This is an optimization exercise on Yosys and OpenROAD, whose aim is small area, a short achievable clock period and few clock cycles per item, not a production implementation. RTL that was checked went through simulation tests only; none was proved equivalent to the original. The series may have gaps, and a smaller design here may also do less where the tests do not look. For run 6, only the layout was checked, not whether the RTL still works.

[flow/run.sh]
#!/bin/bash
# synth_recipe.tcl (not shown) runs the flow's synth.tcl, then flattens the netlist and writes it again
# the make line also repeats each setting of config.mk as NAME=value (left out here)
make -C /OpenROAD-flow-scripts/flow DESIGN_CONFIG=/design/flow/config.mk WORK_HOME=/design/flow/orfs CLKGATE_MAP_FILE= SYNTH_SCRIPT=/design/flow/synth_recipe.tcl finish
[flow/config.mk]
export PLATFORM = sky130hd
export DESIGN_NAME = sdiv_unit
export DESIGN_NICKNAME = sdiv_unit
export VERILOG_FILES = /design/flow/design.v
export SDC_FILE = /design/flow/constraint.sdc
export NUM_CORES = 4
export LEC_CHECK = 0
export CAP_MARGIN = 20
export CORE_MARGIN = 2
export CORE_UTILIZATION = 40
export SLEW_MARGIN = 20
[flow/constraint.sdc]
create_clock -name core_clock -period 110.0 [get_ports {clk}]
set_input_delay 22.0000 -clock core_clock [delete_from_list [all_inputs] [get_ports {clk}]]
set_output_delay 22.0000 -clock core_clock [all_outputs]
set_load 0.01 [all_outputs]
[flow/design.v]
module sdiv_unit #(parameter STEP = 4) (
		input clk,
		input rst,
		input [63 : 0] data_in_bus,
		input [1 : 0] valid_in_bus,
		output [1 : 0] ready_in_bus,
		output [31 : 0] data_out_bus,
		output [0 : 0] valid_out_bus,
		input [0 : 0] ready_out_bus
);
	localparam NCH = 32 / STEP;           
	localparam CW = 3;                    
	reg iter;             
	reg vout;             
	reg got_a, got_b;     
	reg rdy_a, rdy_b;     
	reg [31:0] rem;       
	reg [31:0] aq;        
	reg [31:0] bd;        
	reg [CW-1:0] cnt;     
	reg qneg;
	assign ready_in_bus = {rdy_b, rdy_a};
	assign valid_out_bus = vout;
	assign data_out_bus = aq;
	wire take_a = valid_in_bus[0] & rdy_a;
	wire take_b = valid_in_bus[1] & rdy_b;
	wire last = iter & (cnt == 0);
	wire prep = ~iter & got_a & got_b & (~vout | ready_out_bus[0]);
	function [32:0] bkadd(input [32:0] x, input [32:0] y, input ci);
		reg [32:0] g, p, p0;
		integer d, i;
		begin
			p0 = x ^ y;
			g = x & y;
			p = p0;
			g[0] = g[0] | (p[0] & ci);
			for (d = 1; d < 33; d = d * 2)
				for (i = 2 * d - 1; i < 33; i = i + 2 * d) begin
					g[i] = g[i] | (p[i] & g[i - d]);
					p[i] = p[i] & p[i - d];
				end
			for (d = 16; d >= 1; d = d / 2)
				for (i = 3 * d - 1; i < 33; i = i + 2 * d) begin
					g[i] = g[i] | (p[i] & g[i - d]);
					p[i] = p[i] & p[i - d];
				end
			bkadd = p0 ^ {g[31:0], ci};
		end
	endfunction
	function [31:0] cneg(input [31:0] x, input c);
		reg [31:0] o;
		integer d, i;
		begin
			o = {x[30:0], 1'b0};    
			for (d = 1; d < 32; d = d * 2)
				for (i = 31; i >= d; i = i - 1)
					o[i] = o[i] | o[i - d];
			cneg = x ^ ({32{c}} & o);
		end
	endfunction
	function [5:0] blen(input [31:0] x);
		integer i;
		begin
			blen = 6'd0;
			for (i = 0; i < 32; i = i + 1)
				if (x[i]) blen = i + 1;
		end
	endfunction
	wire aneg = rem[31];
	wire bneg = bd[31];
	wire [31:0] absa = cneg(rem, aneg);
	wire [31:0] bx = bd ^ {32{bneg}};    
	wire [5:0] la = blen(absa);
	wire [5:0] lb = blen(bx);
	wire qzero = (la < lb);                       
	wire [6:0] nq = la - lb + 1;                  
	wire [6:0] nqc = (nq > 32) ? 7'd32 : nq;
	wire [CW:0] nch = (nqc + STEP - 1) / STEP;    
	wire [CW-1:0] shc = NCH - nch;                
	wire [63:0] fun = {32'd0, absa} << (shc * STEP);
	reg [31:0] r_i, q_i;
	reg [32:0] t;
	wire [32:0] dneg = {1'b1, bd ^ {32{~bneg}}};    
	integer k;
	always @(*) begin
		r_i = rem;
		q_i = aq;
		for (k = 0; k < STEP; k = k + 1) begin
			t = bkadd({r_i, q_i[31]}, dneg, ~bneg);
			r_i = t[32] ? {r_i[30:0], q_i[31]} : t[31:0];
			q_i = {q_i[30:0], ~t[32]};
		end
	end
	wire got_a_n = ~prep & (got_a | take_a);
	wire got_b_n = ~prep & (got_b | take_b);
	wire iter_n = prep ? ~qzero : (iter & ~last);
	wire [CW-1:0] cnt_n = prep ? nch - 1'b1 : cnt - 1'b1;
	always @(posedge clk, posedge rst)
		if (rst) begin
			iter <= 1'b0;
			vout <= 1'b0;
			got_a <= 1'b0;
			got_b <= 1'b0;
			rdy_a <= 1'b1;
			rdy_b <= 1'b1;
		end else begin
			iter <= iter_n;
			vout <= prep ? qzero : (last | (vout & ~ready_out_bus[0]));
			got_a <= got_a_n;
			got_b <= got_b_n;
			rdy_a <= ~got_a_n & (~iter_n | (cnt_n == 0));
			rdy_b <= ~got_b_n & (~iter_n | (cnt_n == 0));
		end
	always @(posedge clk) begin
		if (take_b) bd <= data_in_bus[63:32];
		if (take_a) rem <= data_in_bus[31:0];
		else if (prep) rem <= fun[63:32];
		else if (iter) rem <= r_i;
		if (prep) begin
			qneg <= aneg ^ bneg;
			cnt <= nch - 1'b1;
			aq <= qzero ? 32'd0 : fun[31:0];
		end else if (iter) begin
			cnt <= cnt - 1'b1;
			aq <= cneg(q_i, last & qneg);
		end
	end
endmodule
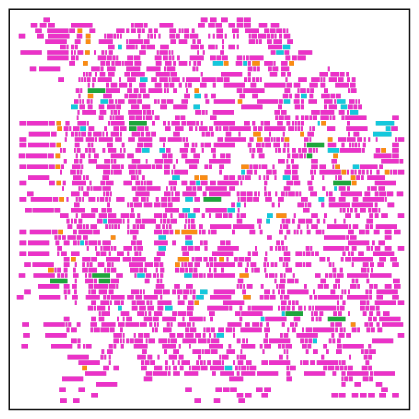
run_1/sizes.png
(2 px per um)
_3 and _4 cells: in orange, cells 49, share 2.6%, most used buf_4. _0 and _1 cells: in magenta, cells 1738, share 94%, most used nand2_1. _6 and larger: in green, cells 12, share 0.65%, most used clkbuf_16. _2 cells: in cyan, cells 53, share 2.9%, most used mux2_2.

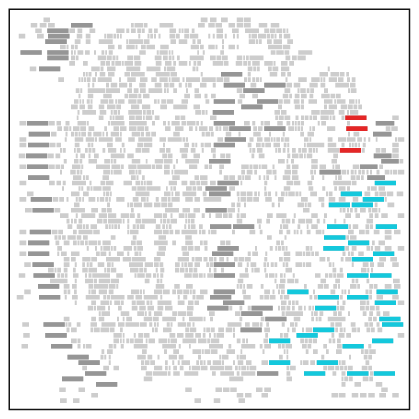
run_1/flops_by_reg.png
(2 px per um)
cnt: in red, placed flops 3. aq: in cyan, placed flops 32.
Another 71 sequential cells are not colored.

==> flow_metrics.tcl, run 1 <==
set metrics [dict create \
    hold_buffers 0 \
    end_kind "flop" \
    yosysWarnings 1 \
    cts_tree "yes" \
    crit_buf_inv 4 \
    worst-r2r-setup-slack_ns 93.47 \
    endpoint "aq[4]$_DFFE_PP_" \
    ys_async_sr_fraction_pct 5.66 \
    h-tree-depth 3 \
    fill_cells 3690 \
    synth_edf_count 100 \
    finalSetupViolCount 0 \
    final_max_slew_viol_count 0 \
    worstHoldPathType "flop to flop" \
    skew_ns 0.0185 \
    drt_first_iter_violations 1057 \
    drtPass1Iterations 5 \
    layout.nets 2114 \
    seqCellArea_um2 3160 \
    cpLargestDelayFamily "buffers and inverters" \
    grt_overflow 0 \
    wire_per_inst_um 21.3 \
    syn-instance-count 1778 \
    final_cell_mix "nand2_1, ha_1, o21ai_0, inv_1, nor2_1" \
    reg2reg_depth 54 \
    crit_chain "clkdlybuf4s50_1, nand2b_1, nand4_1, buf_4, inv_1, buf_4, and2_1, nand2_1, nor2_1, a32o_1, a311o_1" \
    grt_usage_pct 25.4 \
    synth_cell_type_count 90 \
    final_area_um2 17200 \
    arrival_ns 25.32 \
    cts_made_buffers 9 \
    outcome "no timing/DRC/antenna violations" \
    postCtsSetupRepairBufs 0 \
    ys_seq_area_share_pct 20.7 \
    layout_commonest_cell "nand2_1" \
    rsz0062_at_grt "false" \
    period_minus_slack_ns 25.18 \
    synth_seq_cells 106 \
    start_kind "input port" \
    drc 0 \
    area_growth_pct 12.6 \
    postLayoutCoreUtil_pct 45.7 \
    clk_latency_ns 0.40 \
    clock_path_buffers 2 \
    fin_crit_sh_pct 22.9 \
    rows 71 \
    critical_path_class "input port to flop" \
    portBuffers 103 \
    fp.dieW_um 199 \
    place_area_um2 16900 \
    syn_nets 2045 \
    maxCapViolCount 0 \
    antenna_found_initial 0 \
    die_area_um2 39800 \
    critPathRequiredTime_ns 110.14 \
    clock-root-buffer "clkbuf_16" \
    syn_area_um2 15300 \
    critPathMaxFanout 61 \
    grt_pass1_vias 13300 \
    layout-drive-gt1-share_pct 6.16 \
    syn_avg_cell_area_um2 8.59 \
    crit_path_frequent_cell "buf_4" \
    n_antenna_cell 0 \
    dr_total_vias 14000 \
    ioPinCount 104 \
    postRouteAntennaNets 0 \
    fmax_ghz 0.0397 \
    slew_headroom_pct 28.8 \
    slowest_delay_ns 0.53 \
    multi_input_comb_area_um2 11400 \
    crit_cells 11 \
    grt_start_max_net_pins 62 \
    vias_per_cell 5.94 \
    grt_first_pass_wirelength_mm 76.7 \
    reg2reg_to "aq[4]$_DFFE_PP_" \
    yosys_most_used_dff "edfxtp_1" \
    clkTransAtPathRegs_ns 0.08 \
    gp_congestion 0.928 \
    worst_path_max_delay_cell "buf_4" \
]
Testbench counts for the RTL of run 1, summed over its fixed seeds: cycles 37,884, items 12,000.
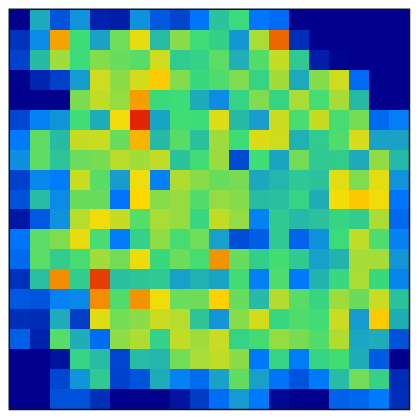
run_1/cell_density.png
(2 px per um) The die is cut into 20 by 20 equal tiles; dark blue is low, red is high, 0 to 100% covered.
The fullest tile reaches 96%. The mean over all tiles is 42%. 9.2% of the tiles are nearly empty.
Initial Utilization: 40.5%
Core Area: 37700 um^2

[run 1: routing by layer]
| layer | share of wire [%] | global-route usage (%) |
|---|---|---|
| met1 | 45 | 34.8 |
| met2 | 46 | 41.9 |
| met3 | 6.3 | 3.27 |
| met4 | 2.6 | 7.65 |
| met5 | 0 | 0 |
[run 1: state kept, by name, indices dropped and copies added, names as in the netlist]
name	count
vout	1
iter	1
rdy_b	1
bd	32
qneg	1
got_a	1
got_b	1
aq	32
rem	32
rdy_a	1
cnt	3
[run 1: logic make-up (layout without fill, tap and decap cells)]
kind of cell	count (synthesis)	count (layout)	share of synthesized area [%]
XOR/XNOR	132	132	7.57
flip-flops	106	106	20.7
AND/OR/NAND/NOR	514	514	16.7
buffers and inverters	198	272	5.23
AO/OA/AOI/OAI	503	503	21.9
adder cells (fa/ha/maj)	198	198	19.5
multiplexers	127	127	8.51
[run 1: worst min path at each step]
stage / from / cells past startpoint / end / slack [ns]
3_3_place_gp: got_b$_DFF_PP0_ / 1 / got_b$_DFF_PP0_ / 0.54
3_5_place_dp: got_b$_DFF_PP0_ / 1 / got_b$_DFF_PP0_ / 0.55
4_1_cts: got_b$_DFF_PP0_ / 1 / got_b$_DFF_PP0_ / 0.57
2_1_floorplan: got_b$_DFF_PP0_ / 1 / got_b$_DFF_PP0_ / 0.51
5_1_grt: got_b$_DFF_PP0_ / 1 / got_b$_DFF_PP0_ / 0.58
6_report: got_b$_DFF_PP0_ / 2 / rdy_b$_DFF_PP1_ / 0.56
[run 1: cell usage after synthesis, drive strengths merged (46+ instances only)]
| master | count | share of area, % |
|---|---|---|
| edfxtp | 100 | 20 |
| mux2i | 107 | 7.0 |
| ha | 132 | 11 |
| inv | 116 | 2.9 |
| o21ai | 124 | 4.1 |
| a21o | 47 | 2.3 |
| nor3 | 46 | 1.5 |
| fa | 66 | 8.7 |
| nor2 | 114 | 2.8 |
| a21oi | 106 | 3.5 |
| clkbuf | 58 | 1.4 |
| nand2 | 142 | 3.5 |
| xnor2 | 89 | 5.1 |
[run 1: worst min-delay path: cells and delay by family, from the launching register on]
kind            cells  cell delay, ns
compound gates      1            0.15
flops               1            0.38
simple gates        1            0.04
[run 1: stage by stage]
step | setup slack, ns | cells | hold slack [ns]
after floorplan | 86.01 | 1778 | 0.510
after global placement | 84.56 | 2347 | 0.544
after detailed placement | 84.44 | 2347 | 0.550
after CTS | 84.84 | 2363 | 0.566
after global routing | 84.61 | 2363 | 0.578
final | 84.82 | 2363 | 0.559
[run 1: layout make-up]
cell class | count | share of cell area [%]
timing repair buffer | 139 | 7.57
sequential | 106 | 18.3
tap | 511 | 3.72
clock buffer | 9 | 1.31
clock inverter | 7 | 0.371
multi-input combinational | 1474 | 66.1
inverter | 117 | 2.57
==> inputs of run 2 (changes only) <==
==> flow/design.v (replaced) <==
module sdiv_unit #(parameter STEP = 4) (
		input clk,
		input rst,
		input [63 : 0] data_in_bus,
		input [1 : 0] valid_in_bus,
		output [1 : 0] ready_in_bus,
		output [31 : 0] data_out_bus,
		output [0 : 0] valid_out_bus,
		input [0 : 0] ready_out_bus
);
	localparam NCH = 32 / STEP;           
	localparam CW = 3;                    
	reg [31:0] ia, ib;
	reg fa, fb;           
	reg rdy_a, rdy_b;     
	reg iter;
	reg [31:0] rem;       
	reg [31:0] aq;        
	reg [31:0] bd;        
	reg [CW-1:0] cnt;     
	reg qneg;
	reg [1:0] nq;         
	reg vout;             
	reg hnz;              
	reg [31:0] odat;      
	assign ready_in_bus = {rdy_b, rdy_a};
	assign valid_out_bus = vout;
	assign data_out_bus = odat;
	function [32:0] bkadd(input [32:0] x, input [32:0] y, input ci);
		reg [32:0] g, p, p0;
		integer d, i;
		begin
			p0 = x ^ y;
			g = x & y;
			p = p0;
			g[0] = g[0] | (p[0] & ci);
			for (d = 1; d < 33; d = d * 2)
				for (i = 2 * d - 1; i < 33; i = i + 2 * d) begin
					g[i] = g[i] | (p[i] & g[i - d]);
					p[i] = p[i] & p[i - d];
				end
			for (d = 16; d >= 1; d = d / 2)
				for (i = 3 * d - 1; i < 33; i = i + 2 * d) begin
					g[i] = g[i] | (p[i] & g[i - d]);
					p[i] = p[i] & p[i - d];
				end
			bkadd = p0 ^ {g[31:0], ci};
		end
	endfunction
	function [31:0] cneg(input [31:0] x, input c);
		reg [31:0] o;
		integer d, i;
		begin
			o = {x[30:0], 1'b0};    
			for (d = 1; d < 32; d = d * 2)
				for (i = 31; i >= d; i = i - 1)
					o[i] = o[i] | o[i - d];
			cneg = x ^ ({32{c}} & o);
		end
	endfunction
	function [5:0] blen(input [31:0] x);
		integer i;
		begin
			blen = 6'd0;
			for (i = 0; i < 32; i = i + 1)
				if (x[i]) blen = i + 1;
		end
	endfunction
	wire aneg = ia[31];
	wire [31:0] absa = cneg(ia, aneg);
	wire [31:0] bx = ib ^ {32{ib[31]}};   
	wire [5:0] la = blen(absa);
	wire [5:0] lb = blen(bx);
	wire qzero = (la < lb);                       
	wire [6:0] nqb = la - lb + 1;                 
	wire [6:0] nqc = (nqb > 32) ? 7'd32 : nqb;
	wire [CW:0] nch = (nqc + STEP - 1) / STEP;    
	wire [CW-1:0] shc = NCH - nch;                
	wire [63:0] fun = {32'd0, absa} << (shc * STEP);
	wire bneg = bd[31];
	reg [31:0] r_i, q_i;
	reg [32:0] t;
	wire [32:0] dneg = {1'b1, bd ^ {32{~bneg}}};    
	integer k;
	always @(*) begin
		r_i = rem;
		q_i = aq;
		for (k = 0; k < STEP; k = k + 1) begin
			t = bkadd({r_i, q_i[31]}, dneg, ~bneg);
			r_i = t[32] ? {r_i[30:0], q_i[31]} : t[31:0];
			q_i = {q_i[30:0], ~t[32]};
		end
	end
	wire take_a = valid_in_bus[0] & rdy_a;
	wire take_b = valid_in_bus[1] & rdy_b;
	wire take_o = vout & ready_out_bus[0];
	wire last = iter & (cnt == 0);
	wire nzw = last & (nq == 2'd0);    
	wire unit_free = ~iter | nzw;
	wire consume = fa & fb & unit_free & (~qzero | (nq != 2'd3));
	wire start = consume & ~qzero;     
	wire zw = consume & qzero;         
	wire fa_n = (fa & ~consume) | take_a;
	wire fb_n = (fb & ~consume) | take_b;
	wire iter_n = start | (iter & ~nzw);
	wire [CW-1:0] cnt_n = start ? nch - 1'b1 : (iter & ~last) ? cnt - 1'b1 : cnt;
	wire [1:0] nq_n = nq - take_o + nzw + zw;
	wire sure_n = (~iter_n & (nq_n != 2'd3)) | (iter_n & (cnt_n == 0) & (nq_n == 2'd0));
	always @(posedge clk, posedge rst)
		if (rst) begin
			fa <= 1'b0;
			fb <= 1'b0;
			rdy_a <= 1'b1;
			rdy_b <= 1'b1;
			iter <= 1'b0;
			nq <= 2'd0;
			vout <= 1'b0;
			hnz <= 1'b0;
		end else begin
			fa <= fa_n;
			fb <= fb_n;
			rdy_a <= ~fa_n | (fb_n & sure_n);
			rdy_b <= ~fb_n | (fa_n & sure_n);
			iter <= iter_n;
			nq <= nq_n;
			vout <= (nq_n != 2'd0);
			hnz <= nzw | (hnz & ~take_o);
		end
	always @(posedge clk) begin
		if (rdy_a) ia <= data_in_bus[31:0];
		if (rdy_b) ib <= data_in_bus[63:32];
		cnt <= cnt_n;
		if (start) begin
			qneg <= ia[31] ^ ib[31];
			bd <= ib;
			rem <= fun[63:32];
			aq <= fun[31:0];
		end else if (iter & ~last) begin
			rem <= r_i;
			aq <= q_i;
		end
		if (nzw) odat <= cneg(q_i, qneg);
		else if ((take_o & hnz) | (zw & (nq == 2'd0))) odat <= 32'd0;
	end
endmodule
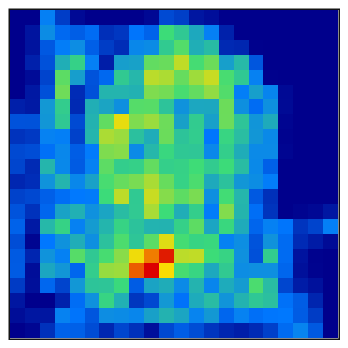
run_2/metal_density.png
(1.5 px per um) The die is cut into 22 by 22 equal tiles; dark blue is low, red is high, scaled to the fullest tile. Values are wire area over tile area, all layers added.
The emptiest ninth of the die: upper right. The densest ninth of the die: center. 19% of the tiles are nearly empty. 15% of the tiles are over half the peak. The mean over all tiles is 0.17. The fullest tile reaches 0.61.

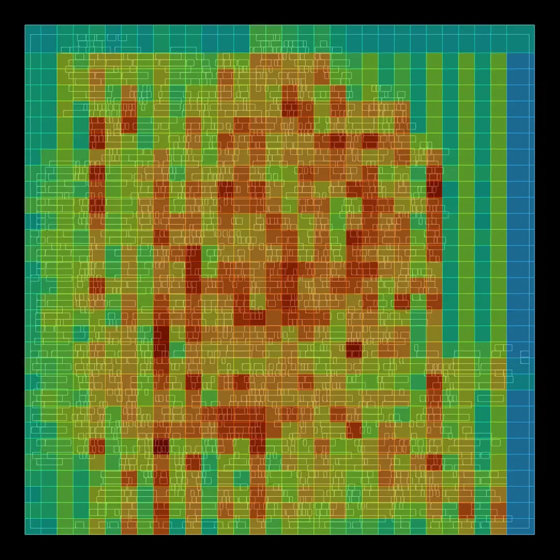
run_2/congestion.png
drt wl/cell: 19.2 um
fin util: 45.7%
met2 GRT Util: 35.1%
GRT Overall Usage: 21.0%
met3 Track Usage GR: 2.62%

==> run 2 against run 1 <==
  * Fmax is 3.6% higher
  * Wire length shrank 0.26%
  * Sequential share of layout area grew 11 points
  * Setup slack better by 0.87 ns
  * Non-clock buffer count is 18 lower
  * Hold slack worse by 0.078 ns
==> flow_metrics.tcl, run 2 <==
set metrics [dict create \
    finalSetupViolCount 0 \
    layout_commonest_cell "edfxtp_1" \
    synth_cell_type_count 87 \
    syn_area_um2 18500 \
    drt_first_iter_violations 1038 \
    grt_start_max_net_pins 82 \
    postCtsSetupRepairBufs 0 \
    n_antenna_cell 0 \
    syn-instance-count 1942 \
    synth_compound_area_share_pct 17.7 \
    outcome "no timing/DRC/antenna violations" \
    cpLargestDelayFamily "flip-flops" \
    drtPass1Iterations 5 \
    place_hpwl_mm 38.9 \
    critical_path_class "flop to output pin" \
    worst_path_max_delay_cell "dfstp_2" \
    crit_chain "clkdlybuf4s50_1" \
    skew_ns 0.0300 \
    start_kind "flop" \
    clk_latency_ns 0.56 \
    fin_crit_sh_pct 22.1 \
    final_max_slew_viol_count 0 \
    synth_largest_area_cell "edfxtp_1" \
    core_area_um2 45500 \
    gp_congestion 0.898 \
    critPathRequiredTime_ns 88.00 \
    rsz0062_at_grt "false" \
    grt_overflow 0 \
    ioPinCount 104 \
    synth_most_common_cell "edfxtp_1" \
    cts_resized 0 \
    area_growth_pct 12.4 \
    synthXorXnorAreaFrac_pct 7.54 \
    hold_buffers 0 \
    yosys_most_used_dff "edfxtp_1" \
    wirelength_mm 50.2 \
    period_minus_slack_ns 24.31 \
    worst_pin_slew_ns 1.05 \
    h-tree-depth 1 \
    clock-root-buffer "clkbuf_16" \
    synthAdderAreaFrac_pct 16.3 \
    final_cell_mix "edfxtp_1, nand2_1, ha_1, nor2_1, o21ai_0" \
    layout.nets 2267 \
    antenna_found_initial 0 \
    portBuffers 103 \
    initial_core_util_pct 40.6 \
    yosys.area_share.simple_pct 14.1 \
    worstHoldPathType "flop to flop" \
    syn_nets 2211 \
    syn_avg_cell_area_um2 9.52 \
    arrival_ns 2.31 \
    cts.sinks 205 \
    postRouteAntennaNets 0 \
    yosysWarnings 1 \
    maxCapViolCount 0 \
    ys_async_sr_fraction_pct 4.39 \
    critPathMaxFanout 34 \
    synth_seq_cells 205 \
    synth_commonest_cells "edfxtp_1, nand2_1, ha_1" \
    fp.dieW_um 219 \
    synth.area.top_cells "edfxtp_1, ha_1, fa_1" \
    grt_first_pass_wirelength_mm 79.6 \
    clock_path_buffers 3 \
    synth_edf_count 193 \
    slew_headroom_pct 29.5 \
    ys_seq_area_share_pct 32.9 \
    dr_total_vias 14800 \
    clkTransAtPathRegs_ns 0.06 \
    rows 78 \
    drc 0 \
    cts_made_buffers 25 \
    layout-drive-gt1-share_pct 5.75 \
    grt_pass1_vias 14600 \
    crit_buf_inv 1 \
    synth_top_family_by_area "compound AO/OA/AOI/OAI gates" \
    synth.area.mux_share_pct 6.89 \
    slowest_delay_ns 1.04 \
    vias_per_cell 5.65 \
    end_kind "output pin" \
    yosys.area.top_type_share_pct 31.4 \
    fmax_ghz 0.0411 \
    die_area_um2 47900 \
    cts_tree "yes" \
]
Testbench counts for the RTL of run 2, summed over its fixed seeds: cycles 27,293, items 12,000.
-- run 2: cell types whose count changed in the layout (fill, tap and decap cells not counted), sizes merged, moves of 14 or more --
cell and change:
buf -18, clkbuf +22, edfxtp +93, nand2 +34
nand3 +18, o21ai +19, o31ai +14, xnor2 -19
xor2 +46
-- run 2: routing by layer --
metal,vias to the layer above,share of wire (%),track usage [%]
li1,7202,-,-
met1,7160,45,28.6
met2,371,47,35.1
met3,66,5.2,2.62
met4,0,2.6,5.83
met5,-,0,0
-- run 2: worst paths after layout --
check	start	end	slack (ns)	cells past startpoint
setup / recovery	rdy_b$_DFF_PP1_	ready_in_bus[1]	85.69	1
hold / removal	ib[0]$_DFFE_PP_	bd[0]$_DFFE_PP_	0.48	0
setup reg to reg	bd[31]$_DFFE_PP_	rem[17]$_DFFE_PP_	93.40	51
hold reg to reg	ib[0]$_DFFE_PP_	bd[0]$_DFFE_PP_	0.48	0
max in group asynchronous	rst	rdy_a$_DFF_PP1_	88.00	2
min in group asynchronous	rst	nq[1]$_DFF_PP0_	21.70	2
-- run 2: logic make-up (layout without fill, tap and decap cells) --
family	Yosys count	count (layout)
AND/OR/NAND/NOR	543	543
multiplexers	123	123
adder cells (fa/ha/maj)	200	200
AO/OA/AOI/OAI	503	503
buffers and inverters	209	284
XOR/XNOR	159	159
flip-flops	205	205
-- run 2: through the flow --
stage / hold slack, ns / cells / instance area [um^2] / setup WS, ns
2_1_floorplan: 0.445 / 1942 / 18500 / 86.09
3_3_place_gp: 0.470 / 2571 / 20000 / 85.75
3_5_place_dp: 0.480 / 2571 / 20000 / 85.69
4_1_cts: 0.491 / 2617 / 20800 / 85.61
5_1_grt: 0.515 / 2617 / 20800 / 85.56
6_report: 0.481 / 2617 / 20800 / 85.69
-- run 2: final cells by class --
type,count,area (um^2)
fill,4376,24700
clock inverter,15,115
clock buffer,31,648
sequential,205,6080
tap,600,751
inverter,117,442
timing repair buffer,121,1170
multi-input combinational,1528,11600
==> inputs of run 3 (changes only) <==
--- a/flow/design.v
+++ b/flow/design.v
@@ -127,8 +127,8 @@
 			hnz <= nzw | (hnz & ~take_o);
 		end
 	always @(posedge clk) begin
-		if (rdy_a) ia <= data_in_bus[31:0];
-		if (rdy_b) ib <= data_in_bus[63:32];
+		if (~fa | consume) ia <= data_in_bus[31:0];
+		if (~fb | consume) ib <= data_in_bus[63:32];
 		cnt <= cnt_n;
 		if (start) begin
 			qneg <= ia[31] ^ ib[31];
--- a/flow/config.mk
+++ b/flow/config.mk
@@ -7,5 +7,5 @@
 export LEC_CHECK = 0
 export CAP_MARGIN = 20
 export CORE_MARGIN = 2
-export CORE_UTILIZATION = 40
+export CORE_UTILIZATION = 65
 export SLEW_MARGIN = 20
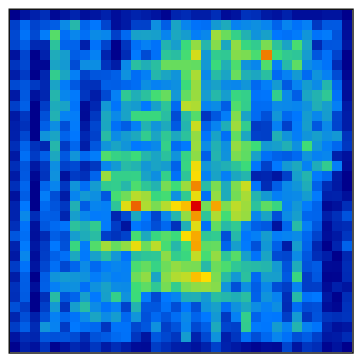
run_3/metal_density.png
(2 px per um) The die is cut into 34 by 34 equal tiles; dark blue is low, red is high, scaled to the fullest tile. Values are wire area over tile area, all layers added.
The fullest tile reaches 0.94. The densest ninth of the die: center. 11% of the tiles are over half the peak. The mean over all tiles is 0.26. 3.4% of the tiles are nearly empty.

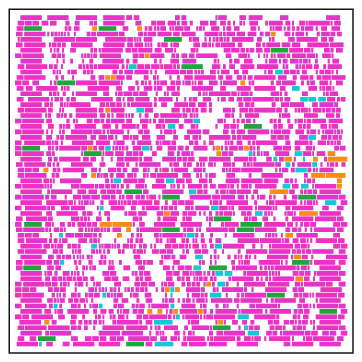
run_3/sizes.png
(2 px per um)
_2 cells: in cyan, cells 52, share 2.6%, most used mux2_2. _0 and _1 cells: in magenta, cells 1872, share 94%, most used nand2_1. _6 and larger: in green, cells 25, share 1.3%, most used clkbuf_16. _3 and _4 cells: in orange, cells 41, share 2.1%, most used buf_4.

==> run 3 against run 2 <==
  * Area after synthesis decreased by 1.8%
  * Via count decreased by 0.80%
  * Clock skew decreased by 0.0063 ns
  * Die area decreased by 39%
  * Critical path type is now input port to flop
  * Largest cell class unchanged
==> flow_metrics.tcl, run 3 <==
set metrics [dict create \
    cts_resized 0 \
    clock-root-buffer "clkbuf_16" \
    grt_usage_pct 31.0 \
    hold_buffers 0 \
    synth_edf_count 193 \
    cts_tree "yes" \
    synth_cell_type_count 87 \
    critPathMaxFanout 3 \
    grt_first_pass_wirelength_mm 71.1 \
    die_area_um2 29300 \
    syn_area_um2 18100 \
    synth_largest_area_cell "edfxtp_1" \
    final_max_slew_viol_count 0 \
    layout-drive-gt1-share_pct 5.93 \
    place_area_um2 19500 \
    clkTransAtPathRegs_ns 0.06 \
    finalSetupViolCount 0 \
    arrival_ns 24.27 \
    clk_latency_ns 0.54 \
    r2r-start "bd[31]$_DFFE_PP_" \
    final_area_um2 20200 \
    postRouteAntennaNets 0 \
    wirelength_mm 44.9 \
    slew_headroom_pct 25.2 \
    synth_seq_cells 205 \
    fin_crit_sh_pct 21.7 \
    outcome "no timing/DRC/antenna violations" \
    clock_path_buffers 3 \
    fill_cells 2122 \
    rows 61 \
    postCtsSetupRepairBufs 0 \
    wire_per_inst_um 19.0 \
    syn_nets 2173 \
    skew_ns 0.0237 \
    synth.area.top_cells "edfxtp_1, ha_1, fa_1" \
    vias_per_cell 6.20 \
    ioPinCount 104 \
    cts.sinks 205 \
    n_antenna_cell 0 \
    drt_first_iter_violations 1471 \
    cts_made_buffers 23 \
    fp.dieW_um 171 \
    start_kind "input port" \
    period_minus_slack_ns 23.82 \
    grt_pass1_vias 13700 \
    critPathRequiredTime_ns 110.45 \
    place_hpwl_mm 34.9 \
    fmax_ghz 0.0420 \
    seqCellArea_um2 6080 \
    h-tree-depth 1 \
    multi_input_comb_area_um2 11300 \
    dr_total_vias 14700 \
    critical_path_class "input port to flop" \
    layout.nets 2246 \
    worst_pin_slew_ns 1.12 \
    synth_commonest_cells "nand2_1, edfxtp_1, o21ai_0" \
]
Testbench counts for the RTL of run 3, summed over its fixed seeds: cycles 27,293, items 12,000.
==> run 3: cell families (layout without fill, tap and decap cells) <==
family,after synthesis,after routing,share of synthesized area (%)
flip-flops,205,205,33.5
adder cells (fa/ha/maj),200,200,16.6
AND/OR/NAND/NOR,523,523,13.6
multiplexers,108,108,6.12
XOR/XNOR,166,166,8.16
buffers and inverters,193,279,4.25
AO/OA/AOI/OAI,509,509,17.8
==> run 3: worst paths after layout <==
kind,cells after the start,endpoint,slack [ns]
min in group asynchronous,2,fb$_DFF_PP0_,21.74
worst max-delay path,10,rdy_b$_DFF_PP1_,86.18
worst min-delay path,0,bd[0]$_DFFE_PP_,0.47
max in group asynchronous,2,rdy_b$_DFF_PP1_,87.96
worst min register to register,0,bd[0]$_DFFE_PP_,0.47
worst max register to register,49,rem[19]$_DFFE_PP_,92.35
==> run 3: metal layers <==
layer	share of wire (%)	vias up	track usage, %
li1	-	7048	-
met1	43	6983	43.7
met2	44	571	47.9
met3	8.9	78	5.99
met4	3.7	0	11.2
met5	0	-	0
==> run 3: area by class of cell <==
class | instances | share of cell area (%)
repair buffers | 128 | 6.02
flip-flops and latches | 205 | 30.0
inverters | 113 | 2.10
multi-input cells | 1506 | 56.0
well taps | 378 | 2.34
clock buffers | 26 | 2.90
clock inverters | 12 | 0.569
==> run 3: metrics by stage <==
stage | worst slack (ns) | hold slack [ns] | std cells | util, %
finish | 86.18 | 0.466 | 2368 | 73.3
global route | 86.02 | 0.478 | 2368 | 73.3
CTS | 86.16 | 0.461 | 2368 | 73.2
detailed placement | 85.62 | 0.448 | 2330 | 70.7
global placement | 85.71 | 0.444 | 2330 | 70.7
floorplan | 85.64 | 0.432 | 1904 | -
==> run 3: worst max-delay path, cell delays in order <==
cell             delay, ns
clkdlybuf4s50_1       0.45
and2_1                0.16
ha_1                  0.25
fa_1                  0.39
xor2_1                0.19
xnor2_1               0.15
nand2b_1              0.17
nor4_1                0.27
nor2_1                0.09
o21ai_0               0.15
==> inputs of run 4 (changes only) <==
==> flow/flow/run.sh (new file) <==
#!/bin/bash
# The standard layout (standard.sh, standard synthesis unchanged), with every port
# buffered by a plain sky130 buf_1 instead of the buffer the resizer picks by default.
set -euo pipefail
bash standard.sh 'BUFFER_PORTS_ARGS=-buffer_cell sky130_fd_sc_hd__buf_1' finish > flow_make.log 2>&1
==> flow/standard.sh (new file) <==
#!/bin/bash
# synth_recipe.tcl (not shown) runs the flow's synth.tcl, then flattens the netlist and writes it again
# the make line also repeats each setting of config.mk as NAME=value (left out here)
make -C /OpenROAD-flow-scripts/flow DESIGN_CONFIG=/design/flow/config.mk WORK_HOME=/design/flow/orfs CLKGATE_MAP_FILE= SYNTH_SCRIPT=/design/flow/synth_recipe.tcl "${@:-finish}"
removed: flow/run.sh
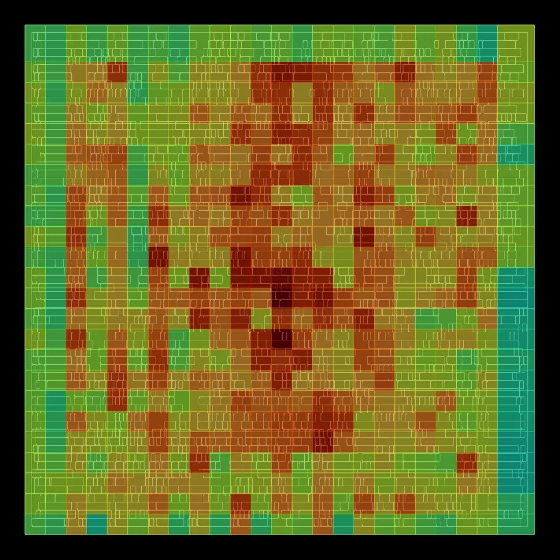
run_4/congestion.png
met1 usage: 44.5%
Top Usage Layer GRT: met2
met2 GRT Util: 47.8%
met3 Track Usage GR: 5.02%

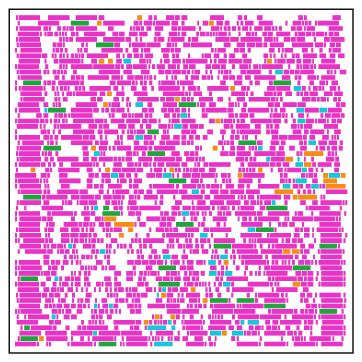
run_4/sizes.png
(2 px per um)
_0 and _1 cells: in magenta, cells 1870, share 94%, most used nand2_1. _2 cells: in cyan, cells 53, share 2.7%, most used mux2_2. _6 and larger: in green, cells 30, share 1.5%, most used clkbuf_16. _3 and _4 cells: in orange, cells 44, share 2.2%, most used buf_4.
number of signal-net buffers in the layout: 130
setup ws final: 86.42 ns

==> run 4 against run 3 <==
  * Still clean on timing, DRC and antenna
  * First-iteration DRC count decreased by 3.3%
  * Die area did not move
  * Wire length hardly changed
  * Flip-flop and latch count stayed put
  * Count of clock-buffer cells in the layout is 1 higher
  * Setup slack better by 0.24 ns
  * Sequential share of layout area is 0.82 points higher
  * Final cell count up 0.30%
  * Hold slack gained 0.012 ns
  * Register-to-register slack improved by 0.33 ns
  * Via count is 0.22% higher
  * Highest routed layer unchanged
==> flow_metrics.tcl, run 4 <==
set metrics [dict create \
    outcome "no timing/DRC/antenna violations" \
    layout.nets 2249 \
    worst_pin_slew_ns 0.960 \
    initial_core_util_pct 65.7 \
    portBuffers 103 \
    n_antenna_cell 0 \
    wirelength_mm 44.9 \
    syn_area_um2 18100 \
    cts.sinks 205 \
    yosys_most_used_dff "edfxtp_1" \
    start_kind "input port" \
    fmax_ghz 0.0424 \
    end_kind "flop" \
    syn_nets 2173 \
    layout-drive-gt1-share_pct 6.36 \
    fp.dieW_um 171 \
    placed_cells 2332 \
    syn-instance-count 1904 \
    drt_first_iter_violations 1423 \
    cpLargestDelayFamily "simple AND/OR/NAND/NOR gates" \
    area_growth_pct 8.60 \
    clkTransAtPathRegs_ns 0.07 \
    synth_edf_count 193 \
    drtPass1Iterations 7 \
    worstHoldPathType "flop to flop" \
    critical_path_class "input port to flop" \
    grt_first_pass_wirelength_mm 71.5 \
    postCtsSetupRepairBufs 0 \
    crit_buf_inv 1 \
    synth.area.top_cells "edfxtp_1, ha_1, fa_1" \
    crit_chain "buf_1, and2_1, ha_1, fa_1, xor2_1, xnor2_1, nand2b_1, nor4_1, nor2_1, o21ai_0" \
    clock-root-buffer "clkbuf_16" \
    finalSetupViolCount 0 \
    arrival_ns 24.04 \
    grt_start_max_net_pins 71 \
    h-tree-depth 1 \
    skew_ns 0.0192 \
    wire_per_inst_um 18.9 \
    cts_tree "yes" \
    cts_resized 0 \
    syn_avg_cell_area_um2 9.53 \
    yosysWarnings 1 \
    synth_cell_type_count 87 \
    grt_pass1_vias 13800 \
    ys_async_sr_fraction_pct 4.39 \
    rows 61 \
    synth_seq_cells 205 \
    drc 0 \
    die_area_um2 29300 \
    slowest_delay_ns 0.38 \
    finalNonFillerCells 2375 \
    critPathRequiredTime_ns 110.46 \
    rsz0062_at_grt "false" \
    hold_buffers 0 \
    hold_viol 0 \
    postLayoutCoreUtil_pct 71.3 \
    die_y_um 171 \
    final_cell_mix "nand2_1, edfxtp_1, o21ai_0, a21oi_1, ha_1" \
    gp_congestion 0.958 \
    synth_commonest_cells "nand2_1, edfxtp_1, o21ai_0" \
    grt_usage_pct 30.9 \
    worst_path_max_delay_cell "fa_1" \
    cts_made_buffers 24 \
    dr_total_vias 14700 \
    layout_commonest_cell "nand2_1" \
    maxCapViolCount 0 \
    clock_path_buffers 3 \
    core_area_um2 27600 \
    grt_overflow 0 \
    synth_most_common_cell "nand2_1" \
    slew_headroom_pct 35.0 \
    ioPinCount 104 \
    fin_crit_sh_pct 21.4 \
    antenna_found_initial 1 \
    ys_seq_area_share_pct 33.5 \
    yosys.area.top_type_share_pct 31.9 \
    postRouteAntennaNets 0 \
    fin_setup_tns_ns 0 \
    vias_per_cell 6.19 \
    final_max_slew_viol_count 0 \
    period_minus_slack_ns 23.58 \
    critPathMaxFanout 3 \
    clk_latency_ns 0.54 \
    place_hpwl_mm 34.7 \
    synth_largest_area_cell "edfxtp_1" \
]
==> run 4: cell counts after synthesis <==
Identical to the previous run, type by type.
==> run 4: cells by family after synthesis <==
family	after synthesis	synth area share, %
buffers and inverters	193	4.25
AND/OR/NAND/NOR	523	13.6
flip-flops	205	33.5
multiplexers	108	6.12
XOR/XNOR	166	8.16
AO/OA/AOI/OAI	509	17.8
adder cells (fa/ha/maj)	200	16.6
==> run 4: layer usage <==
metal | share of wire (%) | up-vias | wire (um)
li1 | - | 7052 | -
met1 | 44 | 6960 | 19800
met2 | 44 | 610 | 19700
met3 | 8.7 | 91 | 3900
met4 | 3.4 | 0 | 1510
met5 | 0 | - | 0
==> run 4: final cells by class <==
type | count | area [um^2]
Multi-Input combinational cell | 1506 | 11300
Fill cell | 2182 | 7920
Sequential cell | 205 | 6080
Clock buffer | 27 | 612
Timing Repair Buffer | 130 | 589
Tap cell | 378 | 473
Inverter | 113 | 424
Clock inverter | 16 | 184
==> run 4: per-stage QoR <==
stage               cell area [um^2]  setup WS, ns  hold WS [ns]
detailed placement             18900         85.91         0.460
CTS                            19700         86.47         0.489
global placement               18900         86.06         0.446
finish                         19700         86.42         0.478
global route                   19700         86.29         0.511
floorplan                      18100         85.64         0.432
==> run 4: final timing paths <==
check | endpoint | depth (start not counted) | slack, ns | startpoint
worst min-delay path | bd[0]$_DFFE_PP_ | 0 | 0.48 | ib[0]$_DFFE_PP_
worst max register to register | rem[20]$_DFFE_PP_ | 51 | 92.68 | bd[31]$_DFFE_PP_
min in group asynchronous | fb$_DFF_PP0_ | 2 | 21.38 | rst
worst min register to register | bd[0]$_DFFE_PP_ | 0 | 0.48 | ib[0]$_DFFE_PP_
max in group asynchronous | rdy_b$_DFF_PP1_ | 2 | 88.33 | rst
worst max-delay path | rdy_a$_DFF_PP1_ | 10 | 86.42 | ready_out_bus[0]
==> inputs of run 5 (changes only) <==
--- a/flow/config.mk
+++ b/flow/config.mk
@@ -8,4 +8,5 @@
 export CAP_MARGIN = 20
 export CORE_MARGIN = 2
 export CORE_UTILIZATION = 65
+export CTS_BUF_LIST = sky130_fd_sc_hd__clkbuf_4
 export SLEW_MARGIN = 20
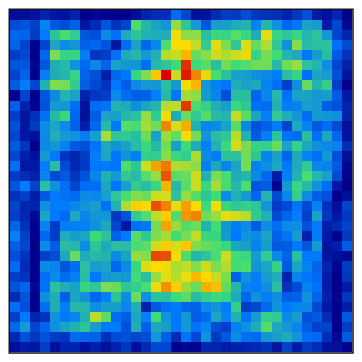
run_5/metal_density.png
(2 px per um) The die is cut into 34 by 34 equal tiles; dark blue is low, red is high, scaled to the fullest tile. Values are wire area over tile area, all layers added.
18% of the tiles are over half the peak. The mean over all tiles is 0.26. The densest ninth of the die: center. 3.9% of the tiles are nearly empty. The fullest tile reaches 0.80.
GRT Overall Usage: 31.1%
drt wl/cell: 18.5 um

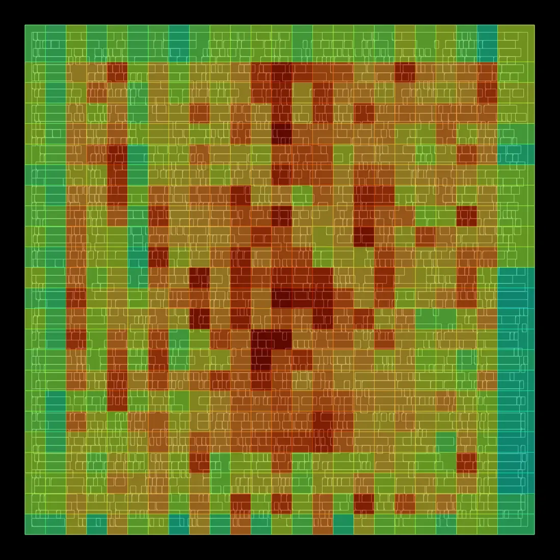
run_5/congestion.png
met1 usage: 43.9%
fin util: 71.3%
met3 Track Usage GR: 6.15%

==> run 5 against run 4 <==
  * Still clean on timing, DRC and antenna
  * Core utilization is 0.077 points lower
  * Final cell count up 2.4%
  * Sequential share of layout area about the same
  * Clock skew is 0.031 ns higher
  * Fmax up 0.76%
  * First-iteration DRC count is 6.4% lower
==> flow_metrics.tcl, run 5 <==
set metrics [dict create \
    yosys.area_share.simple_pct 13.6 \
    antenna_found_initial 2 \
    worstHoldPathType "flop to flop" \
    postRouteAntennaNets 0 \
    reg2reg_to "rem[20]$_DFFE_PP_" \
    synth.area.mux_share_pct 6.12 \
    start_kind "input port" \
    crit_chain "buf_1, and2_1, ha_1, fa_1, xor2_1, xnor2_1, nand2b_1, nor4_1, nor2_1, o21ai_0" \
    ys_async_sr_fraction_pct 4.39 \
    ioPinCount 104 \
    hold_viol 0 \
    synth_edf_count 193 \
    clk_latency_ns 0.73 \
    place_hpwl_mm 34.7 \
    finalNonFillerCells 2432 \
    reg2reg_depth 51 \
    cts_resized 0 \
    worst-r2r-setup-slack_ns 92.81 \
    crit_buf_inv 1 \
    cts.sinks 205 \
    portBuffers 103 \
    die_area_um2 29300 \
    die_y_um 171 \
    placed_cells 2332 \
    post-place-ws_ns 85.91 \
    outcome "no timing/DRC/antenna violations" \
    syn_nets 2173 \
    period_minus_slack_ns 23.40 \
    yosysWarnings 1 \
    grt_overflow 0 \
    dr_total_vias 14900 \
    postCtsSetupRepairBufs 0 \
    critPathMaxFanout 3 \
    critPathRequiredTime_ns 110.62 \
    cpLargestDelayFamily "simple AND/OR/NAND/NOR gates" \
    hold_buffers 0 \
    final_cell_mix "nand2_1, edfxtp_1, o21ai_0, a21oi_1, ha_1" \
    drtPass1Iterations 7 \
    synth_compound_area_share_pct 17.8 \
    fin_setup_tns_ns 0 \
    slew_headroom_pct 34.0 \
    maxCapViolCount 0 \
    end_kind "flop" \
    syn_area_um2 18100 \
    rows 61 \
    fin_crit_sh_pct 21.3 \
    drt_first_iter_violations 1332 \
    critical_path_class "input port to flop" \
    syn_avg_cell_area_um2 9.53 \
    skew_ns 0.0499 \
    crit_cells 10 \
    synth_cell_type_count 87 \
    fmax_ghz 0.0427 \
    synth_top_family_by_area "compound AO/OA/AOI/OAI gates" \
    final_max_slew_viol_count 0 \
    synth_seq_cells 205 \
    r2r-start "bd[31]$_DFFE_PP_" \
    grt_first_pass_wirelength_mm 71.7 \
    final_area_um2 19700 \
    cts_tree "yes" \
    finalSetupViolCount 0 \
    arrival_ns 24.03 \
    cts_made_buffers 54 \
    clock-root-buffer "clkbuf_4" \
    critPathLaunch "ready_out_bus[0]" \
    worst_slack_ns 86.60 \
    syn-instance-count 1904 \
    fp.dieW_um 171 \
    ys_seq_area_share_pct 33.5 \
    synth_largest_area_cell "edfxtp_1" \
    grt_pass1_vias 14000 \
    synth_commonest_cells "nand2_1, edfxtp_1, o21ai_0" \
    drc 0 \
    clkTransAtPathRegs_ns 0.07 \
    worst_pin_slew_ns 0.990 \
    yosys.area.top_type_share_pct 31.9 \
    area_growth_pct 8.49 \
    place_area_um2 18900 \
    rsz0062_at_grt "false" \
    clock_path_buffers 3 \
]
## run 5: layout make-up
| cell class | count | area, um^2 |
|---|---|---|
| multi-input combinational | 1506 | 11300 |
| fill | 2204 | 7940 |
| sequential | 205 | 6080 |
| clock buffer | 82 | 616 |
| timing repair buffer | 130 | 589 |
| tap | 378 | 473 |
| inverter | 113 | 424 |
| clock inverter | 17 | 156 |
| antenna | 1 | 2.50 |
## run 5: per-stage QoR
| stage | util (%) | hold WS (ns) |
|---|---|---|
| after floorplan | - | 0.432 |
| after CTS | 71.2 | 0.475 |
| final | 71.3 | 0.474 |
| after global routing | 71.3 | 0.507 |
| after global placement | 68.4 | 0.446 |
| after detailed placement | 68.4 | 0.460 |
## run 5: routing by layer
| layer | routed length [um] | GRT usage, % | vias to the layer above |
|---|---|---|---|
| met5 | 0 | 0 | - |
| met4 | 1640 | 11.5 | 0 |
| met2 | 19700 | 47.8 | 638 |
| met1 | 19600 | 43.9 | 6988 |
| li1 | - | - | 7154 |
| met3 | 4080 | 6.15 | 105 |
## run 5: how the worst min path moves through the flow
stage,start,endpoint,slack [ns],cells after the start
after floorplan,ib[0]$_DFFE_PP_,bd[0]$_DFFE_PP_,0.43,0
after global placement,ib[0]$_DFFE_PP_,bd[0]$_DFFE_PP_,0.45,0
after detailed placement,ib[0]$_DFFE_PP_,bd[0]$_DFFE_PP_,0.46,0
after CTS,ib[0]$_DFFE_PP_,bd[0]$_DFFE_PP_,0.48,0
after global routing,ib[0]$_DFFE_PP_,bd[0]$_DFFE_PP_,0.51,0
final,ib[0]$_DFFE_PP_,bd[0]$_DFFE_PP_,0.47,0
## run 5: cells by family (layout without fill, tap and decap cells)
group,Yosys count,after routing
simple gates,523,523
compound gates,509,509
flops,205,205
fa+ha+maj,200,200
buf+inv,193,342
xor+xnor,166,166
mux,108,108
other cells,0,1
==> inputs of run 6 (changes only) <==
--- a/flow/design.v
+++ b/flow/design.v
@@ -104,8 +104,13 @@
 	wire fb_n = (fb & ~consume) | take_b;
 	wire iter_n = start | (iter & ~nzw);
 	wire [CW-1:0] cnt_n = start ? nch - 1'b1 : (iter & ~last) ? cnt - 1'b1 : cnt;
-	wire [1:0] nq_n = nq - take_o + nzw + zw;
-	wire sure_n = (~iter_n & (nq_n != 2'd3)) | (iter_n & (cnt_n == 0) & (nq_n == 2'd0));
+	wire [1:0] nq_s = nq + nzw + zw;
+	wire [1:0] nq_t = nq_s - 1'b1;
+	wire [1:0] nq_n = take_o ? nq_t : nq_s;
+	wire last_n = iter_n & (cnt_n == 0);
+	wire sure_s = (~iter_n & (nq_s != 2'd3)) | (last_n & (nq_s == 2'd0));
+	wire sure_t = (~iter_n & (nq_t != 2'd3)) | (last_n & (nq_t == 2'd0));
+	wire sure_n = take_o ? sure_t : sure_s;
 	always @(posedge clk, posedge rst)
 		if (rst) begin
 			fa <= 1'b0;
@@ -123,7 +128,7 @@
 			rdy_b <= ~fb_n | (fa_n & sure_n);
 			iter <= iter_n;
 			nq <= nq_n;
-			vout <= (nq_n != 2'd0);
+			vout <= take_o ? (nq_t != 2'd0) : (nq_s != 2'd0);
 			hnz <= nzw | (hnz & ~take_o);
 		end
 	always @(posedge clk) begin
==> flow/run.sh (new file) <==
#!/bin/bash
# synth_recipe.tcl (not shown) runs the flow's synth.tcl, then flattens the netlist and writes it again
# the make line also repeats each setting of config.mk as NAME=value (left out here)
make -C /OpenROAD-flow-scripts/flow DESIGN_CONFIG=/design/flow/config.mk WORK_HOME=/design/flow/orfs CLKGATE_MAP_FILE= SYNTH_SCRIPT=/design/flow/synth_recipe.tcl finish
--- a/flow/config.mk
+++ b/flow/config.mk
@@ -8,5 +8,4 @@
 export CAP_MARGIN = 20
 export CORE_MARGIN = 2
 export CORE_UTILIZATION = 65
-export CTS_BUF_LIST = sky130_fd_sc_hd__clkbuf_4
 export SLEW_MARGIN = 20
removed: flow/flow/run.sh
removed: flow/standard.sh
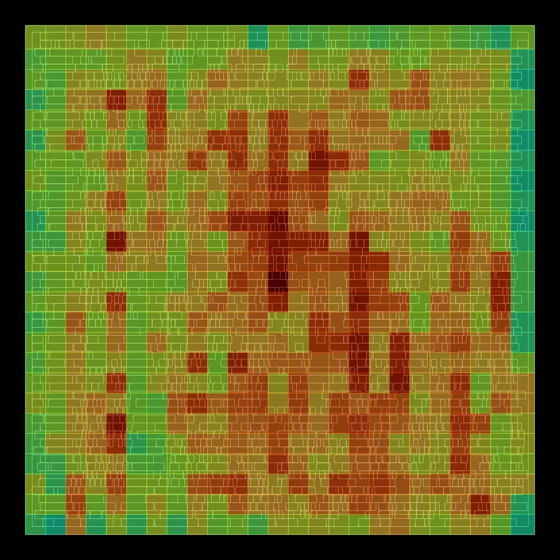
run_6/congestion.png
met1 usage: 46.4%
drt wl/cell: 19.3 um
fin util: 72.9%
GRT Overall Usage: 31.9%

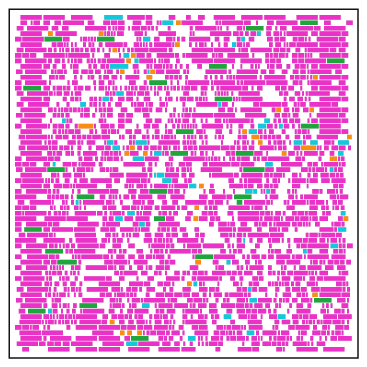
run_6/sizes.png
(2 px per um)
_2 cells: in cyan, cells 58, share 2.8%, most used mux2_2. _0 and _1 cells: in magenta, cells 1977, share 94%, most used edfxtp_1. _6 and larger: in green, cells 28, share 1.3%, most used clkbuf_16. _3 and _4 cells: in orange, cells 35, share 1.7%, most used buf_4.

==> run 6 against run 5 <==
  * Area after synthesis grew 3.1%
  * Core utilization grew 1.7 points
  * Fmax shrank 0.89%
  * Register-to-register slack gained 0.39 ns
  * Synthesized cell count grew 6.1%
  * Sequential share of layout area shrank 1.7 points
  * Critical path depth shrank 9
  * Critical endpoint is now ready_in_bus[1]
  * Clock skew shrank 0.027 ns
  * Global-route usage grew 0.74 points
==> flow_metrics.tcl, run 6 <==
set metrics [dict create \
    h-tree-depth 1 \
    final_cell_mix "edfxtp_1, nand2_1, nor2_1, ha_1" \
    synth_most_common_cell "edfxtp_1" \
    fin_crit_sh_pct 21.5 \
    critical_path_class "flop to output pin" \
    finalSetupViolCount 0 \
    clock-root-buffer "clkbuf_16" \
    hold_buffers 0 \
    placed_cells 2438 \
    synth_compound_area_share_pct 18.3 \
    critPathMaxFanout 2 \
    crit_chain "clkdlybuf4s50_1" \
    fill_cells 2199 \
    arrival_ns 1.61 \
    syn_nets 2293 \
    cts_resized 0 \
    worst_pin_slew_ns 0.963 \
    slew_headroom_pct 35.8 \
    grt_start_max_net_pins 83 \
    hold_ws_ns 0.480 \
    synthXorXnorAreaFrac_pct 7.72 \
    cts_tree "yes" \
    portBuffers 103 \
    place_hpwl_mm 36.5 \
    period_minus_slack_ns 23.61 \
    drtPass1Iterations 9 \
    synth_largest_area_cell "edfxtp_1" \
    rsz0062_at_grt "false" \
    critPathRequiredTime_ns 88.00 \
    synth_commonest_cells "edfxtp_1, nand2_1, nor2_1" \
    clk_latency_ns 0.55 \
    yosysWarnings 1 \
    area_growth_pct 11.3 \
    worstHoldPathType "flop to flop" \
    postRouteAntennaNets 0 \
    vias_per_cell 6.34 \
    rows 62 \
    syn_area_um2 18700 \
    maxCapViolCount 0 \
    syn_avg_cell_area_um2 9.26 \
    yosys.area.top_type_share_pct 31.0 \
    worst-r2r-setup-slack_ns 93.20 \
    fp.dieW_um 174 \
    final_area_um2 20800 \
    cts.sinks 205 \
    drt_first_iter_violations 1353 \
    ioPinCount 104 \
    die_area_um2 30200 \
    wirelength_mm 48.0 \
    cpLargestDelayFamily "flip-flops" \
    gp_congestion 0.954 \
    start_kind "flop" \
    crit_buf_inv 1 \
    syn-instance-count 2021 \
    synth.area.mux_share_pct 5.05 \
    layout.nets 2353 \
    drc 0 \
    hold_viol 0 \
    finalNonFillerCells 2482 \
    dr_total_vias 15700 \
    skew_ns 0.0226 \
    grt_pass1_vias 15000 \
    ys_async_sr_fraction_pct 4.39 \
    slowest_delay_ns 0.53 \
    yosys.area_share.simple_pct 15.6 \
    fin_setup_tns_ns 0 \
    synth_top_family_by_area "compound AO/OA/AOI/OAI gates" \
    die_y_um 174 \
    final_max_slew_viol_count 0 \
    n_antenna_cell 0 \
    synth_edf_count 193 \
    grt_first_pass_wirelength_mm 78.2 \
    synth_seq_cells 205 \
    cts_made_buffers 24 \
    synthAdderAreaFrac_pct 16.3 \
    postCtsSetupRepairBufs 0 \
    core_area_um2 28500 \
    antenna_found_initial 1 \
    seqCellArea_um2 6080 \
    clkTransAtPathRegs_ns 0.06 \
    clock_path_buffers 3 \
    place_area_um2 20000 \
    multi_input_comb_area_um2 11800 \
    initial_core_util_pct 65.6 \
    synth.area.top_cells "edfxtp_1, ha_1, fa_1" \
    grt_overflow 0 \
    fmax_ghz 0.0423 \
    synth_cell_type_count 89 \
    end_kind "output pin" \
    outcome "no timing/DRC/antenna violations" \
    layout-drive-gt1-share_pct 5.77 \
    layout_commonest_cell "edfxtp_1" \
    yosys_most_used_dff "edfxtp_1" \
    ys_seq_area_share_pct 32.5 \
    worst_path_max_delay_cell "dfstp_2" \
]
-- run 6: final cells by class --
type / instances / share of cell area, %
Multi-Input combinational cell: 1597 / 56.7
Sequential cell: 205 / 29.2
Timing Repair Buffer: 128 / 5.95
Clock buffer: 26 / 2.92
Tap cell: 384 / 2.31
Inverter: 125 / 2.25
Clock inverter: 17 / 0.679
-- run 6: worst paths after layout --
| path | from | end | depth (start not counted) |
|---|---|---|---|
| max | rdy_b$_DFF_PP1_ | ready_in_bus[1] | 1 |
| min | ib[0]$_DFFE_PP_ | bd[0]$_DFFE_PP_ | 0 |
| max reg2reg | bd[31]$_DFFE_PP_ | rem[9]$_DFFE_PP_ | 49 |
| min reg2reg | ib[0]$_DFFE_PP_ | bd[0]$_DFFE_PP_ | 0 |
| max in group asynchronous | rst | rdy_b$_DFF_PP1_ | 2 |
| min in group asynchronous | rst | vout$_DFF_PP0_ | 2 |
-- run 6: metal layers --
metal	GRT usage (%)	vias to the layer above	part of all wire (%)
li1	-	7465	-
met1	46.4	7474	44
met2	50.0	700	44
met3	5.46	95	8.9
met4	7.74	0	2.5
met5	0	-	0
-- run 6: logic make-up (layout without fill, tap and decap cells) --
family,Yosys count,count (layout)
AO/OA/AOI/OAI,527,527
XOR/XNOR,164,164
adder cells (fa/ha/maj),203,203
buffers and inverters,219,296
flip-flops,205,205
multiplexers,92,92
AND/OR/NAND/NOR,611,611
-- run 6: per-stage QoR --
stage                     worst slack, ns
after floorplan                     85.79
after global placement              86.55
after detailed placement            86.50
after CTS                           86.37
after global routing                86.35
final                               86.39
==> inputs of run 7 (changes only) <==
--- a/flow/design.v
+++ b/flow/design.v
@@ -14,7 +14,7 @@
 	reg fa, fb;           
 	reg rdy_a, rdy_b;     
 	reg iter;
-	reg [31:0] rem;       
+	reg [30:0] rem;       
 	reg [31:0] aq;        
 	reg [31:0] bd;        
 	reg [CW-1:0] cnt;     
@@ -78,7 +78,8 @@
 	wire [CW-1:0] shc = NCH - nch;                
 	wire [63:0] fun = {32'd0, absa} << (shc * STEP);
 	wire bneg = bd[31];
-	reg [31:0] r_i, q_i;
+	reg [30:0] r_i;
+	reg [31:0] q_i;
 	reg [32:0] t;
 	wire [32:0] dneg = {1'b1, bd ^ {32{~bneg}}};    
 	integer k;
@@ -86,8 +87,8 @@
 		r_i = rem;
 		q_i = aq;
 		for (k = 0; k < STEP; k = k + 1) begin
-			t = bkadd({r_i, q_i[31]}, dneg, ~bneg);
-			r_i = t[32] ? {r_i[30:0], q_i[31]} : t[31:0];
+			t = bkadd({1'b0, r_i, q_i[31]}, dneg, ~bneg);
+			r_i = t[32] ? {r_i[29:0], q_i[31]} : t[30:0];
 			q_i = {q_i[30:0], ~t[32]};
 		end
 	end
@@ -138,7 +139,7 @@
 		if (start) begin
 			qneg <= ia[31] ^ ib[31];
 			bd <= ib;
-			rem <= fun[63:32];
+			rem <= fun[62:32];
 			aq <= fun[31:0];
 		end else if (iter & ~last) begin
 			rem <= r_i;
==> flow/flow/run.sh (new file) <==
#!/bin/bash
# The standard layout (standard.sh, standard synthesis unchanged), with every port
# buffered by a plain sky130 buf_1 instead of the buffer the resizer picks by default.
set -euo pipefail
bash standard.sh 'BUFFER_PORTS_ARGS=-buffer_cell sky130_fd_sc_hd__buf_1' finish > flow_make.log 2>&1
==> flow/standard.sh (new file) <==
#!/bin/bash
# synth_recipe.tcl (not shown) runs the flow's synth.tcl, then flattens the netlist and writes it again
# the make line also repeats each setting of config.mk as NAME=value (left out here)
make -C /OpenROAD-flow-scripts/flow DESIGN_CONFIG=/design/flow/config.mk WORK_HOME=/design/flow/orfs CLKGATE_MAP_FILE= SYNTH_SCRIPT=/design/flow/synth_recipe.tcl "${@:-finish}"
--- a/flow/config.mk
+++ b/flow/config.mk
@@ -8,4 +8,5 @@
 export CAP_MARGIN = 20
 export CORE_MARGIN = 2
 export CORE_UTILIZATION = 65
+export CTS_BUF_LIST = sky130_fd_sc_hd__clkbuf_4
 export SLEW_MARGIN = 20
removed: flow/run.sh
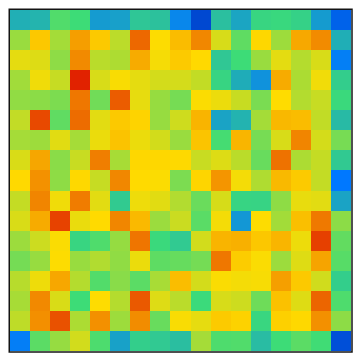
run_7/cell_density.png
(2 px per um) The die is cut into 17 by 17 equal tiles; dark blue is low, red is high, 0 to 100% covered.
The mean over all tiles is 65%. The fullest tile reaches 96%. 27% of the tiles are over 75% full.

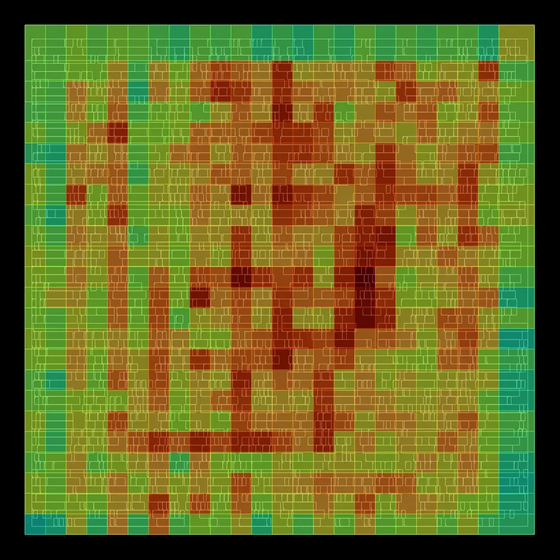
run_7/congestion.png
met3 Track Usage GR: 6.41%
drt wl/cell: 18.7 um

==> run 7 against run 6 <==
  * Register-to-register slack improved by 2.1 ns
  * Non-clock buffer count did not move
  * Wire length fell by 6.7%
==> flow_metrics.tcl, run 7 <==
set metrics [dict create \
    fin_setup_tns_ns 0 \
    fp.dieW_um 171 \
    synth_most_common_cell "edfxtp_1" \
    dr_total_vias 14600 \
    area_growth_pct 7.98 \
    finalSetupViolCount 0 \
    cts_made_buffers 53 \
    crit_chain "buf_1" \
    synth.area.top_cells "edfxtp_1, ha_1, fa_1" \
    slowest_delay_ns 0.53 \
    grt_first_pass_wirelength_mm 71.2 \
    cpLargestDelayFamily "flip-flops" \
    postCtsSetupRepairBufs 0 \
    cts_tree "yes" \
    arrival_ns 1.37 \
    ioPinCount 104 \
    synth_commonest_cells "edfxtp_1, nand2_1, nor2_1" \
    finalNonFillerCells 2389 \
    synth_seq_cells 204 \
    synth_edf_count 192 \
    syn_nets 2132 \
    grt_overflow 0 \
    ys_seq_area_share_pct 33.5 \
    initial_core_util_pct 66.6 \
    fmax_ghz 0.0428 \
    grt_pass1_vias 13600 \
    clk_latency_ns 0.70 \
    clock_path_buffers 3 \
    worst_pin_slew_ns 1.03 \
    crit_buf_inv 1 \
    worst_slack_ns 86.63 \
    syn-instance-count 1864 \
    critical_path_class "flop to output pin" \
    fill_cells 2150 \
    outcome "no timing/DRC/antenna violations" \
    grt_start_max_net_pins 93 \
    period_minus_slack_ns 23.37 \
    core_area_um2 27100 \
    drc 0 \
    end_kind "output pin" \
    place_hpwl_mm 35.0 \
    syn_area_um2 18000 \
    start_kind "flop" \
    synth_cell_type_count 91 \
    final_cell_mix "edfxtp_1, nand2_1, nor2_1, ha_1, a21oi_1" \
    drtPass1Iterations 5 \
    maxCapViolCount 0 \
    placed_cells 2289 \
    slew_headroom_pct 31.6 \
    layout_commonest_cell "edfxtp_1" \
    cts_resized 0 \
    cts.sinks 204 \
    yosys.area.top_type_share_pct 32.0 \
    clkTransAtPathRegs_ns 0.07 \
    layout.nets 2241 \
    ys_async_sr_fraction_pct 4.41 \
    final_max_slew_viol_count 0 \
    post-place-ws_ns 86.90 \
    portBuffers 103 \
    rsz0062_at_grt "false" \
    rows 60 \
    skew_ns 0.0423 \
    antenna_found_initial 1 \
    grt_usage_pct 31.3 \
    fin_crit_sh_pct 21.2 \
    drt_first_iter_violations 1292 \
]
Testbench counts for the RTL of run 7, summed over its fixed seeds: cycles 27,293, items 12,000.
run 7: per-layer routing:
metal / share of wire (%) / GRT usage (%) / routed length (um) / vias to the layer above
met2: 44 / 47.7 / 19800 / 557
met3: 8.3 / 6.41 / 3730 / 70
met5: 0 / 0 / 0 / -
li1: - / - / - / 7107
met1: 44 / 44.4 / 19800 / 6915
met4: 3.0 / 11.3 / 1360 / 0
run 7: cell type report:
class	count	area, um^2	share of cell area (%)
Clock inverter	26	119	0.610
Sequential cell	204	6050	31.1
Inverter	102	383	1.96
Antenna cell	1	2.50	0.0128
Timing Repair Buffer	128	594	3.05
Tap cell	372	465	2.39
Clock buffer	72	541	2.77
Multi-Input combinational cell	1484	11300	58.1
run 7: path summary, 6_finish.rpt:
kind / start / to / slack, ns / cells past startpoint
min in group asynchronous: rst / fa$_DFF_PP0_ / 21.25 / 2
max in group asynchronous: rst / rdy_a$_DFF_PP1_ / 88.45 / 2
setup reg to reg: bd[31]$_DFFE_PP_ / rem[4]$_DFFE_PP_ / 95.33 / 40
setup / recovery: rdy_b$_DFF_PP1_ / ready_in_bus[1] / 86.63 / 1
hold reg to reg: hnz$_DFF_PP0_ / hnz$_DFF_PP0_ / 0.51 / 2
hold / removal: hnz$_DFF_PP0_ / hnz$_DFF_PP0_ / 0.51 / 2
run 7: stage by stage:
stage | util [%] | cell area (um^2) | hold WS [ns]
after detailed placement | 69.4 | 18800 | 0.504
after CTS | 71.8 | 19500 | 0.520
final | 71.9 | 19500 | 0.512
after floorplan | - | 18000 | 0.424
after global routing | 71.9 | 19500 | 0.541
after global placement | 69.4 | 18800 | 0.463
run 7: kinds of logic (layout without fill, tap and decap cells):
| kind of cell | count (synthesis) | after routing | synth area share, % |
|---|---|---|---|
| AOI/OAI and AO/OA | 483 | 483 | 17.8 |
| xor gates and xnor gates | 163 | 163 | 8.03 |
| adders and majority gates | 199 | 199 | 16.4 |
| buffers and inverters | 176 | 328 | 4.01 |
| DFF | 204 | 204 | 33.5 |
| muxes | 104 | 104 | 5.96 |
| other | 0 | 1 | 0 |
| and+or+nand+nor | 535 | 535 | 14.2 |
==> inputs of run 8 (changes only) <==
==> flow/flow/run.sh (replaced) <==
#!/bin/bash
# The standard layout (standard.sh, standard synthesis unchanged), with every port
# buffered by a plain sky130 buf_1 instead of the buffer the resizer picks by default, and a
# clock tree of clkbuf_16 leaves over clusters of up to 30 sinks, without dummy loads.
set -euo pipefail
bash standard.sh \
  'BUFFER_PORTS_ARGS=-buffer_cell sky130_fd_sc_hd__buf_1' \
  'CTS_ARGS=-sink_clustering_enable -repair_clock_nets -dont_use_dummy_load -buf_list sky130_fd_sc_hd__clkbuf_16 -sink_clustering_size 30 -sink_clustering_max_diameter 100' \
  finish > flow_make.log 2>&1
--- a/flow/config.mk
+++ b/flow/config.mk
@@ -8,5 +8,4 @@
 export CAP_MARGIN = 20
 export CORE_MARGIN = 2
 export CORE_UTILIZATION = 65
-export CTS_BUF_LIST = sky130_fd_sc_hd__clkbuf_4
 export SLEW_MARGIN = 20
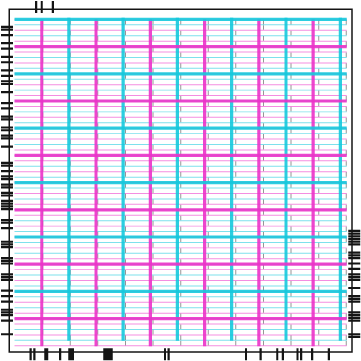
run_8/power_grid.png
(2 px per um) Pins as bars on the die edge. Tap cells in gray.
VSS: in magenta. VDD: in cyan.
The core has 60 rows. 12 straps on met5.

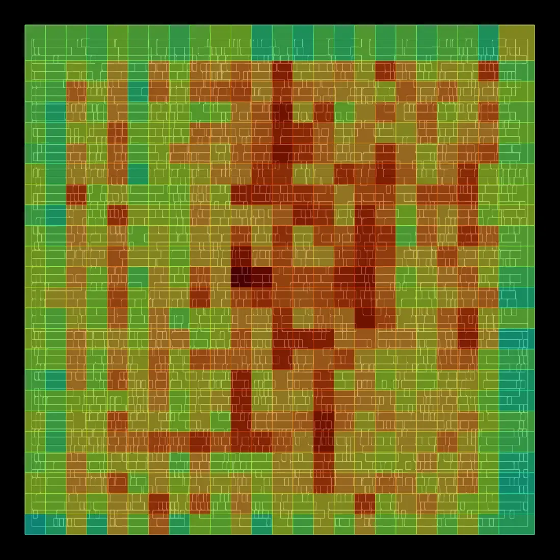
run_8/congestion.png
met1 usage: 44.9%
met2 GRT Util: 47.7%
GRT Overall Usage: 30.8%
drt wl/cell: 19.3 um
fin util: 70.7%

==> run 8 against run 7 <==
  * Still clean on timing, DRC and antenna
  * Die area unchanged
  * Count of clock-buffer cells in the layout shrank 59
  * Hold slack better by 0.0028 ns
  * Fmax is 0.93% higher
  * Sequential share of layout area rose by 0.55 points
  * Largest cell class unchanged
==> flow_metrics.tcl, run 8 <==
set metrics [dict create \
    layout.nets 2201 \
    fin_setup_tns_ns 0 \
    grt_pass1_vias 13200 \
    layout-drive-gt1-share_pct 5.85 \
    arrival_ns 1.16 \
    syn_area_um2 18000 \
    syn-instance-count 1864 \
    gp_congestion 0.981 \
    die_y_um 171 \
    area_growth_pct 6.12 \
    drt_first_iter_violations 1247 \
    drc 0 \
    final_max_slew_viol_count 0 \
    end_kind "output pin" \
    yosys_most_used_dff "edfxtp_1" \
    ys_async_sr_fraction_pct 4.41 \
    final_cell_mix "edfxtp_1, nand2_1, nor2_1, ha_1, a21oi_1" \
    period_minus_slack_ns 23.16 \
    cts.sinks 204 \
    r2r-start "bd[31]$_DFFE_PP_" \
    critPathMaxFanout 2 \
    vias_per_cell 6.27 \
    clock_path_buffers 3 \
    cpLargestDelayFamily "flip-flops" \
    synth.area.top_cells "edfxtp_1, ha_1, fa_1" \
    crit_buf_inv 1 \
    crit_chain "buf_1" \
    hold_viol 0 \
    reg2reg_to "rem[4]$_DFFE_PP_" \
    antenna_found_initial 0 \
    syn_avg_cell_area_um2 9.68 \
    place_hpwl_mm 35.0 \
    yosys.area.top_type_share_pct 32.0 \
    outcome "no timing/DRC/antenna violations" \
    fp.dieW_um 171 \
    critical_path_class "flop to output pin" \
    h-tree-depth 1 \
    worst-r2r-setup-slack_ns 95.26 \
    grt_start_max_net_pins 93 \
    min_from "hnz$_DFF_PP0_" \
    reg2reg_depth 40 \
    finalSetupViolCount 0 \
    cts_tree "yes" \
    initial_core_util_pct 66.6 \
    rsz0062_at_grt "false" \
    synth_cell_type_count 91 \
    synth_most_common_cell "edfxtp_1" \
    synth_seq_cells 204 \
    synth_commonest_cells "edfxtp_1, nand2_1, nor2_1" \
    fmax_ghz 0.0432 \
    hold_buffers 0 \
    holdPathEnd "hnz$_DFF_PP0_" \
    worst_slack_ns 86.84 \
    ioPinCount 104 \
    fill_cells 2167 \
    worst_pin_slew_ns 1.02 \
    hold_depth 2 \
    syn_nets 2132 \
    die_area_um2 29100 \
    clock-root-buffer "clkbuf_16" \
    clkTransAtPathRegs_ns 0.10 \
    maxCapViolCount 0 \
    rows 60 \
    n_antenna_cell 0 \
    postCtsSetupRepairBufs 0 \
    cts_made_buffers 13 \
    worst_path_max_delay_cell "dfstp_2" \
    worstHoldPathType "flop to flop" \
    fin_crit_sh_pct 21.1 \
    ys_seq_area_share_pct 33.5 \
    dr_total_vias 14400 \
    grt_first_pass_wirelength_mm 70.5 \
    post-place-ws_ns 86.90 \
    layout_commonest_cell "edfxtp_1" \
    postRouteAntennaNets 0 \
    cts_resized 0 \
    hold_ws_ns 0.515 \
    yosysWarnings 1 \
    slew_headroom_pct 31.9 \
    critPathRequiredTime_ns 88.00 \
    synth_edf_count 192 \
    synth_largest_area_cell "edfxtp_1" \
    clk_latency_ns 0.51 \
    wirelength_mm 44.4 \
    skew_ns 0.0711 \
    drtPass1Iterations 5 \
    start_kind "flop" \
    portBuffers 103 \
    core_area_um2 27100 \
    grt_overflow 0 \
    slowest_delay_ns 0.54 \
]
-- run 8: cell counts after synthesis --
Identical to the previous run, type by type.
-- run 8: kinds of logic (layout without fill, tap and decap cells) --
family / count (synthesis) / in the layout / synth area share, %
and+or+nand+nor: 535 / 535 / 14.2
muxes: 104 / 104 / 5.96
AOI/OAI and AO/OA: 483 / 483 / 17.8
DFF: 204 / 204 / 33.5
buffers and inverters: 176 / 243 / 4.01
xor gates and xnor gates: 163 / 163 / 8.03
adders and majority gates: 199 / 199 / 16.4
-- run 8: worst max-delay path by stage --
stage,from,end,cells after the start
after detailed placement,ready_out_bus[0],rdy_b$_DFF_PP1_,6
final,rdy_b$_DFF_PP1_,ready_in_bus[1],1
after global routing,rdy_b$_DFF_PP1_,ready_in_bus[1],1
after floorplan,ready_out_bus[0],odat[0]$_SDFFCE_PN0P_,2
after global placement,ready_out_bus[0],rdy_b$_DFF_PP1_,6
after CTS,rdy_b$_DFF_PP1_,ready_in_bus[1],1
-- run 8: routing by layer --
| layer | track usage [%] | up-vias | part of all wire (%) |
|---|---|---|---|
| met3 | 4.83 | 71 | 7.6 |
| met4 | 9.03 | 0 | 3.3 |
| met5 | 0 | - | 0 |
| li1 | - | 6969 | - |
| met1 | 44.9 | 6844 | 45 |
| met2 | 47.7 | 551 | 44 |
-- run 8: layout make-up --
class | count | area, um^2 | share of cell area (%)
flip-flops and latches | 204 | 6050 | 31.6
multi-input cells | 1484 | 11300 | 59.2
well taps | 372 | 465 | 2.43
clock buffers | 13 | 325 | 1.70
inverters | 102 | 383 | 2.00
repair buffers | 128 | 594 | 3.10
-- run 8: through the flow --
step / area, um^2 / cells
detailed placement: 18800 / 2289
finish: 19100 / 2303
global placement: 18800 / 2289
CTS: 19100 / 2302
global route: 19100 / 2303
floorplan: 18000 / 1864
==> inputs of run 9 (changes only) <==
--- a/flow/config.mk
+++ b/flow/config.mk
@@ -5,7 +5,7 @@
 export SDC_FILE = /design/flow/constraint.sdc
 export NUM_CORES = 4
 export LEC_CHECK = 0
-export CAP_MARGIN = 20
+export CAP_MARGIN = 0
 export CORE_MARGIN = 2
 export CORE_UTILIZATION = 65
-export SLEW_MARGIN = 20
+export SLEW_MARGIN = 0
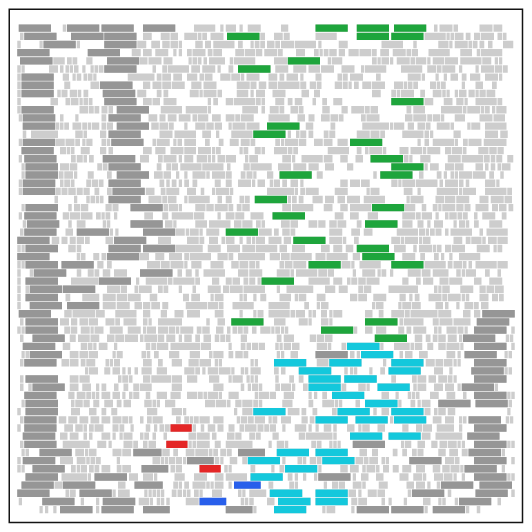
run_9/flops_by_reg.png
(3 px per um)
aq: in cyan, placed flops 32. nq: in blue, placed flops 2. cnt: in red, placed flops 3. rem: in green, placed flops 31.
Another 136 sequential cells are not colored.

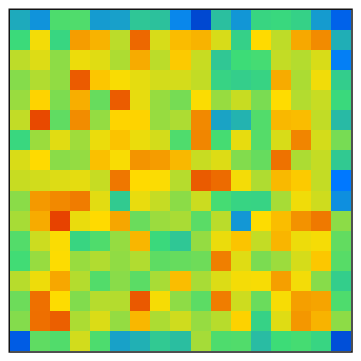
run_9/cell_density.png
(2 px per um) The die is cut into 17 by 17 equal tiles; dark blue is low, red is high, 0 to 100% covered.
The mean over all tiles is 64%. The fullest tile reaches 93%. 24% of the tiles are over 75% full.

==> run 9 against run 8 <==
  * Setup slack lost 0.0036 ns
  * Core utilization shrank 0.10 points
  * Final cell count is essentially flat
  * Largest cell class unchanged
==> flow_metrics.tcl, run 9 <==
set metrics [dict create \
    rows 60 \
    holdPathEnd "hnz$_DFF_PP0_" \
    drt_first_iter_violations 1304 \
    postRouteAntennaNets 0 \
    slowest_delay_ns 0.54 \
    die_area_um2 29100 \
    outcome "no timing/DRC/antenna violations" \
    worstHoldPathType "flop to flop" \
    end_kind "output pin" \
    cts_tree "yes" \
    cts_made_buffers 13 \
    synth_largest_area_cell "edfxtp_1" \
    area_growth_pct 5.96 \
    synth_edf_count 192 \
    clock-root-buffer "clkbuf_16" \
    grt_usage_pct 30.8 \
    postCtsSetupRepairBufs 0 \
    die_y_um 171 \
    maxCapViolCount 0 \
    wire_per_inst_um 19.3 \
    syn_area_um2 18000 \
    worst_pin_slew_ns 1.06 \
    critical_path_class "flop to output pin" \
    worst_path_max_delay_cell "dfstp_2" \
    syn_nets 2132 \
    skew_ns 0.0679 \
    start_kind "flop" \
    vias_per_cell 6.27 \
    period_minus_slack_ns 23.16 \
    synth_most_common_cell "edfxtp_1" \
    critPathMaxFanout 2 \
    n_antenna_cell 0 \
    critPathRequiredTime_ns 88.00 \
    syn-instance-count 1864 \
    hold_viol 0 \
    antenna_found_initial 0 \
    hold_depth 2 \
    crit_chain "buf_1" \
    layout.nets 2200 \
    postLayoutCoreUtil_pct 70.6 \
    yosysWarnings 1 \
    clock_path_buffers 3 \
    grt_first_pass_wirelength_mm 70.5 \
    grt_start_max_net_pins 93 \
    finalSetupViolCount 0 \
    r2r-start "bd[31]$_DFFE_PP_" \
    synth.area.top_cells "edfxtp_1, ha_1, fa_1" \
    core_area_um2 27100 \
    gp_congestion 0.981 \
    reg2reg_to "rem[4]$_DFFE_PP_" \
    dr_total_vias 14400 \
    rsz0062_at_grt "false" \
    synth_seq_cells 204 \
    critPathLaunch "rdy_b$_DFF_PP1_" \
    drc 0 \
    fin_setup_tns_ns 0 \
    initial_core_util_pct 66.6 \
    reg2reg_depth 40 \
    syn_avg_cell_area_um2 9.68 \
    ys_async_sr_fraction_pct 4.41 \
    grt_pass1_vias 13200 \
    h-tree-depth 1 \
    cpLargestDelayFamily "flip-flops" \
    slew_headroom_pct 29.2 \
    yosys.area.top_type_share_pct 32.0 \
    fmax_ghz 0.0432 \
    wirelength_mm 44.3 \
    clkTransAtPathRegs_ns 0.10 \
    final_cell_mix "edfxtp_1, nand2_1, nor2_1, ha_1, a21oi_1" \
    final_max_slew_viol_count 0 \
    crit_buf_inv 1 \
    min_from "hnz$_DFF_PP0_" \
    hold_buffers 0 \
    synth_commonest_cells "edfxtp_1, nand2_1, nor2_1" \
    fp.dieW_um 171 \
    fill_cells 2170 \
    clk_latency_ns 0.51 \
    drtPass1Iterations 5 \
    portBuffers 103 \
    cts_resized 0 \
    hold_ws_ns 0.516 \
    arrival_ns 1.16 \
    layout_commonest_cell "edfxtp_1" \
    grt_overflow 0 \
    worst-r2r-setup-slack_ns 95.26 \
    yosys_most_used_dff "edfxtp_1" \
    ys_seq_area_share_pct 33.5 \
    layout-drive-gt1-share_pct 5.80 \
    place_hpwl_mm 35.0 \
    fin_crit_sh_pct 21.1 \
    synth_cell_type_count 91 \
    ioPinCount 104 \
    cts.sinks 204 \
]
-- run 9: cell counts after synthesis --
No cell type changed its count.
-- run 9: worst max path at each step --
stage | endpoint | cells after the start
2_1_floorplan | odat[0]$_SDFFCE_PN0P_ | 2
4_1_cts | ready_in_bus[1] | 1
5_1_grt | ready_in_bus[1] | 1
3_5_place_dp | rdy_b$_DFF_PP1_ | 6
6_report | ready_in_bus[1] | 1
3_3_place_gp | rdy_b$_DFF_PP1_ | 6
-- run 9: area by class of cell --
class | instances | area [um^2] | area share (%)
Tap cell | 372 | 465 | 2.43
Sequential cell | 204 | 6050 | 31.7
Timing Repair Buffer | 127 | 567 | 2.96
Multi-Input combinational cell | 1484 | 11300 | 59.2
Clock buffer | 13 | 325 | 1.70
Inverter | 102 | 383 | 2.00
-- run 9: logic make-up (layout without fill, tap and decap cells) --
group	Yosys count	in the layout	synth area share [%]
AOI/OAI and AO/OA	483	483	17.8
and+or+nand+nor	535	535	14.2
muxes	104	104	5.96
adders and majority gates	199	199	16.4
xor gates and xnor gates	163	163	8.03
DFF	204	204	33.5
buffers and inverters	176	242	4.01
-- run 9: per-layer routing --
metal	GRT usage [%]	routed length (um)	up-vias
met5	0	0	-
met2	47.7	19600	533
met4	9.03	1410	0
met1	44.9	20000	6878
met3	4.83	3340	65
li1	-	-	6962
-- run 9: per-stage QoR --
step,instances,cell area (um^2),setup slack (ns)
after CTS,2302,19100,86.81
after detailed placement,2289,18800,86.90
after global placement,2289,18800,86.98
after floorplan,1864,18000,85.79
final,2302,19100,86.84
after global routing,2302,19100,86.80
==> inputs of run 10 (changes only) <==
--- a/flow/config.mk
+++ b/flow/config.mk
@@ -8,4 +8,6 @@
 export CAP_MARGIN = 0
 export CORE_MARGIN = 2
 export CORE_UTILIZATION = 65
+export GPL_ROUTABILITY_DRIVEN = 0
+export GPL_TIMING_DRIVEN = 0
 export SLEW_MARGIN = 0
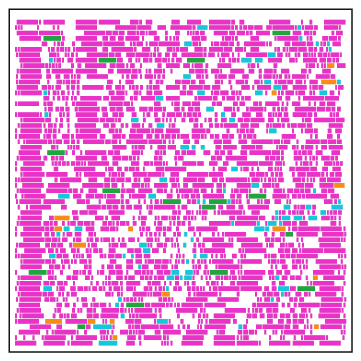
run_10/sizes.png
(2 px per um)
_0 and _1 cells: in magenta, cells 1862, share 94%, most used edfxtp_1. _3 and _4 cells: in orange, cells 16, share 0.81%, most used buf_4. _2 cells: in cyan, cells 89, share 4.5%, most used buf_2. _6 and larger: in green, cells 16, share 0.81%, most used clkbuf_16.

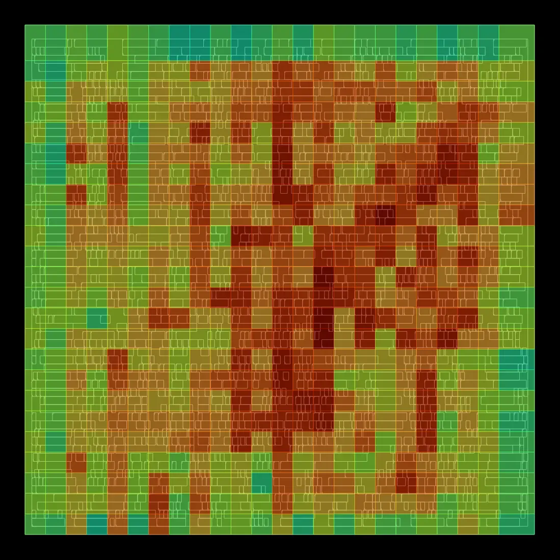
run_10/congestion.png
met1 usage: 46.4%
fin util: 71.1%
met3 Track Usage GR: 7.22%
drt wl/cell: 20.7 um
GRT Overall Usage: 33.7%

==> run 10 against run 9 <==
  * Fmax is 0.28% lower
  * Synthesized cell count stayed put
  * Flip-flop and latch count stayed put
  * Sequential share of layout area is 0.26 points lower
  * Register-to-register slack worse by 0.88 ns
  * Area after synthesis stayed put
  * Clock skew is 0.024 ns lower
  * Count of clock-buffer cells in the layout stayed put
  * Still clean on timing, DRC and antenna
  * Global-route usage is 2.9 points higher
==> flow_metrics.tcl, run 10 <==
set metrics [dict create \
    period_minus_slack_ns 23.23 \
    vias_per_cell 6.39 \
    outcome "no timing/DRC/antenna violations" \
    clock-root-buffer "clkbuf_16" \
    die_y_um 171 \
    postRouteAntennaNets 0 \
    core_area_um2 27100 \
    rows 60 \
    dr_total_vias 15100 \
    h-tree-depth 1 \
    synth_commonest_cells "edfxtp_1, nand2_1, nor2_1" \
    ioPinCount 104 \
    area_growth_pct 6.84 \
    arrival_ns 1.23 \
    clkTransAtPathRegs_ns 0.10 \
    cpLargestDelayFamily "flip-flops" \
    syn_area_um2 18000 \
    grt_start_max_net_pins 64 \
    synth_compound_area_share_pct 17.8 \
    seqCellArea_um2 6050 \
    critPathMaxFanout 2 \
    worstHoldPathType "flop to flop" \
    syn-instance-count 1864 \
    ys_seq_area_share_pct 33.5 \
    antenna_found_initial 0 \
    yosys.area.top_type_share_pct 32.0 \
    drtPass1Iterations 6 \
    final_max_slew_viol_count 0 \
    slowest_delay_ns 0.53 \
    start_kind "flop" \
    fin_crit_sh_pct 21.1 \
    synth_seq_cells 204 \
    portBuffers 103 \
    skew_ns 0.0440 \
    hold_viol 0 \
    finalSetupViolCount 0 \
    cts_made_buffers 13 \
    cts_tree "yes" \
    n_antenna_cell 0 \
    fmax_ghz 0.0431 \
    critical_path_class "flop to output pin" \
    grt_first_pass_wirelength_mm 75.9 \
    grt_pass1_vias 14100 \
    rsz0062_at_grt "false" \
    layout_commonest_cell "edfxtp_1" \
    layout-drive-gt1-share_pct 6.10 \
    synth_cell_type_count 91 \
    crit_buf_inv 2 \
    fill_cells 2137 \
    place_hpwl_mm 38.9 \
    synth_top_family_by_area "compound AO/OA/AOI/OAI gates" \
    drt_first_iter_violations 1505 \
    synth_edf_count 192 \
    crit_chain "buf_4, buf_1" \
    postCtsSetupRepairBufs 0 \
    grt_overflow 0 \
    yosys_most_used_dff "edfxtp_1" \
    yosysWarnings 1 \
    hold_buffers 0 \
    initial_core_util_pct 66.6 \
    worst_pin_slew_ns 1.20 \
    critPathRequiredTime_ns 88.00 \
    maxCapViolCount 0 \
    synthXorXnorAreaFrac_pct 8.03 \
    syn_nets 2132 \
    cts_resized 0 \
    wirelength_mm 48.8 \
    worst_path_max_delay_cell "dfstp_2" \
    synthAdderAreaFrac_pct 16.4 \
    clk_latency_ns 0.49 \
    ys_async_sr_fraction_pct 4.41 \
    slew_headroom_pct 19.4 \
    cts.sinks 204 \
    yosys.area_share.simple_pct 14.2 \
    die_area_um2 29100 \
    synth_most_common_cell "edfxtp_1" \
    final_cell_mix "edfxtp_1, nand2_1, nor2_1, ha_1, a21oi_1" \
    end_kind "output pin" \
    layout.nets 2253 \
    synth.area.top_cells "edfxtp_1, ha_1, fa_1" \
    fin_setup_tns_ns 0 \
    multi_input_comb_area_um2 11300 \
    clock_path_buffers 3 \
    synth_largest_area_cell "edfxtp_1" \
    synth.area.mux_share_pct 5.96 \
    fp.dieW_um 171 \
    drc 0 \
    syn_avg_cell_area_um2 9.68 \
]
run 10: cell types whose count changed in the layout (fill, tap and decap cells not counted), sizes merged:
cell    previous run  this run
clkbuf            13        47
buf              127       146
run 10: metrics by stage:
| stage | hold WS, ns | cell area (um^2) | setup slack, ns | instances |
|---|---|---|---|---|
| 6_report | 0.489 | 19300 | 86.77 | 2355 |
| 5_1_grt | 0.508 | 19300 | 86.74 | 2355 |
| 4_1_cts | 0.498 | 19300 | 86.76 | 2355 |
| 3_5_place_dp | 0.473 | 18900 | 86.62 | 2342 |
| 3_3_place_gp | 0.461 | 18900 | 85.07 | 2339 |
| 2_1_floorplan | 0.424 | 18000 | 85.79 | 1864 |
run 10: final cells by class:
type	instances	area share (%)
buffer	74	1.77
clock buffer	13	1.69
inverter	102	1.99
multi-input combinational	1484	58.6
sequential	204	31.4
tap	372	2.41
timing repair buffer	106	2.19
run 10: kinds of logic after synthesis:
| group | count (synthesis) |
|---|---|
| AND/OR/NAND/NOR | 535 |
| AO/OA/AOI/OAI | 483 |
| multiplexers | 104 |
| adder cells (fa/ha/maj) | 199 |
| flip-flops | 204 |
| XOR/XNOR | 163 |
| buffers and inverters | 176 |
run 10: worst paths after layout:
check                      slack [ns]           endpoint  cells past startpoint        startpoint
setup / recovery                86.77    ready_in_bus[0]                      2   rdy_a$_DFF_PP1_
hold / removal                   0.49   bd[31]$_DFFE_PP_                      0  ib[31]$_DFFE_PP_
setup reg to reg                94.38  rem[15]$_DFFE_PP_                     48  bd[31]$_DFFE_PP_
hold reg to reg                  0.49   bd[31]$_DFFE_PP_                      0  ib[31]$_DFFE_PP_
max in group asynchronous       88.23    rdy_a$_DFF_PP1_                      2               rst
min in group asynchronous       21.44      hnz$_DFF_PP0_                      2               rst
run 10: layer usage:
metal	global-route usage [%]	part of all wire, %	vias to the layer above
met5	0	0	-
met4	13.0	4.2	0
li1	-	-	7076
met1	46.4	42	7112
met3	7.22	10	121
met2	52.5	44	742
==> inputs of run 11 (changes only) <==
--- a/flow/design.v
+++ b/flow/design.v
@@ -116,8 +116,8 @@
 		if (rst) begin
 			fa <= 1'b0;
 			fb <= 1'b0;
-			rdy_a <= 1'b1;
-			rdy_b <= 1'b1;
+			rdy_a <= 1'b0;
+			rdy_b <= 1'b0;
 			iter <= 1'b0;
 			nq <= 2'd0;
 			vout <= 1'b0;
--- a/flow/flow/run.sh
+++ b/flow/flow/run.sh
@@ -6,4 +6,5 @@
 bash standard.sh \
   'BUFFER_PORTS_ARGS=-buffer_cell sky130_fd_sc_hd__buf_1' \
   'CTS_ARGS=-sink_clustering_enable -repair_clock_nets -dont_use_dummy_load -buf_list sky130_fd_sc_hd__clkbuf_16 -sink_clustering_size 30 -sink_clustering_max_diameter 100' \
+  RECOVER_POWER=50 \
   finish > flow_make.log 2>&1
==> flow/config.mk (replaced) <==
export PLATFORM = sky130hd
export DESIGN_NAME = sdiv_unit
export DESIGN_NICKNAME = sdiv_unit
export VERILOG_FILES = /design/flow/design.v
export SDC_FILE = /design/flow/constraint.sdc
export NUM_CORES = 4
export LEC_CHECK = 0
export CAP_MARGIN = 20
export CORE_MARGIN = 2
export CORE_UTILIZATION = 65
export SLEW_MARGIN = 20
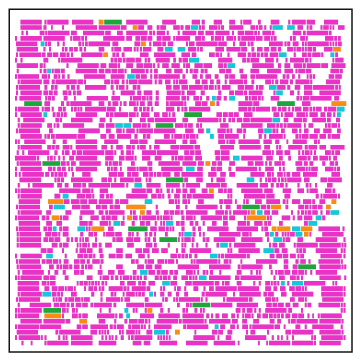
run_11/sizes.png
(2 px per um)
_3 and _4 cells: in orange, cells 28, share 1.5%, most used buf_4. _0 and _1 cells: in magenta, cells 1827, share 95%, most used edfxtp_1. _2 cells: in cyan, cells 60, share 3.1%, most used mux2_2. _6 and larger: in green, cells 13, share 0.67%, most used clkbuf_16.

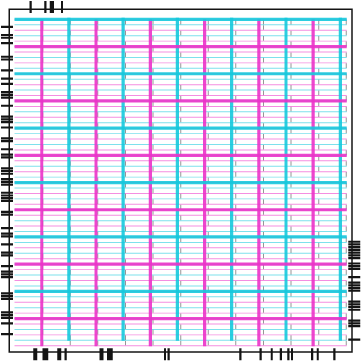
run_11/power_grid.png
(2 px per um) Pins as bars on the die edge. Tap cells in gray.
VSS: in magenta. VDD: in cyan.
12 straps on met4. 12 straps on met5.
Die W: 171 um
Core Area: 27100 um^2

==> run 11 against run 10 <==
  * Register-to-register slack better by 1.7 ns
  * The layout now fails its checks (max-capacitance violations, max-slew violations)
  * Via count fell by 3.6%
==> flow_metrics.tcl, run 11 <==
set metrics [dict create \
    postCtsSetupRepairBufs 0 \
    grt_start_max_net_pins 94 \
    arrival_ns 1.07 \
    h-tree-depth 1 \
    area_growth_pct 5.77 \
    postLayoutCoreUtil_pct 70.4 \
    start_kind "flop" \
    violations "max-capacitance violations, max-slew violations" \
    cpLargestDelayFamily "flip-flops" \
    clock_path_buffers 3 \
    yosys_most_used_dff "edfxtp_1" \
    yosysWarnings 1 \
    initial_core_util_pct 66.6 \
    hold_viol 0 \
    synth_edf_count 192 \
    ys_seq_area_share_pct 33.5 \
    rows 60 \
    wirelength_mm 44.0 \
    portBuffers 103 \
    synth_cell_type_count 90 \
    clk_latency_ns 0.52 \
    final_cell_mix "edfxtp_1, nand2_1, nor2_1, ha_1, a21oi_1" \
    synth_seq_cells 204 \
    hold_buffers 0 \
    rsz0062_at_grt "false" \
    cts.sinks 204 \
    cts_tree "yes" \
    n_antenna_cell 0 \
    place_hpwl_mm 34.6 \
    syn_avg_cell_area_um2 9.68 \
    drt_first_iter_violations 1458 \
    final_max_slew_viol_count 321 \
    fmax_ghz 0.0433 \
    slew_headroom_pct -151 \
    grt_usage_pct 30.3 \
    antenna_found_initial 0 \
    syn_area_um2 18000 \
    worst_path_max_delay_cell "dfrtp_1" \
    dr_total_vias 14500 \
    layout.nets 2198 \
    grt_overflow 0 \
    syn_nets 2132 \
    drc 0 \
    layout-drive-gt1-share_pct 5.24 \
    vias_per_cell 6.31 \
    period_minus_slack_ns 23.07 \
    gp_congestion 0.970 \
    ioPinCount 104 \
    ys_async_sr_fraction_pct 4.41 \
    clkTransAtPathRegs_ns 0.12 \
    skew_ns 0.0809 \
    grt_pass1_vias 13300 \
    critical_path_class "flop to output pin" \
    clock-root-buffer "clkbuf_16" \
    cts_resized 0 \
    synth_largest_area_cell "edfxtp_1" \
    critPathRequiredTime_ns 88.00 \
    worstHoldPathType "flop to flop" \
    critPathMaxFanout 3 \
    wire_per_inst_um 19.2 \
    fin_setup_tns_ns 0 \
    die_area_um2 29100 \
    yosys.area.top_type_share_pct 32.0 \
    finalSetupViolCount 0 \
    crit_chain "buf_1" \
    grt_first_pass_wirelength_mm 69.7 \
    postRouteAntennaNets 0 \
    outcome "failed layout checks" \
    synth_most_common_cell "edfxtp_1" \
    end_kind "output pin" \
    slowest_delay_ns 0.42 \
    worst_pin_slew_ns 3.76 \
    drtPass1Iterations 5 \
    fin_crit_sh_pct 21.0 \
    crit_buf_inv 1 \
    cts_made_buffers 12 \
    layout_commonest_cell "edfxtp_1" \
    maxCapViolCount 6 \
    syn-instance-count 1864 \
    synth_commonest_cells "edfxtp_1, nand2_1, nor2_1" \
    synth.area.top_cells "edfxtp_1, ha_1, fa_1" \
]
Testbench counts for the RTL of run 11, summed over its fixed seeds: cycles 27,301, items 12,000.
## run 11: cells by family (layout without fill, tap and decap cells)
logic type	count (synthesis)	after routing	share of synthesized area (%)
xor gates and xnor gates	163	163	8.03
buffers and inverters	176	240	4.01
muxes	104	104	5.96
adders and majority gates	199	199	16.4
AOI/OAI and AO/OA	483	483	17.8
DFF	204	204	33.5
and+or+nand+nor	535	535	14.2
## run 11: path summary, 6_finish.rpt
path / depth (start not counted) / start / slack (ns) / to
max: 1 / vout$_DFF_PP0_ / 86.93 / valid_out_bus[0]
min: 2 / hnz$_DFF_PP0_ / 0.50 / hnz$_DFF_PP0_
max reg2reg: 46 / bd[31]$_DFFE_PP_ / 96.07 / rem[20]$_DFFE_PP_
min reg2reg: 2 / hnz$_DFF_PP0_ / 0.50 / hnz$_DFF_PP0_
max in group asynchronous: 2 / rst / 88.31 / iter$_DFF_PP0_
min in group asynchronous: 2 / rst / 21.40 / nq[1]$_DFF_PP0_
## run 11: area by class of cell
| class | count | area (um^2) |
|---|---|---|
| multi-input combinational | 1484 | 11300 |
| fill | 2190 | 8020 |
| tap | 372 | 465 |
| inverter | 102 | 383 |
| sequential | 204 | 6050 |
| timing repair buffer | 126 | 557 |
| clock buffer | 12 | 300 |
## run 11: stage by stage
step	instances	instance area, um^2	setup WS [ns]	hold WS, ns
2_1_floorplan	1864	18000	85.79	0.424
3_3_place_gp	2287	18800	86.96	0.461
3_5_place_dp	2287	18800	86.93	0.474
4_1_cts	2299	19100	86.91	0.501
5_1_grt	2300	19100	86.89	0.560
6_report	2300	19100	86.93	0.502
## run 11: per-layer routing
layer	global-route usage, %	vias to the layer above	wire length (um)
li1	-	6950	-
met3	3.40	73	3710
met2	47.9	622	19700
met1	45.1	6865	19700
met5	0	-	0
met4	6.69	0	986
==> inputs of run 12 (changes only) <==
--- a/flow/flow/run.sh
+++ b/flow/flow/run.sh
@@ -6,5 +6,4 @@
 bash standard.sh \
   'BUFFER_PORTS_ARGS=-buffer_cell sky130_fd_sc_hd__buf_1' \
   'CTS_ARGS=-sink_clustering_enable -repair_clock_nets -dont_use_dummy_load -buf_list sky130_fd_sc_hd__clkbuf_16 -sink_clustering_size 30 -sink_clustering_max_diameter 100' \
-  RECOVER_POWER=50 \
   finish > flow_make.log 2>&1
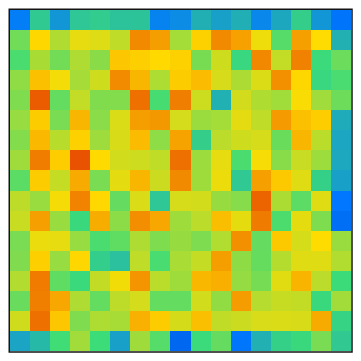
run_12/cell_density.png
(2 px per um) The die is cut into 17 by 17 equal tiles; dark blue is low, red is high, 0 to 100% covered.
The mean over all tiles is 64%. The fullest tile reaches 91%. 26% of the tiles are over 75% full.

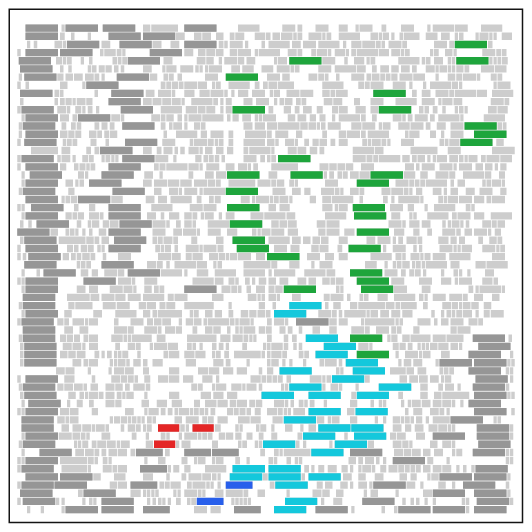
run_12/flops_by_reg.png
(3 px per um)
nq: in blue, placed flops 2. rem: in green, placed flops 31. cnt: in red, placed flops 3. aq: in cyan, placed flops 32, where bottom center.
FF/Latch Area: 6050 um^2
Seq area share: 31.7%
fin util: 70.5%

==> run 12 against run 11 <==
  * Now clean on timing, DRC and antenna
  * Area after synthesis unchanged
  * Global-route usage unchanged
  * Register-to-register slack got worse by 0.03 ns
  * Non-clock buffer count unchanged
  * Sequential share of layout area about the same
==> flow_metrics.tcl, run 12 <==
set metrics [dict create \
    initial_core_util_pct 66.6 \
    fmax_ghz 0.0434 \
    place_hpwl_mm 34.6 \
    postCtsSetupRepairBufs 0 \
    vias_per_cell 6.34 \
    critPathRequiredTime_ns 88.00 \
    skew_ns 0.0796 \
    slowest_delay_ns 0.39 \
    crit_buf_inv 1 \
    synth_largest_area_cell "edfxtp_1" \
    h-tree-depth 1 \
    gp_congestion 0.970 \
    wire_per_inst_um 19.2 \
    period_minus_slack_ns 23.07 \
    antenna_found_initial 0 \
    final_max_slew_viol_count 0 \
    cts.sinks 204 \
    hold_buffers 0 \
    arrival_ns 1.07 \
    start_kind "flop" \
    area_growth_pct 5.89 \
    syn_avg_cell_area_um2 9.68 \
    clkTransAtPathRegs_ns 0.12 \
    ioPinCount 104 \
    slew_headroom_pct 29.0 \
    rows 60 \
    cts_tree "yes" \
    fill_cells 2183 \
    ys_seq_area_share_pct 33.5 \
    layout_commonest_cell "edfxtp_1" \
    ys_async_sr_fraction_pct 4.41 \
    critPathMaxFanout 3 \
    outcome "no timing/DRC/antenna violations" \
    grt_pass1_vias 13300 \
    fin_crit_sh_pct 21.0 \
    worstHoldPathType "flop to flop" \
    rsz0062_at_grt "false" \
    critical_path_class "flop to output pin" \
    cts_made_buffers 12 \
    multi_input_comb_area_um2 11300 \
    hold_viol 0 \
    portBuffers 103 \
    grt_overflow 0 \
    cts_resized 0 \
    yosys_most_used_dff "edfxtp_1" \
    synth_most_common_cell "edfxtp_1" \
    postRouteAntennaNets 0 \
    crit_chain "buf_1" \
    worst_path_max_delay_cell "dfrtp_1" \
    clk_latency_ns 0.51 \
    syn-instance-count 1864 \
    die_area_um2 29100 \
    finalSetupViolCount 0 \
    wirelength_mm 44.1 \
    synth_cell_type_count 90 \
    dr_total_vias 14600 \
    worst_pin_slew_ns 1.07 \
    fin_setup_tns_ns 0 \
    synth.area.top_cells "edfxtp_1, ha_1, fa_1" \
    grt_usage_pct 30.3 \
    worst_slack_ns 86.93 \
    core_area_um2 27100 \
    syn_nets 2132 \
    final_cell_mix "edfxtp_1, nand2_1, nor2_1, ha_1, a21oi_1" \
    layout.nets 2198 \
    grt_start_max_net_pins 94 \
    synth_edf_count 192 \
    clock-root-buffer "clkbuf_16" \
    synth_commonest_cells "edfxtp_1, nand2_1, nor2_1" \
    post-place-ws_ns 86.93 \
    maxCapViolCount 0 \
    n_antenna_cell 0 \
    yosysWarnings 1 \
    synth_seq_cells 204 \
    final_area_um2 19100 \
    cpLargestDelayFamily "flip-flops" \
    end_kind "output pin" \
    fp.dieW_um 171 \
    layout-drive-gt1-share_pct 5.60 \
    grt_first_pass_wirelength_mm 69.7 \
    syn_area_um2 18000 \
    clock_path_buffers 3 \
    place_area_um2 18800 \
    drc 0 \
    drt_first_iter_violations 1431 \
    yosys.area.top_type_share_pct 32.0 \
]
run 12: cell types whose count changed in the layout (fill, tap and decap cells not counted), sizes merged:
cell    delta
clkbuf     -6
buf        +6
run 12: worst register-to-register path: cells and delay by family, from the launching register on:
kind                       cells  cell delay [ns]
adders and majority gates      5             2.02
xor gates and xnor gates       4             1.37
buffers and inverters          4             1.56
AOI/OAI and AO/OA             22             6.18
and+or+nand+nor               10             2.17
DFF                            1             0.36
run 12: kinds of logic (layout without fill, tap and decap cells):
kind of cell,count (synthesis),in the layout,share of synthesized area (%)
compound gates,483,483,17.8
simple gates,535,535,14.2
xor+xnor,163,163,8.03
flops,204,204,33.5
mux,104,104,5.96
buf+inv,176,240,4.01
fa+ha+maj,199,199,16.4
run 12: layout make-up:
type,instances,share of cell area (%)
repair buffers,126,3.03
well taps,372,2.44
flip-flops and latches,204,31.7
inverters,102,2.00
multi-input cells,1484,59.3
clock buffers,12,1.57
run 12: per-layer routing:
| metal | wire [um] | track usage [%] |
|---|---|---|
| met5 | 0 | 0 |
| met4 | 916 | 6.69 |
| met2 | 19700 | 47.9 |
| met3 | 3900 | 3.40 |
| met1 | 19500 | 45.1 |
run 12: per-stage QoR:
stage               std cells  hold slack, ns  util, %
floorplan                1864           0.424        -
global placement         2287           0.461     69.3
detailed placement       2287           0.474     69.3
CTS                      2299           0.501     70.4
global route             2300           0.560     70.5
finish                   2300           0.501     70.5
run 12: worst paths after layout:
check                                      start                to  slack (ns)  depth (start not counted)
worst max-delay path              vout$_DFF_PP0_  valid_out_bus[0]       86.93                          1
worst min-delay path               hnz$_DFF_PP0_     hnz$_DFF_PP0_        0.50                          2
worst max register to register  bd[31]$_DFFE_PP_  rem[6]$_DFFE_PP_       96.04                         45
worst min register to register     hnz$_DFF_PP0_     hnz$_DFF_PP0_        0.50                          2
max in group asynchronous                    rst    iter$_DFF_PP0_       88.31                          2
min in group asynchronous                    rst   nq[1]$_DFF_PP0_       21.40                          2
==> inputs of run 13 (changes only) <==
--- a/flow/flow/run.sh
+++ b/flow/flow/run.sh
@@ -5,5 +5,5 @@
 set -euo pipefail
 bash standard.sh \
   'BUFFER_PORTS_ARGS=-buffer_cell sky130_fd_sc_hd__buf_1' \
-  'CTS_ARGS=-sink_clustering_enable -repair_clock_nets -dont_use_dummy_load -buf_list sky130_fd_sc_hd__clkbuf_16 -sink_clustering_size 30 -sink_clustering_max_diameter 100' \
+  'CTS_ARGS=-sink_clustering_enable -repair_clock_nets -dont_use_dummy_load -buf_list sky130_fd_sc_hd__clkbuf_16 -sink_clustering_size 20 -sink_clustering_max_diameter 80' \
   finish > flow_make.log 2>&1
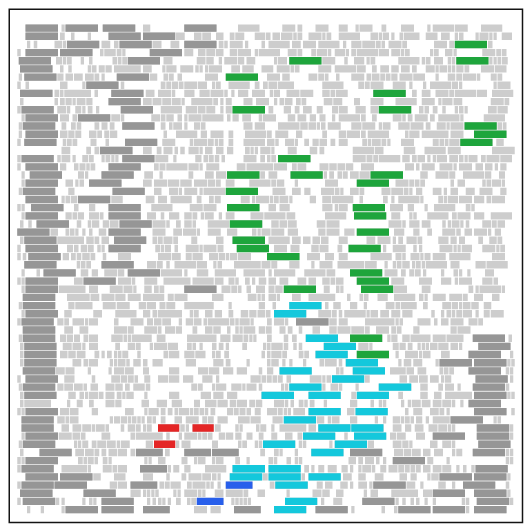
run_13/flops_by_reg.png
(3 px per um)
rem: in green, placed flops 31. cnt: in red, placed flops 3. aq: in cyan, placed flops 32, where bottom center. nq: in blue, placed flops 2.

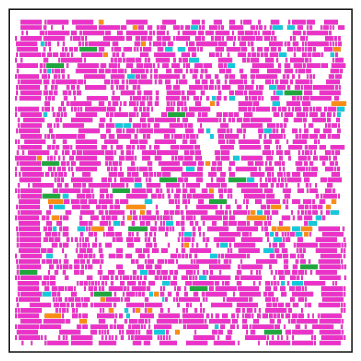
run_13/sizes.png
(2 px per um)
_2 cells: in cyan, cells 61, share 3.2%, most used mux2_2. _0 and _1 cells: in magenta, cells 1820, share 94%, most used edfxtp_1. _6 and larger: in green, cells 16, share 0.83%, most used clkbuf_16. _3 and _4 cells: in orange, cells 34, share 1.8%, most used buf_4.
area grow syn2layout: 6.31%
final instance area: 19200 um^2
setup ws final: 86.96 ns

==> run 13 against run 12 <==
  * Via count down 0.35%
  * Die area unchanged
  * First-iteration DRC count is 2.2% higher
  * Count of clock-buffer cells in the layout is 3 higher
  * Setup slack better by 0.030 ns
  * Final cell count up 0.13%
  * Critical path depth is the same
  * Highest routed layer unchanged
==> flow_metrics.tcl, run 13 <==
set metrics [dict create \
    slowest_delay_ns 0.41 \
    synth_commonest_cells "edfxtp_1, nand2_1, nor2_1" \
    rows 60 \
    grt_overflow 0 \
    cts.sinks 204 \
    start_kind "flop" \
    antenna_found_initial 0 \
    syn_avg_cell_area_um2 9.68 \
    syn_area_um2 18000 \
    synth_most_common_cell "edfxtp_1" \
    gp_congestion 0.970 \
    syn-instance-count 1864 \
    drc 0 \
    hold_viol 0 \
    dr_total_vias 14500 \
    hold_depth 2 \
    fp.dieW_um 171 \
    postCtsSetupRepairBufs 0 \
    clock_path_buffers 3 \
    synth_largest_area_cell "edfxtp_1" \
    synth_edf_count 192 \
    wire_per_inst_um 19.1 \
    die_area_um2 29100 \
    critical_path_class "flop to output pin" \
    postLayoutCoreUtil_pct 70.8 \
    multi_input_comb_area_um2 11300 \
    cts_made_buffers 15 \
    synth_cell_type_count 90 \
    cts_resized 0 \
    grt_pass1_vias 13400 \
    worstHoldPathType "flop to flop" \
    end_kind "output pin" \
    core_area_um2 27100 \
    skew_ns 0.0313 \
    drt_first_iter_violations 1462 \
    period_minus_slack_ns 23.04 \
    worst_path_max_delay_cell "dfrtp_1" \
    reg2reg_depth 44 \
    layout.nets 2201 \
    grt_start_max_net_pins 94 \
    portBuffers 103 \
    hold_buffers 0 \
    yosysWarnings 1 \
    postRouteAntennaNets 0 \
    crit_cells 1 \
    initial_core_util_pct 66.6 \
    crit_buf_inv 1 \
    fin_setup_tns_ns 0 \
    vias_per_cell 6.31 \
    maxCapViolCount 0 \
    cpLargestDelayFamily "flip-flops" \
    clock-root-buffer "clkbuf_16" \
    outcome "no timing/DRC/antenna violations" \
    fin_crit_sh_pct 20.9 \
    slew_headroom_pct 31.6 \
    yosys.area.top_type_share_pct 32.0 \
    critPathMaxFanout 3 \
    grt_first_pass_wirelength_mm 69.7 \
    wirelength_mm 43.9 \
    cts_tree "yes" \
    ys_async_sr_fraction_pct 4.41 \
    layout-drive-gt1-share_pct 5.75 \
    worst_pin_slew_ns 1.02 \
    layout_commonest_cell "edfxtp_1" \
    finalSetupViolCount 0 \
    synth_seq_cells 204 \
    clk_latency_ns 0.49 \
    seqCellArea_um2 6050 \
    arrival_ns 1.04 \
    ioPinCount 104 \
    place_hpwl_mm 34.6 \
    n_antenna_cell 0 \
    clkTransAtPathRegs_ns 0.09 \
    rsz0062_at_grt "false" \
    h-tree-depth 1 \
    critPathRequiredTime_ns 88.00 \
    grt_usage_pct 30.3 \
    ys_seq_area_share_pct 33.5 \
]
## run 13: cell counts after synthesis
Identical to the previous run, type by type.
## run 13: final timing paths
path	startpoint	end	slack [ns]
max reg2reg	bd[31]$_DFFE_PP_	odat[19]$_SDFFCE_PN0P_	96.00
min in group asynchronous	rst	nq[0]$_DFF_PP0_	21.43
max in group asynchronous	rst	iter$_DFF_PP0_	88.29
min	hnz$_DFF_PP0_	hnz$_DFF_PP0_	0.50
min reg2reg	hnz$_DFF_PP0_	hnz$_DFF_PP0_	0.50
max	vout$_DFF_PP0_	valid_out_bus[0]	86.96
## run 13: final cells by class
cell class	count	area share, %
multi-input combinational	1484	59.1
sequential	204	31.5
clock buffer	15	1.96
inverter	102	2.00
timing repair buffer	126	3.02
tap	372	2.43
## run 13: logic make-up (layout without fill, tap and decap cells)
| kind of cell | count (synthesis) | in the layout | synth area share (%) |
|---|---|---|---|
| simple gates | 535 | 535 | 14.2 |
| compound gates | 483 | 483 | 17.8 |
| flops | 204 | 204 | 33.5 |
| fa+ha+maj | 199 | 199 | 16.4 |
| buf+inv | 176 | 243 | 4.01 |
| xor+xnor | 163 | 163 | 8.03 |
| mux | 104 | 104 | 5.96 |
## run 13: per-stage QoR
stage	cells	setup WS (ns)	cell area (um^2)	hold slack, ns
6_report	2303	86.96	19200	0.501
5_1_grt	2303	86.93	19200	0.557
4_1_cts	2302	86.95	19200	0.494
3_5_place_dp	2287	86.93	18800	0.474
3_3_place_gp	2287	86.96	18800	0.461
2_1_floorplan	1864	85.79	18000	0.424
## run 13: worst min-delay path, delay by kind of cell, from the launching register on
family	cells	cell delay [ns]
DFF	1	0.37
and+or+nand+nor	2	0.10
## run 13: per-layer routing
metal	up-vias	GRT usage, %	part of all wire (%)
met3	68	3.86	8.0
met4	0	7.43	2.3
met1	6914	44.8	45
met2	587	47.5	45
li1	6970	-	-
met5	-	0	0
==> inputs of run 14 (changes only) <==
--- a/flow/flow/run.sh
+++ b/flow/flow/run.sh
@@ -1,7 +1,7 @@
 #!/bin/bash
 # The standard layout (standard.sh, standard synthesis unchanged), with every port
 # buffered by a plain sky130 buf_1 instead of the buffer the resizer picks by default, and a
-# clock tree of clkbuf_16 leaves over clusters of up to 30 sinks, without dummy loads.
+# clock tree of clkbuf_16 leaves over clusters of up to 20 sinks, without dummy loads.
 set -euo pipefail
 bash standard.sh \
   'BUFFER_PORTS_ARGS=-buffer_cell sky130_fd_sc_hd__buf_1' \
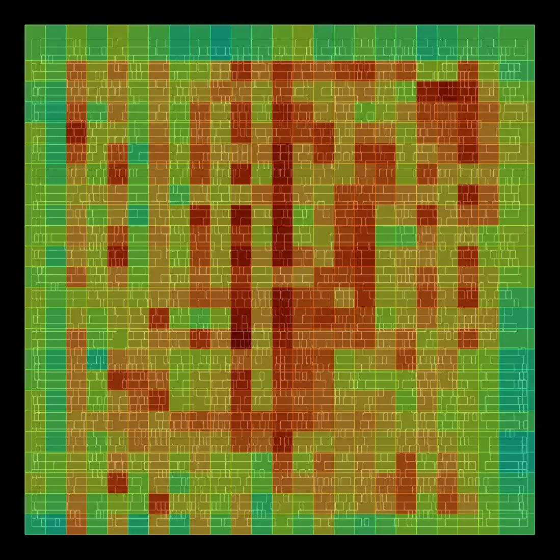
run_14/congestion.png
GRT Overall Usage: 30.3%
met1 usage: 44.8%
met3 Track Usage GR: 3.86%
fin util: 70.8%
met2 GRT Util: 47.5%

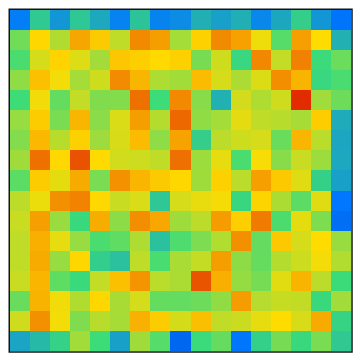
run_14/cell_density.png
(2 px per um) The die is cut into 17 by 17 equal tiles; dark blue is low, red is high, 0 to 100% covered.
The fullest tile reaches 95%. 28% of the tiles are over 75% full. The mean over all tiles is 64%.

==> run 14 against run 13 <==
  * Critical path type unchanged
  * Setup slack unchanged
  * Largest cell class unchanged
  * Via count unchanged
==> flow_metrics.tcl, run 14 <==
set metrics [dict create \
    rsz0062_at_grt "false" \
    fin_crit_sh_pct 20.9 \
    clock_path_buffers 3 \
    ioPinCount 104 \
    fp.dieW_um 171 \
    cts.sinks 204 \
    layout-drive-gt1-share_pct 5.75 \
    h-tree-depth 1 \
    skew_ns 0.0313 \
    finalSetupViolCount 0 \
    vias_per_cell 6.31 \
    end_kind "output pin" \
    fmax_ghz 0.0434 \
    dr_wl_met3_mm 3.51 \
    synth_edf_count 192 \
    dr.max_layer_used "met4" \
    hold_buffers 0 \
    crit_cells 1 \
    worst_pin_slew_ns 1.02 \
    gp_congestion 0.970 \
    dr_total_vias 14500 \
    cts_tree "yes" \
    met1_length_mm 19.7 \
    crit_chain "buf_1" \
    synth.area.top_cells "edfxtp_1, ha_1, fa_1" \
    wire_per_inst_um 19.1 \
    arrival_ns 1.04 \
    wirelength_mm 43.9 \
    outcome "no timing/DRC/antenna violations" \
    grt_first_pass_wirelength_mm 69.7 \
    fin_setup_tns_ns 0 \
    drc 0 \
    reg2reg_to "odat[19]$_SDFFCE_PN0P_" \
    seqCellArea_um2 6050 \
    worstHoldPathType "flop to flop" \
    syn_nets 2132 \
    hold_depth 2 \
    wl_met2_mm 19.7 \
    worst-r2r-setup-slack_ns 96.00 \
    hold_viol 0 \
    grt_overflow 0 \
    synth_cell_type_count 90 \
    critical_path_class "flop to output pin" \
    synth_commonest_cells "edfxtp_1, nand2_1, nor2_1" \
    area_growth_pct 6.31 \
    r2r-start "bd[31]$_DFFE_PP_" \
    multi_input_comb_area_um2 11300 \
    syn_avg_cell_area_um2 9.68 \
    drt_first_iter_violations 1462 \
    cpLargestDelayFamily "flip-flops" \
    synth_seq_cells 204 \
    clock-root-buffer "clkbuf_16" \
    cts_resized 0 \
    synth_largest_area_cell "edfxtp_1" \
    worst_path_max_delay_cell "dfrtp_1" \
    min_from "hnz$_DFF_PP0_" \
    core_area_um2 27100 \
    syn_area_um2 18000 \
    grt_pass1_vias 13400 \
    drtPass1Iterations 6 \
    die_y_um 171 \
    syn-instance-count 1864 \
    clkTransAtPathRegs_ns 0.09 \
    ys_seq_area_share_pct 33.5 \
    period_minus_slack_ns 23.04 \
    n_antenna_cell 0 \
    holdPathEnd "hnz$_DFF_PP0_" \
    slew_headroom_pct 31.6 \
    fill_cells 2162 \
    portBuffers 103 \
    die_area_um2 29100 \
    layout_commonest_cell "edfxtp_1" \
    critPathRequiredTime_ns 88.00 \
    reg2reg_depth 44 \
    slowest_delay_ns 0.41 \
    grt_start_max_net_pins 94 \
    ys_async_sr_fraction_pct 4.41 \
    synth_most_common_cell "edfxtp_1" \
    rows 60 \
    layout.nets 2201 \
    final_max_slew_viol_count 0 \
    postRouteAntennaNets 0 \
    place_hpwl_mm 34.6 \
    start_kind "flop" \
    cts_made_buffers 15 \
    critPathMaxFanout 3 \
    clk_latency_ns 0.49 \
    yosys.area.top_type_share_pct 32.0 \
    antenna_found_initial 0 \
    postCtsSetupRepairBufs 0 \
    yosys_most_used_dff "edfxtp_1" \
    maxCapViolCount 0 \
    final_cell_mix "edfxtp_1, nand2_1, nor2_1, ha_1, a21oi_1" \
    yosysWarnings 1 \
    crit_buf_inv 1 \
    initial_core_util_pct 66.6 \
]
==> run 14: cell counts in the layout (fill, tap and decap cells not counted) <==
Identical to the previous run, type by type.
==> run 14: per-stage QoR <==
stage / setup WS (ns) / instances / util, % / hold WS [ns] / area (um^2)
2_1_floorplan: 85.79 / 1864 / - / 0.424 / 18000
3_3_place_gp: 86.96 / 2287 / 69.3 / 0.461 / 18800
5_1_grt: 86.93 / 2303 / 70.8 / 0.557 / 19200
3_5_place_dp: 86.93 / 2287 / 69.3 / 0.474 / 18800
6_report: 86.96 / 2303 / 70.8 / 0.501 / 19200
4_1_cts: 86.95 / 2302 / 70.7 / 0.494 / 19200
==> run 14: worst max-delay path by stage <==
| stage | slack, ns | from | endpoint |
|---|---|---|---|
| after floorplan | 85.79 | ready_out_bus[0] | odat[0]$_SDFFCE_PN0P_ |
| after global placement | 86.96 | ready_out_bus[0] | rdy_a$_DFF_PP0_ |
| after detailed placement | 86.93 | ready_out_bus[0] | rdy_b$_DFF_PP0_ |
| after CTS | 86.95 | vout$_DFF_PP0_ | valid_out_bus[0] |
| after global routing | 86.93 | vout$_DFF_PP0_ | valid_out_bus[0] |
| final | 86.96 | vout$_DFF_PP0_ | valid_out_bus[0] |
==> run 14: cell type report <==
type / instances / area share, %
Tap cell: 372 / 2.43
Sequential cell: 204 / 31.5
Clock buffer: 15 / 1.96
Timing Repair Buffer: 126 / 3.02
Inverter: 102 / 2.00
Multi-Input combinational cell: 1484 / 59.1
==> run 14: worst register-to-register path, delay by kind of cell, from the launching register on <==
| kind | cells | cell delay (ns) |
|---|---|---|
| AOI/OAI and AO/OA | 23 | 7.05 |
| and+or+nand+nor | 9 | 2.32 |
| xor gates and xnor gates | 2 | 1.09 |
| buffers and inverters | 6 | 1.59 |
| adders and majority gates | 4 | 1.35 |
| DFF | 1 | 0.36 |
==> run 14: per-layer routing <==
layer / GRT usage [%] / up-vias
met3: 3.86 / 68
met5: 0 / -
met1: 44.8 / 6914
li1: - / 6970
met4: 7.43 / 0
met2: 47.5 / 587
==> run 14: cells by family (layout without fill, tap and decap cells) <==
logic type	count (synthesis)	after routing	synth area share (%)
XOR/XNOR	163	163	8.03
flip-flops	204	204	33.5
AND/OR/NAND/NOR	535	535	14.2
buffers and inverters	176	243	4.01
AO/OA/AOI/OAI	483	483	17.8
adder cells (fa/ha/maj)	199	199	16.4
multiplexers	104	104	5.96
==> inputs of run 15 (changes only) <==
--- a/flow/config.mk
+++ b/flow/config.mk
@@ -7,5 +7,6 @@
 export LEC_CHECK = 0
 export CAP_MARGIN = 20
 export CORE_MARGIN = 2
-export CORE_UTILIZATION = 65
+export CORE_UTILIZATION = 75
+export PLACE_DENSITY = 0.8
 export SLEW_MARGIN = 20
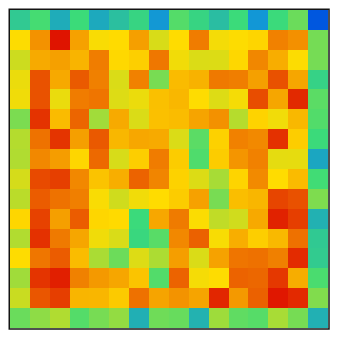
run_15/cell_density.png
(2 px per um) The die is cut into 16 by 16 equal tiles; dark blue is low, red is high, 0 to 100% covered.
57% of the tiles are over 75% full. The fullest tile reaches 98%. The mean over all tiles is 74%.

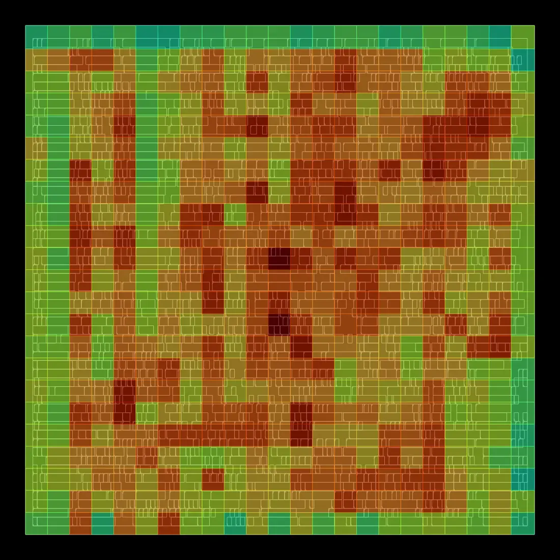
run_15/congestion.png
met3 Track Usage GR: 4.53%
fin util: 81.1%
met1 usage: 50.2%
GRT Overall Usage: 35.2%

==> run 15 against run 14 <==
  * Synthesized cell count did not move
  * Die area fell by 13%
  * First-iteration DRC count rose by 2.9%
  * Flip-flop and latch count did not move
  * Final area fell by 0.41%
  * Global-route usage rose by 4.9 points
  * Critical path type unchanged
  * Critical endpoint is now data_out_bus[23]
==> flow_metrics.tcl, run 15 <==
set metrics [dict create \
    layout_commonest_cell "edfxtp_1" \
    layout-drive-gt1-share_pct 5.70 \
    yosys.area.top_type_share_pct 32.0 \
    reg2reg_depth 45 \
    clock-root-buffer "clkbuf_16" \
    h-tree-depth 1 \
    die_y_um 159 \
    rsz0062_at_grt "false" \
    n_antenna_cell 0 \
    dr_total_vias 14800 \
    synth.area.top_cells "edfxtp_1, ha_1, fa_1" \
    worst_slack_ns 86.98 \
    synth_edf_count 192 \
    wire_per_inst_um 19.8 \
    yosys_most_used_dff "edfxtp_1" \
    hold_buffers 0 \
    final_cell_mix "edfxtp_1, nand2_1, nor2_1, ha_1, a21oi_1" \
    vias_per_cell 6.60 \
    layout.nets 2199 \
    antenna_found_initial 1 \
    syn_nets 2132 \
    grt_start_max_net_pins 94 \
    drtPass1Iterations 6 \
    finalSetupViolCount 0 \
    synth_most_common_cell "edfxtp_1" \
    drt_first_iter_violations 1504 \
    gp_congestion 0.954 \
    cpLargestDelayFamily "flip-flops" \
    seqCellArea_um2 6050 \
    hold_viol 0 \
    worst-r2r-setup-slack_ns 95.28 \
    worst_pin_slew_ns 1.05 \
    place_area_um2 18700 \
    cts_resized 0 \
    syn-instance-count 1864 \
    critPathMaxFanout 1 \
    rows 56 \
    slew_headroom_pct 29.8 \
    ys_async_sr_fraction_pct 4.41 \
    reg2reg_to "odat[9]$_SDFFCE_PN0P_" \
    worstHoldPathType "flop to flop" \
    wirelength_mm 44.6 \
    final_area_um2 19100 \
    syn_avg_cell_area_um2 9.68 \
    cts_made_buffers 15 \
    initial_core_util_pct 76.6 \
    final_max_slew_viol_count 0 \
    grt_overflow 0 \
    period_minus_slack_ns 23.02 \
    synth_cell_type_count 90 \
    slowest_delay_ns 0.40 \
    hold_ws_ns 0.493 \
    portBuffers 103 \
    clk_latency_ns 0.49 \
    grt_first_pass_wirelength_mm 72.0 \
    min_from "ib[0]$_DFFE_PP_" \
    die_area_um2 25300 \
    worst_path_max_delay_cell "edfxtp_1" \
    arrival_ns 1.02 \
    synth_seq_cells 204 \
    clkTransAtPathRegs_ns 0.08 \
    synth_largest_area_cell "edfxtp_1" \
    post-place-ws_ns 86.94 \
    outcome "no timing/DRC/antenna violations" \
    postCtsSetupRepairBufs 0 \
    start_kind "flop" \
    core_area_um2 23500 \
    cts.sinks 204 \
    holdPathEnd "bd[0]$_DFFE_PP_" \
    ys_seq_area_share_pct 33.5 \
    synth_commonest_cells "edfxtp_1, nand2_1, nor2_1" \
    area_growth_pct 5.87 \
    critical_path_class "flop to output pin" \
    syn_area_um2 18000 \
    ioPinCount 104 \
    critPathRequiredTime_ns 88.00 \
    r2r-start "bd[31]$_DFFE_PP_" \
    multi_input_comb_area_um2 11300 \
    skew_ns 0.0401 \
    fmax_ghz 0.0434 \
    grt_pass1_vias 13900 \
    maxCapViolCount 0 \
    fill_cells 1537 \
    cts_tree "yes" \
    place_hpwl_mm 34.7 \
    fin_crit_sh_pct 20.9 \
    postRouteAntennaNets 0 \
    clock_path_buffers 3 \
    fin_setup_tns_ns 0 \
    crit_chain "buf_1" \
    fp.dieW_um 159 \
    crit_buf_inv 1 \
    end_kind "output pin" \
    yosysWarnings 1 \
    drc 0 \
    hold_depth 0 \
]
## run 15: stage by stage
| step | util (%) | instances |
|---|---|---|
| global route | 81.1 | 2248 |
| global placement | 79.4 | 2232 |
| finish | 81.1 | 2248 |
| detailed placement | 79.4 | 2232 |
| CTS | 81.0 | 2247 |
| floorplan | - | 1864 |
## run 15: metal layers
layer  global-route usage, %  up-vias  share of wire, %
li1                        -     6961                 -
met1                    50.2     6987                41
met2                    57.6      792                46
met3                    4.53      104                10
met4                    9.17        2               3.1
met5                       0        -             0.029
## run 15: cells by family after synthesis
logic type,share of synthesized area [%]
AOI/OAI and AO/OA,17.8
xor gates and xnor gates,8.03
adders and majority gates,16.4
buffers and inverters,4.01
DFF,33.5
muxes,5.96
and+or+nand+nor,14.2
## run 15: how the worst max path moves through the flow
stage	depth (start not counted)	end	startpoint
floorplan	2	odat[0]$_SDFFCE_PN0P_	ready_out_bus[0]
global placement	6	rdy_a$_DFF_PP0_	ready_out_bus[0]
detailed placement	6	rdy_b$_DFF_PP0_	ready_out_bus[0]
CTS	1	valid_out_bus[0]	vout$_DFF_PP0_
global route	1	ready_in_bus[1]	rdy_b$_DFF_PP0_
finish	1	data_out_bus[23]	odat[23]$_SDFFCE_PN0P_
## run 15: cell type report
type / instances / area share [%]
Multi-Input combinational cell: 1484 / 59.3
Sequential cell: 204 / 31.7
Timing Repair Buffer: 124 / 2.95
Tap cell: 319 / 2.09
Inverter: 102 / 2.00
Clock buffer: 15 / 1.97

[port drivers added, routing unchanged]
The flow's constraints put no driver on any port. The routed layouts listed below were extracted and timed again, unchanged, in two steps.
Step 1 (the two cells are an assumption about what drives the block):
set clk [get_ports {clk}]
set_driving_cell -lib_cell sky130_fd_sc_hd__clkbuf_16 $clk
set_driving_cell -lib_cell sky130_fd_sc_hd__buf_2 [delete_from_list [all_inputs] $clk]
Step 2 times the ports against the registers' clock, not the clock port: input delays grow and output delays shrink by t, the midpoint of the rising clock arrivals with the driver on.
Slacks: ideal ports / drivers / drivers and shift; pairs: ideal ports / drivers.
run	t (ns)	setup slack, ns	slew at the worst register clock pin (ns)
run 1	0.441	84.821 / 84.851 / 84.410	0.09 / 0.09
run 2	0.605	85.690 / 85.634 / 85.686	0.06 / 0.06
run 3	0.577	86.176 / 86.200 / 85.623	0.07 / 0.07
run 4	0.580	86.417 / 86.445 / 85.865	0.07 / 0.07
run 5	0.752	86.596 / 86.567 / 85.867	0.08 / 0.08
run 6	0.591	86.385 / 86.336 / 86.430	0.06 / 0.06
run 7	0.728	86.627 / 86.579 / 86.902	0.07 / 0.07
run 8	0.526	86.842 / 86.792 / 86.894	0.11 / 0.11
run 9	0.524	86.838 / 86.788 / 86.897	0.11 / 0.11
run 10	0.524	86.774 / 86.723 / 86.649	0.11 / 0.11
run 11	0.526	86.931 / 86.881 / 86.909	0.12 / 0.12
run 12	0.525	86.934 / 86.883 / 86.933	0.12 / 0.12
run 13	0.528	86.964 / 86.914 / 86.904	0.09 / 0.09
run 14	0.528	86.964 / 86.914 / 86.904	0.09 / 0.09
run 15	0.516	86.980 / 86.932 / 86.940	0.09 / 0.09
The setup slack of run 5, which loses most, moves by -0.029 ns with the drivers and by -0.729 ns with both steps.
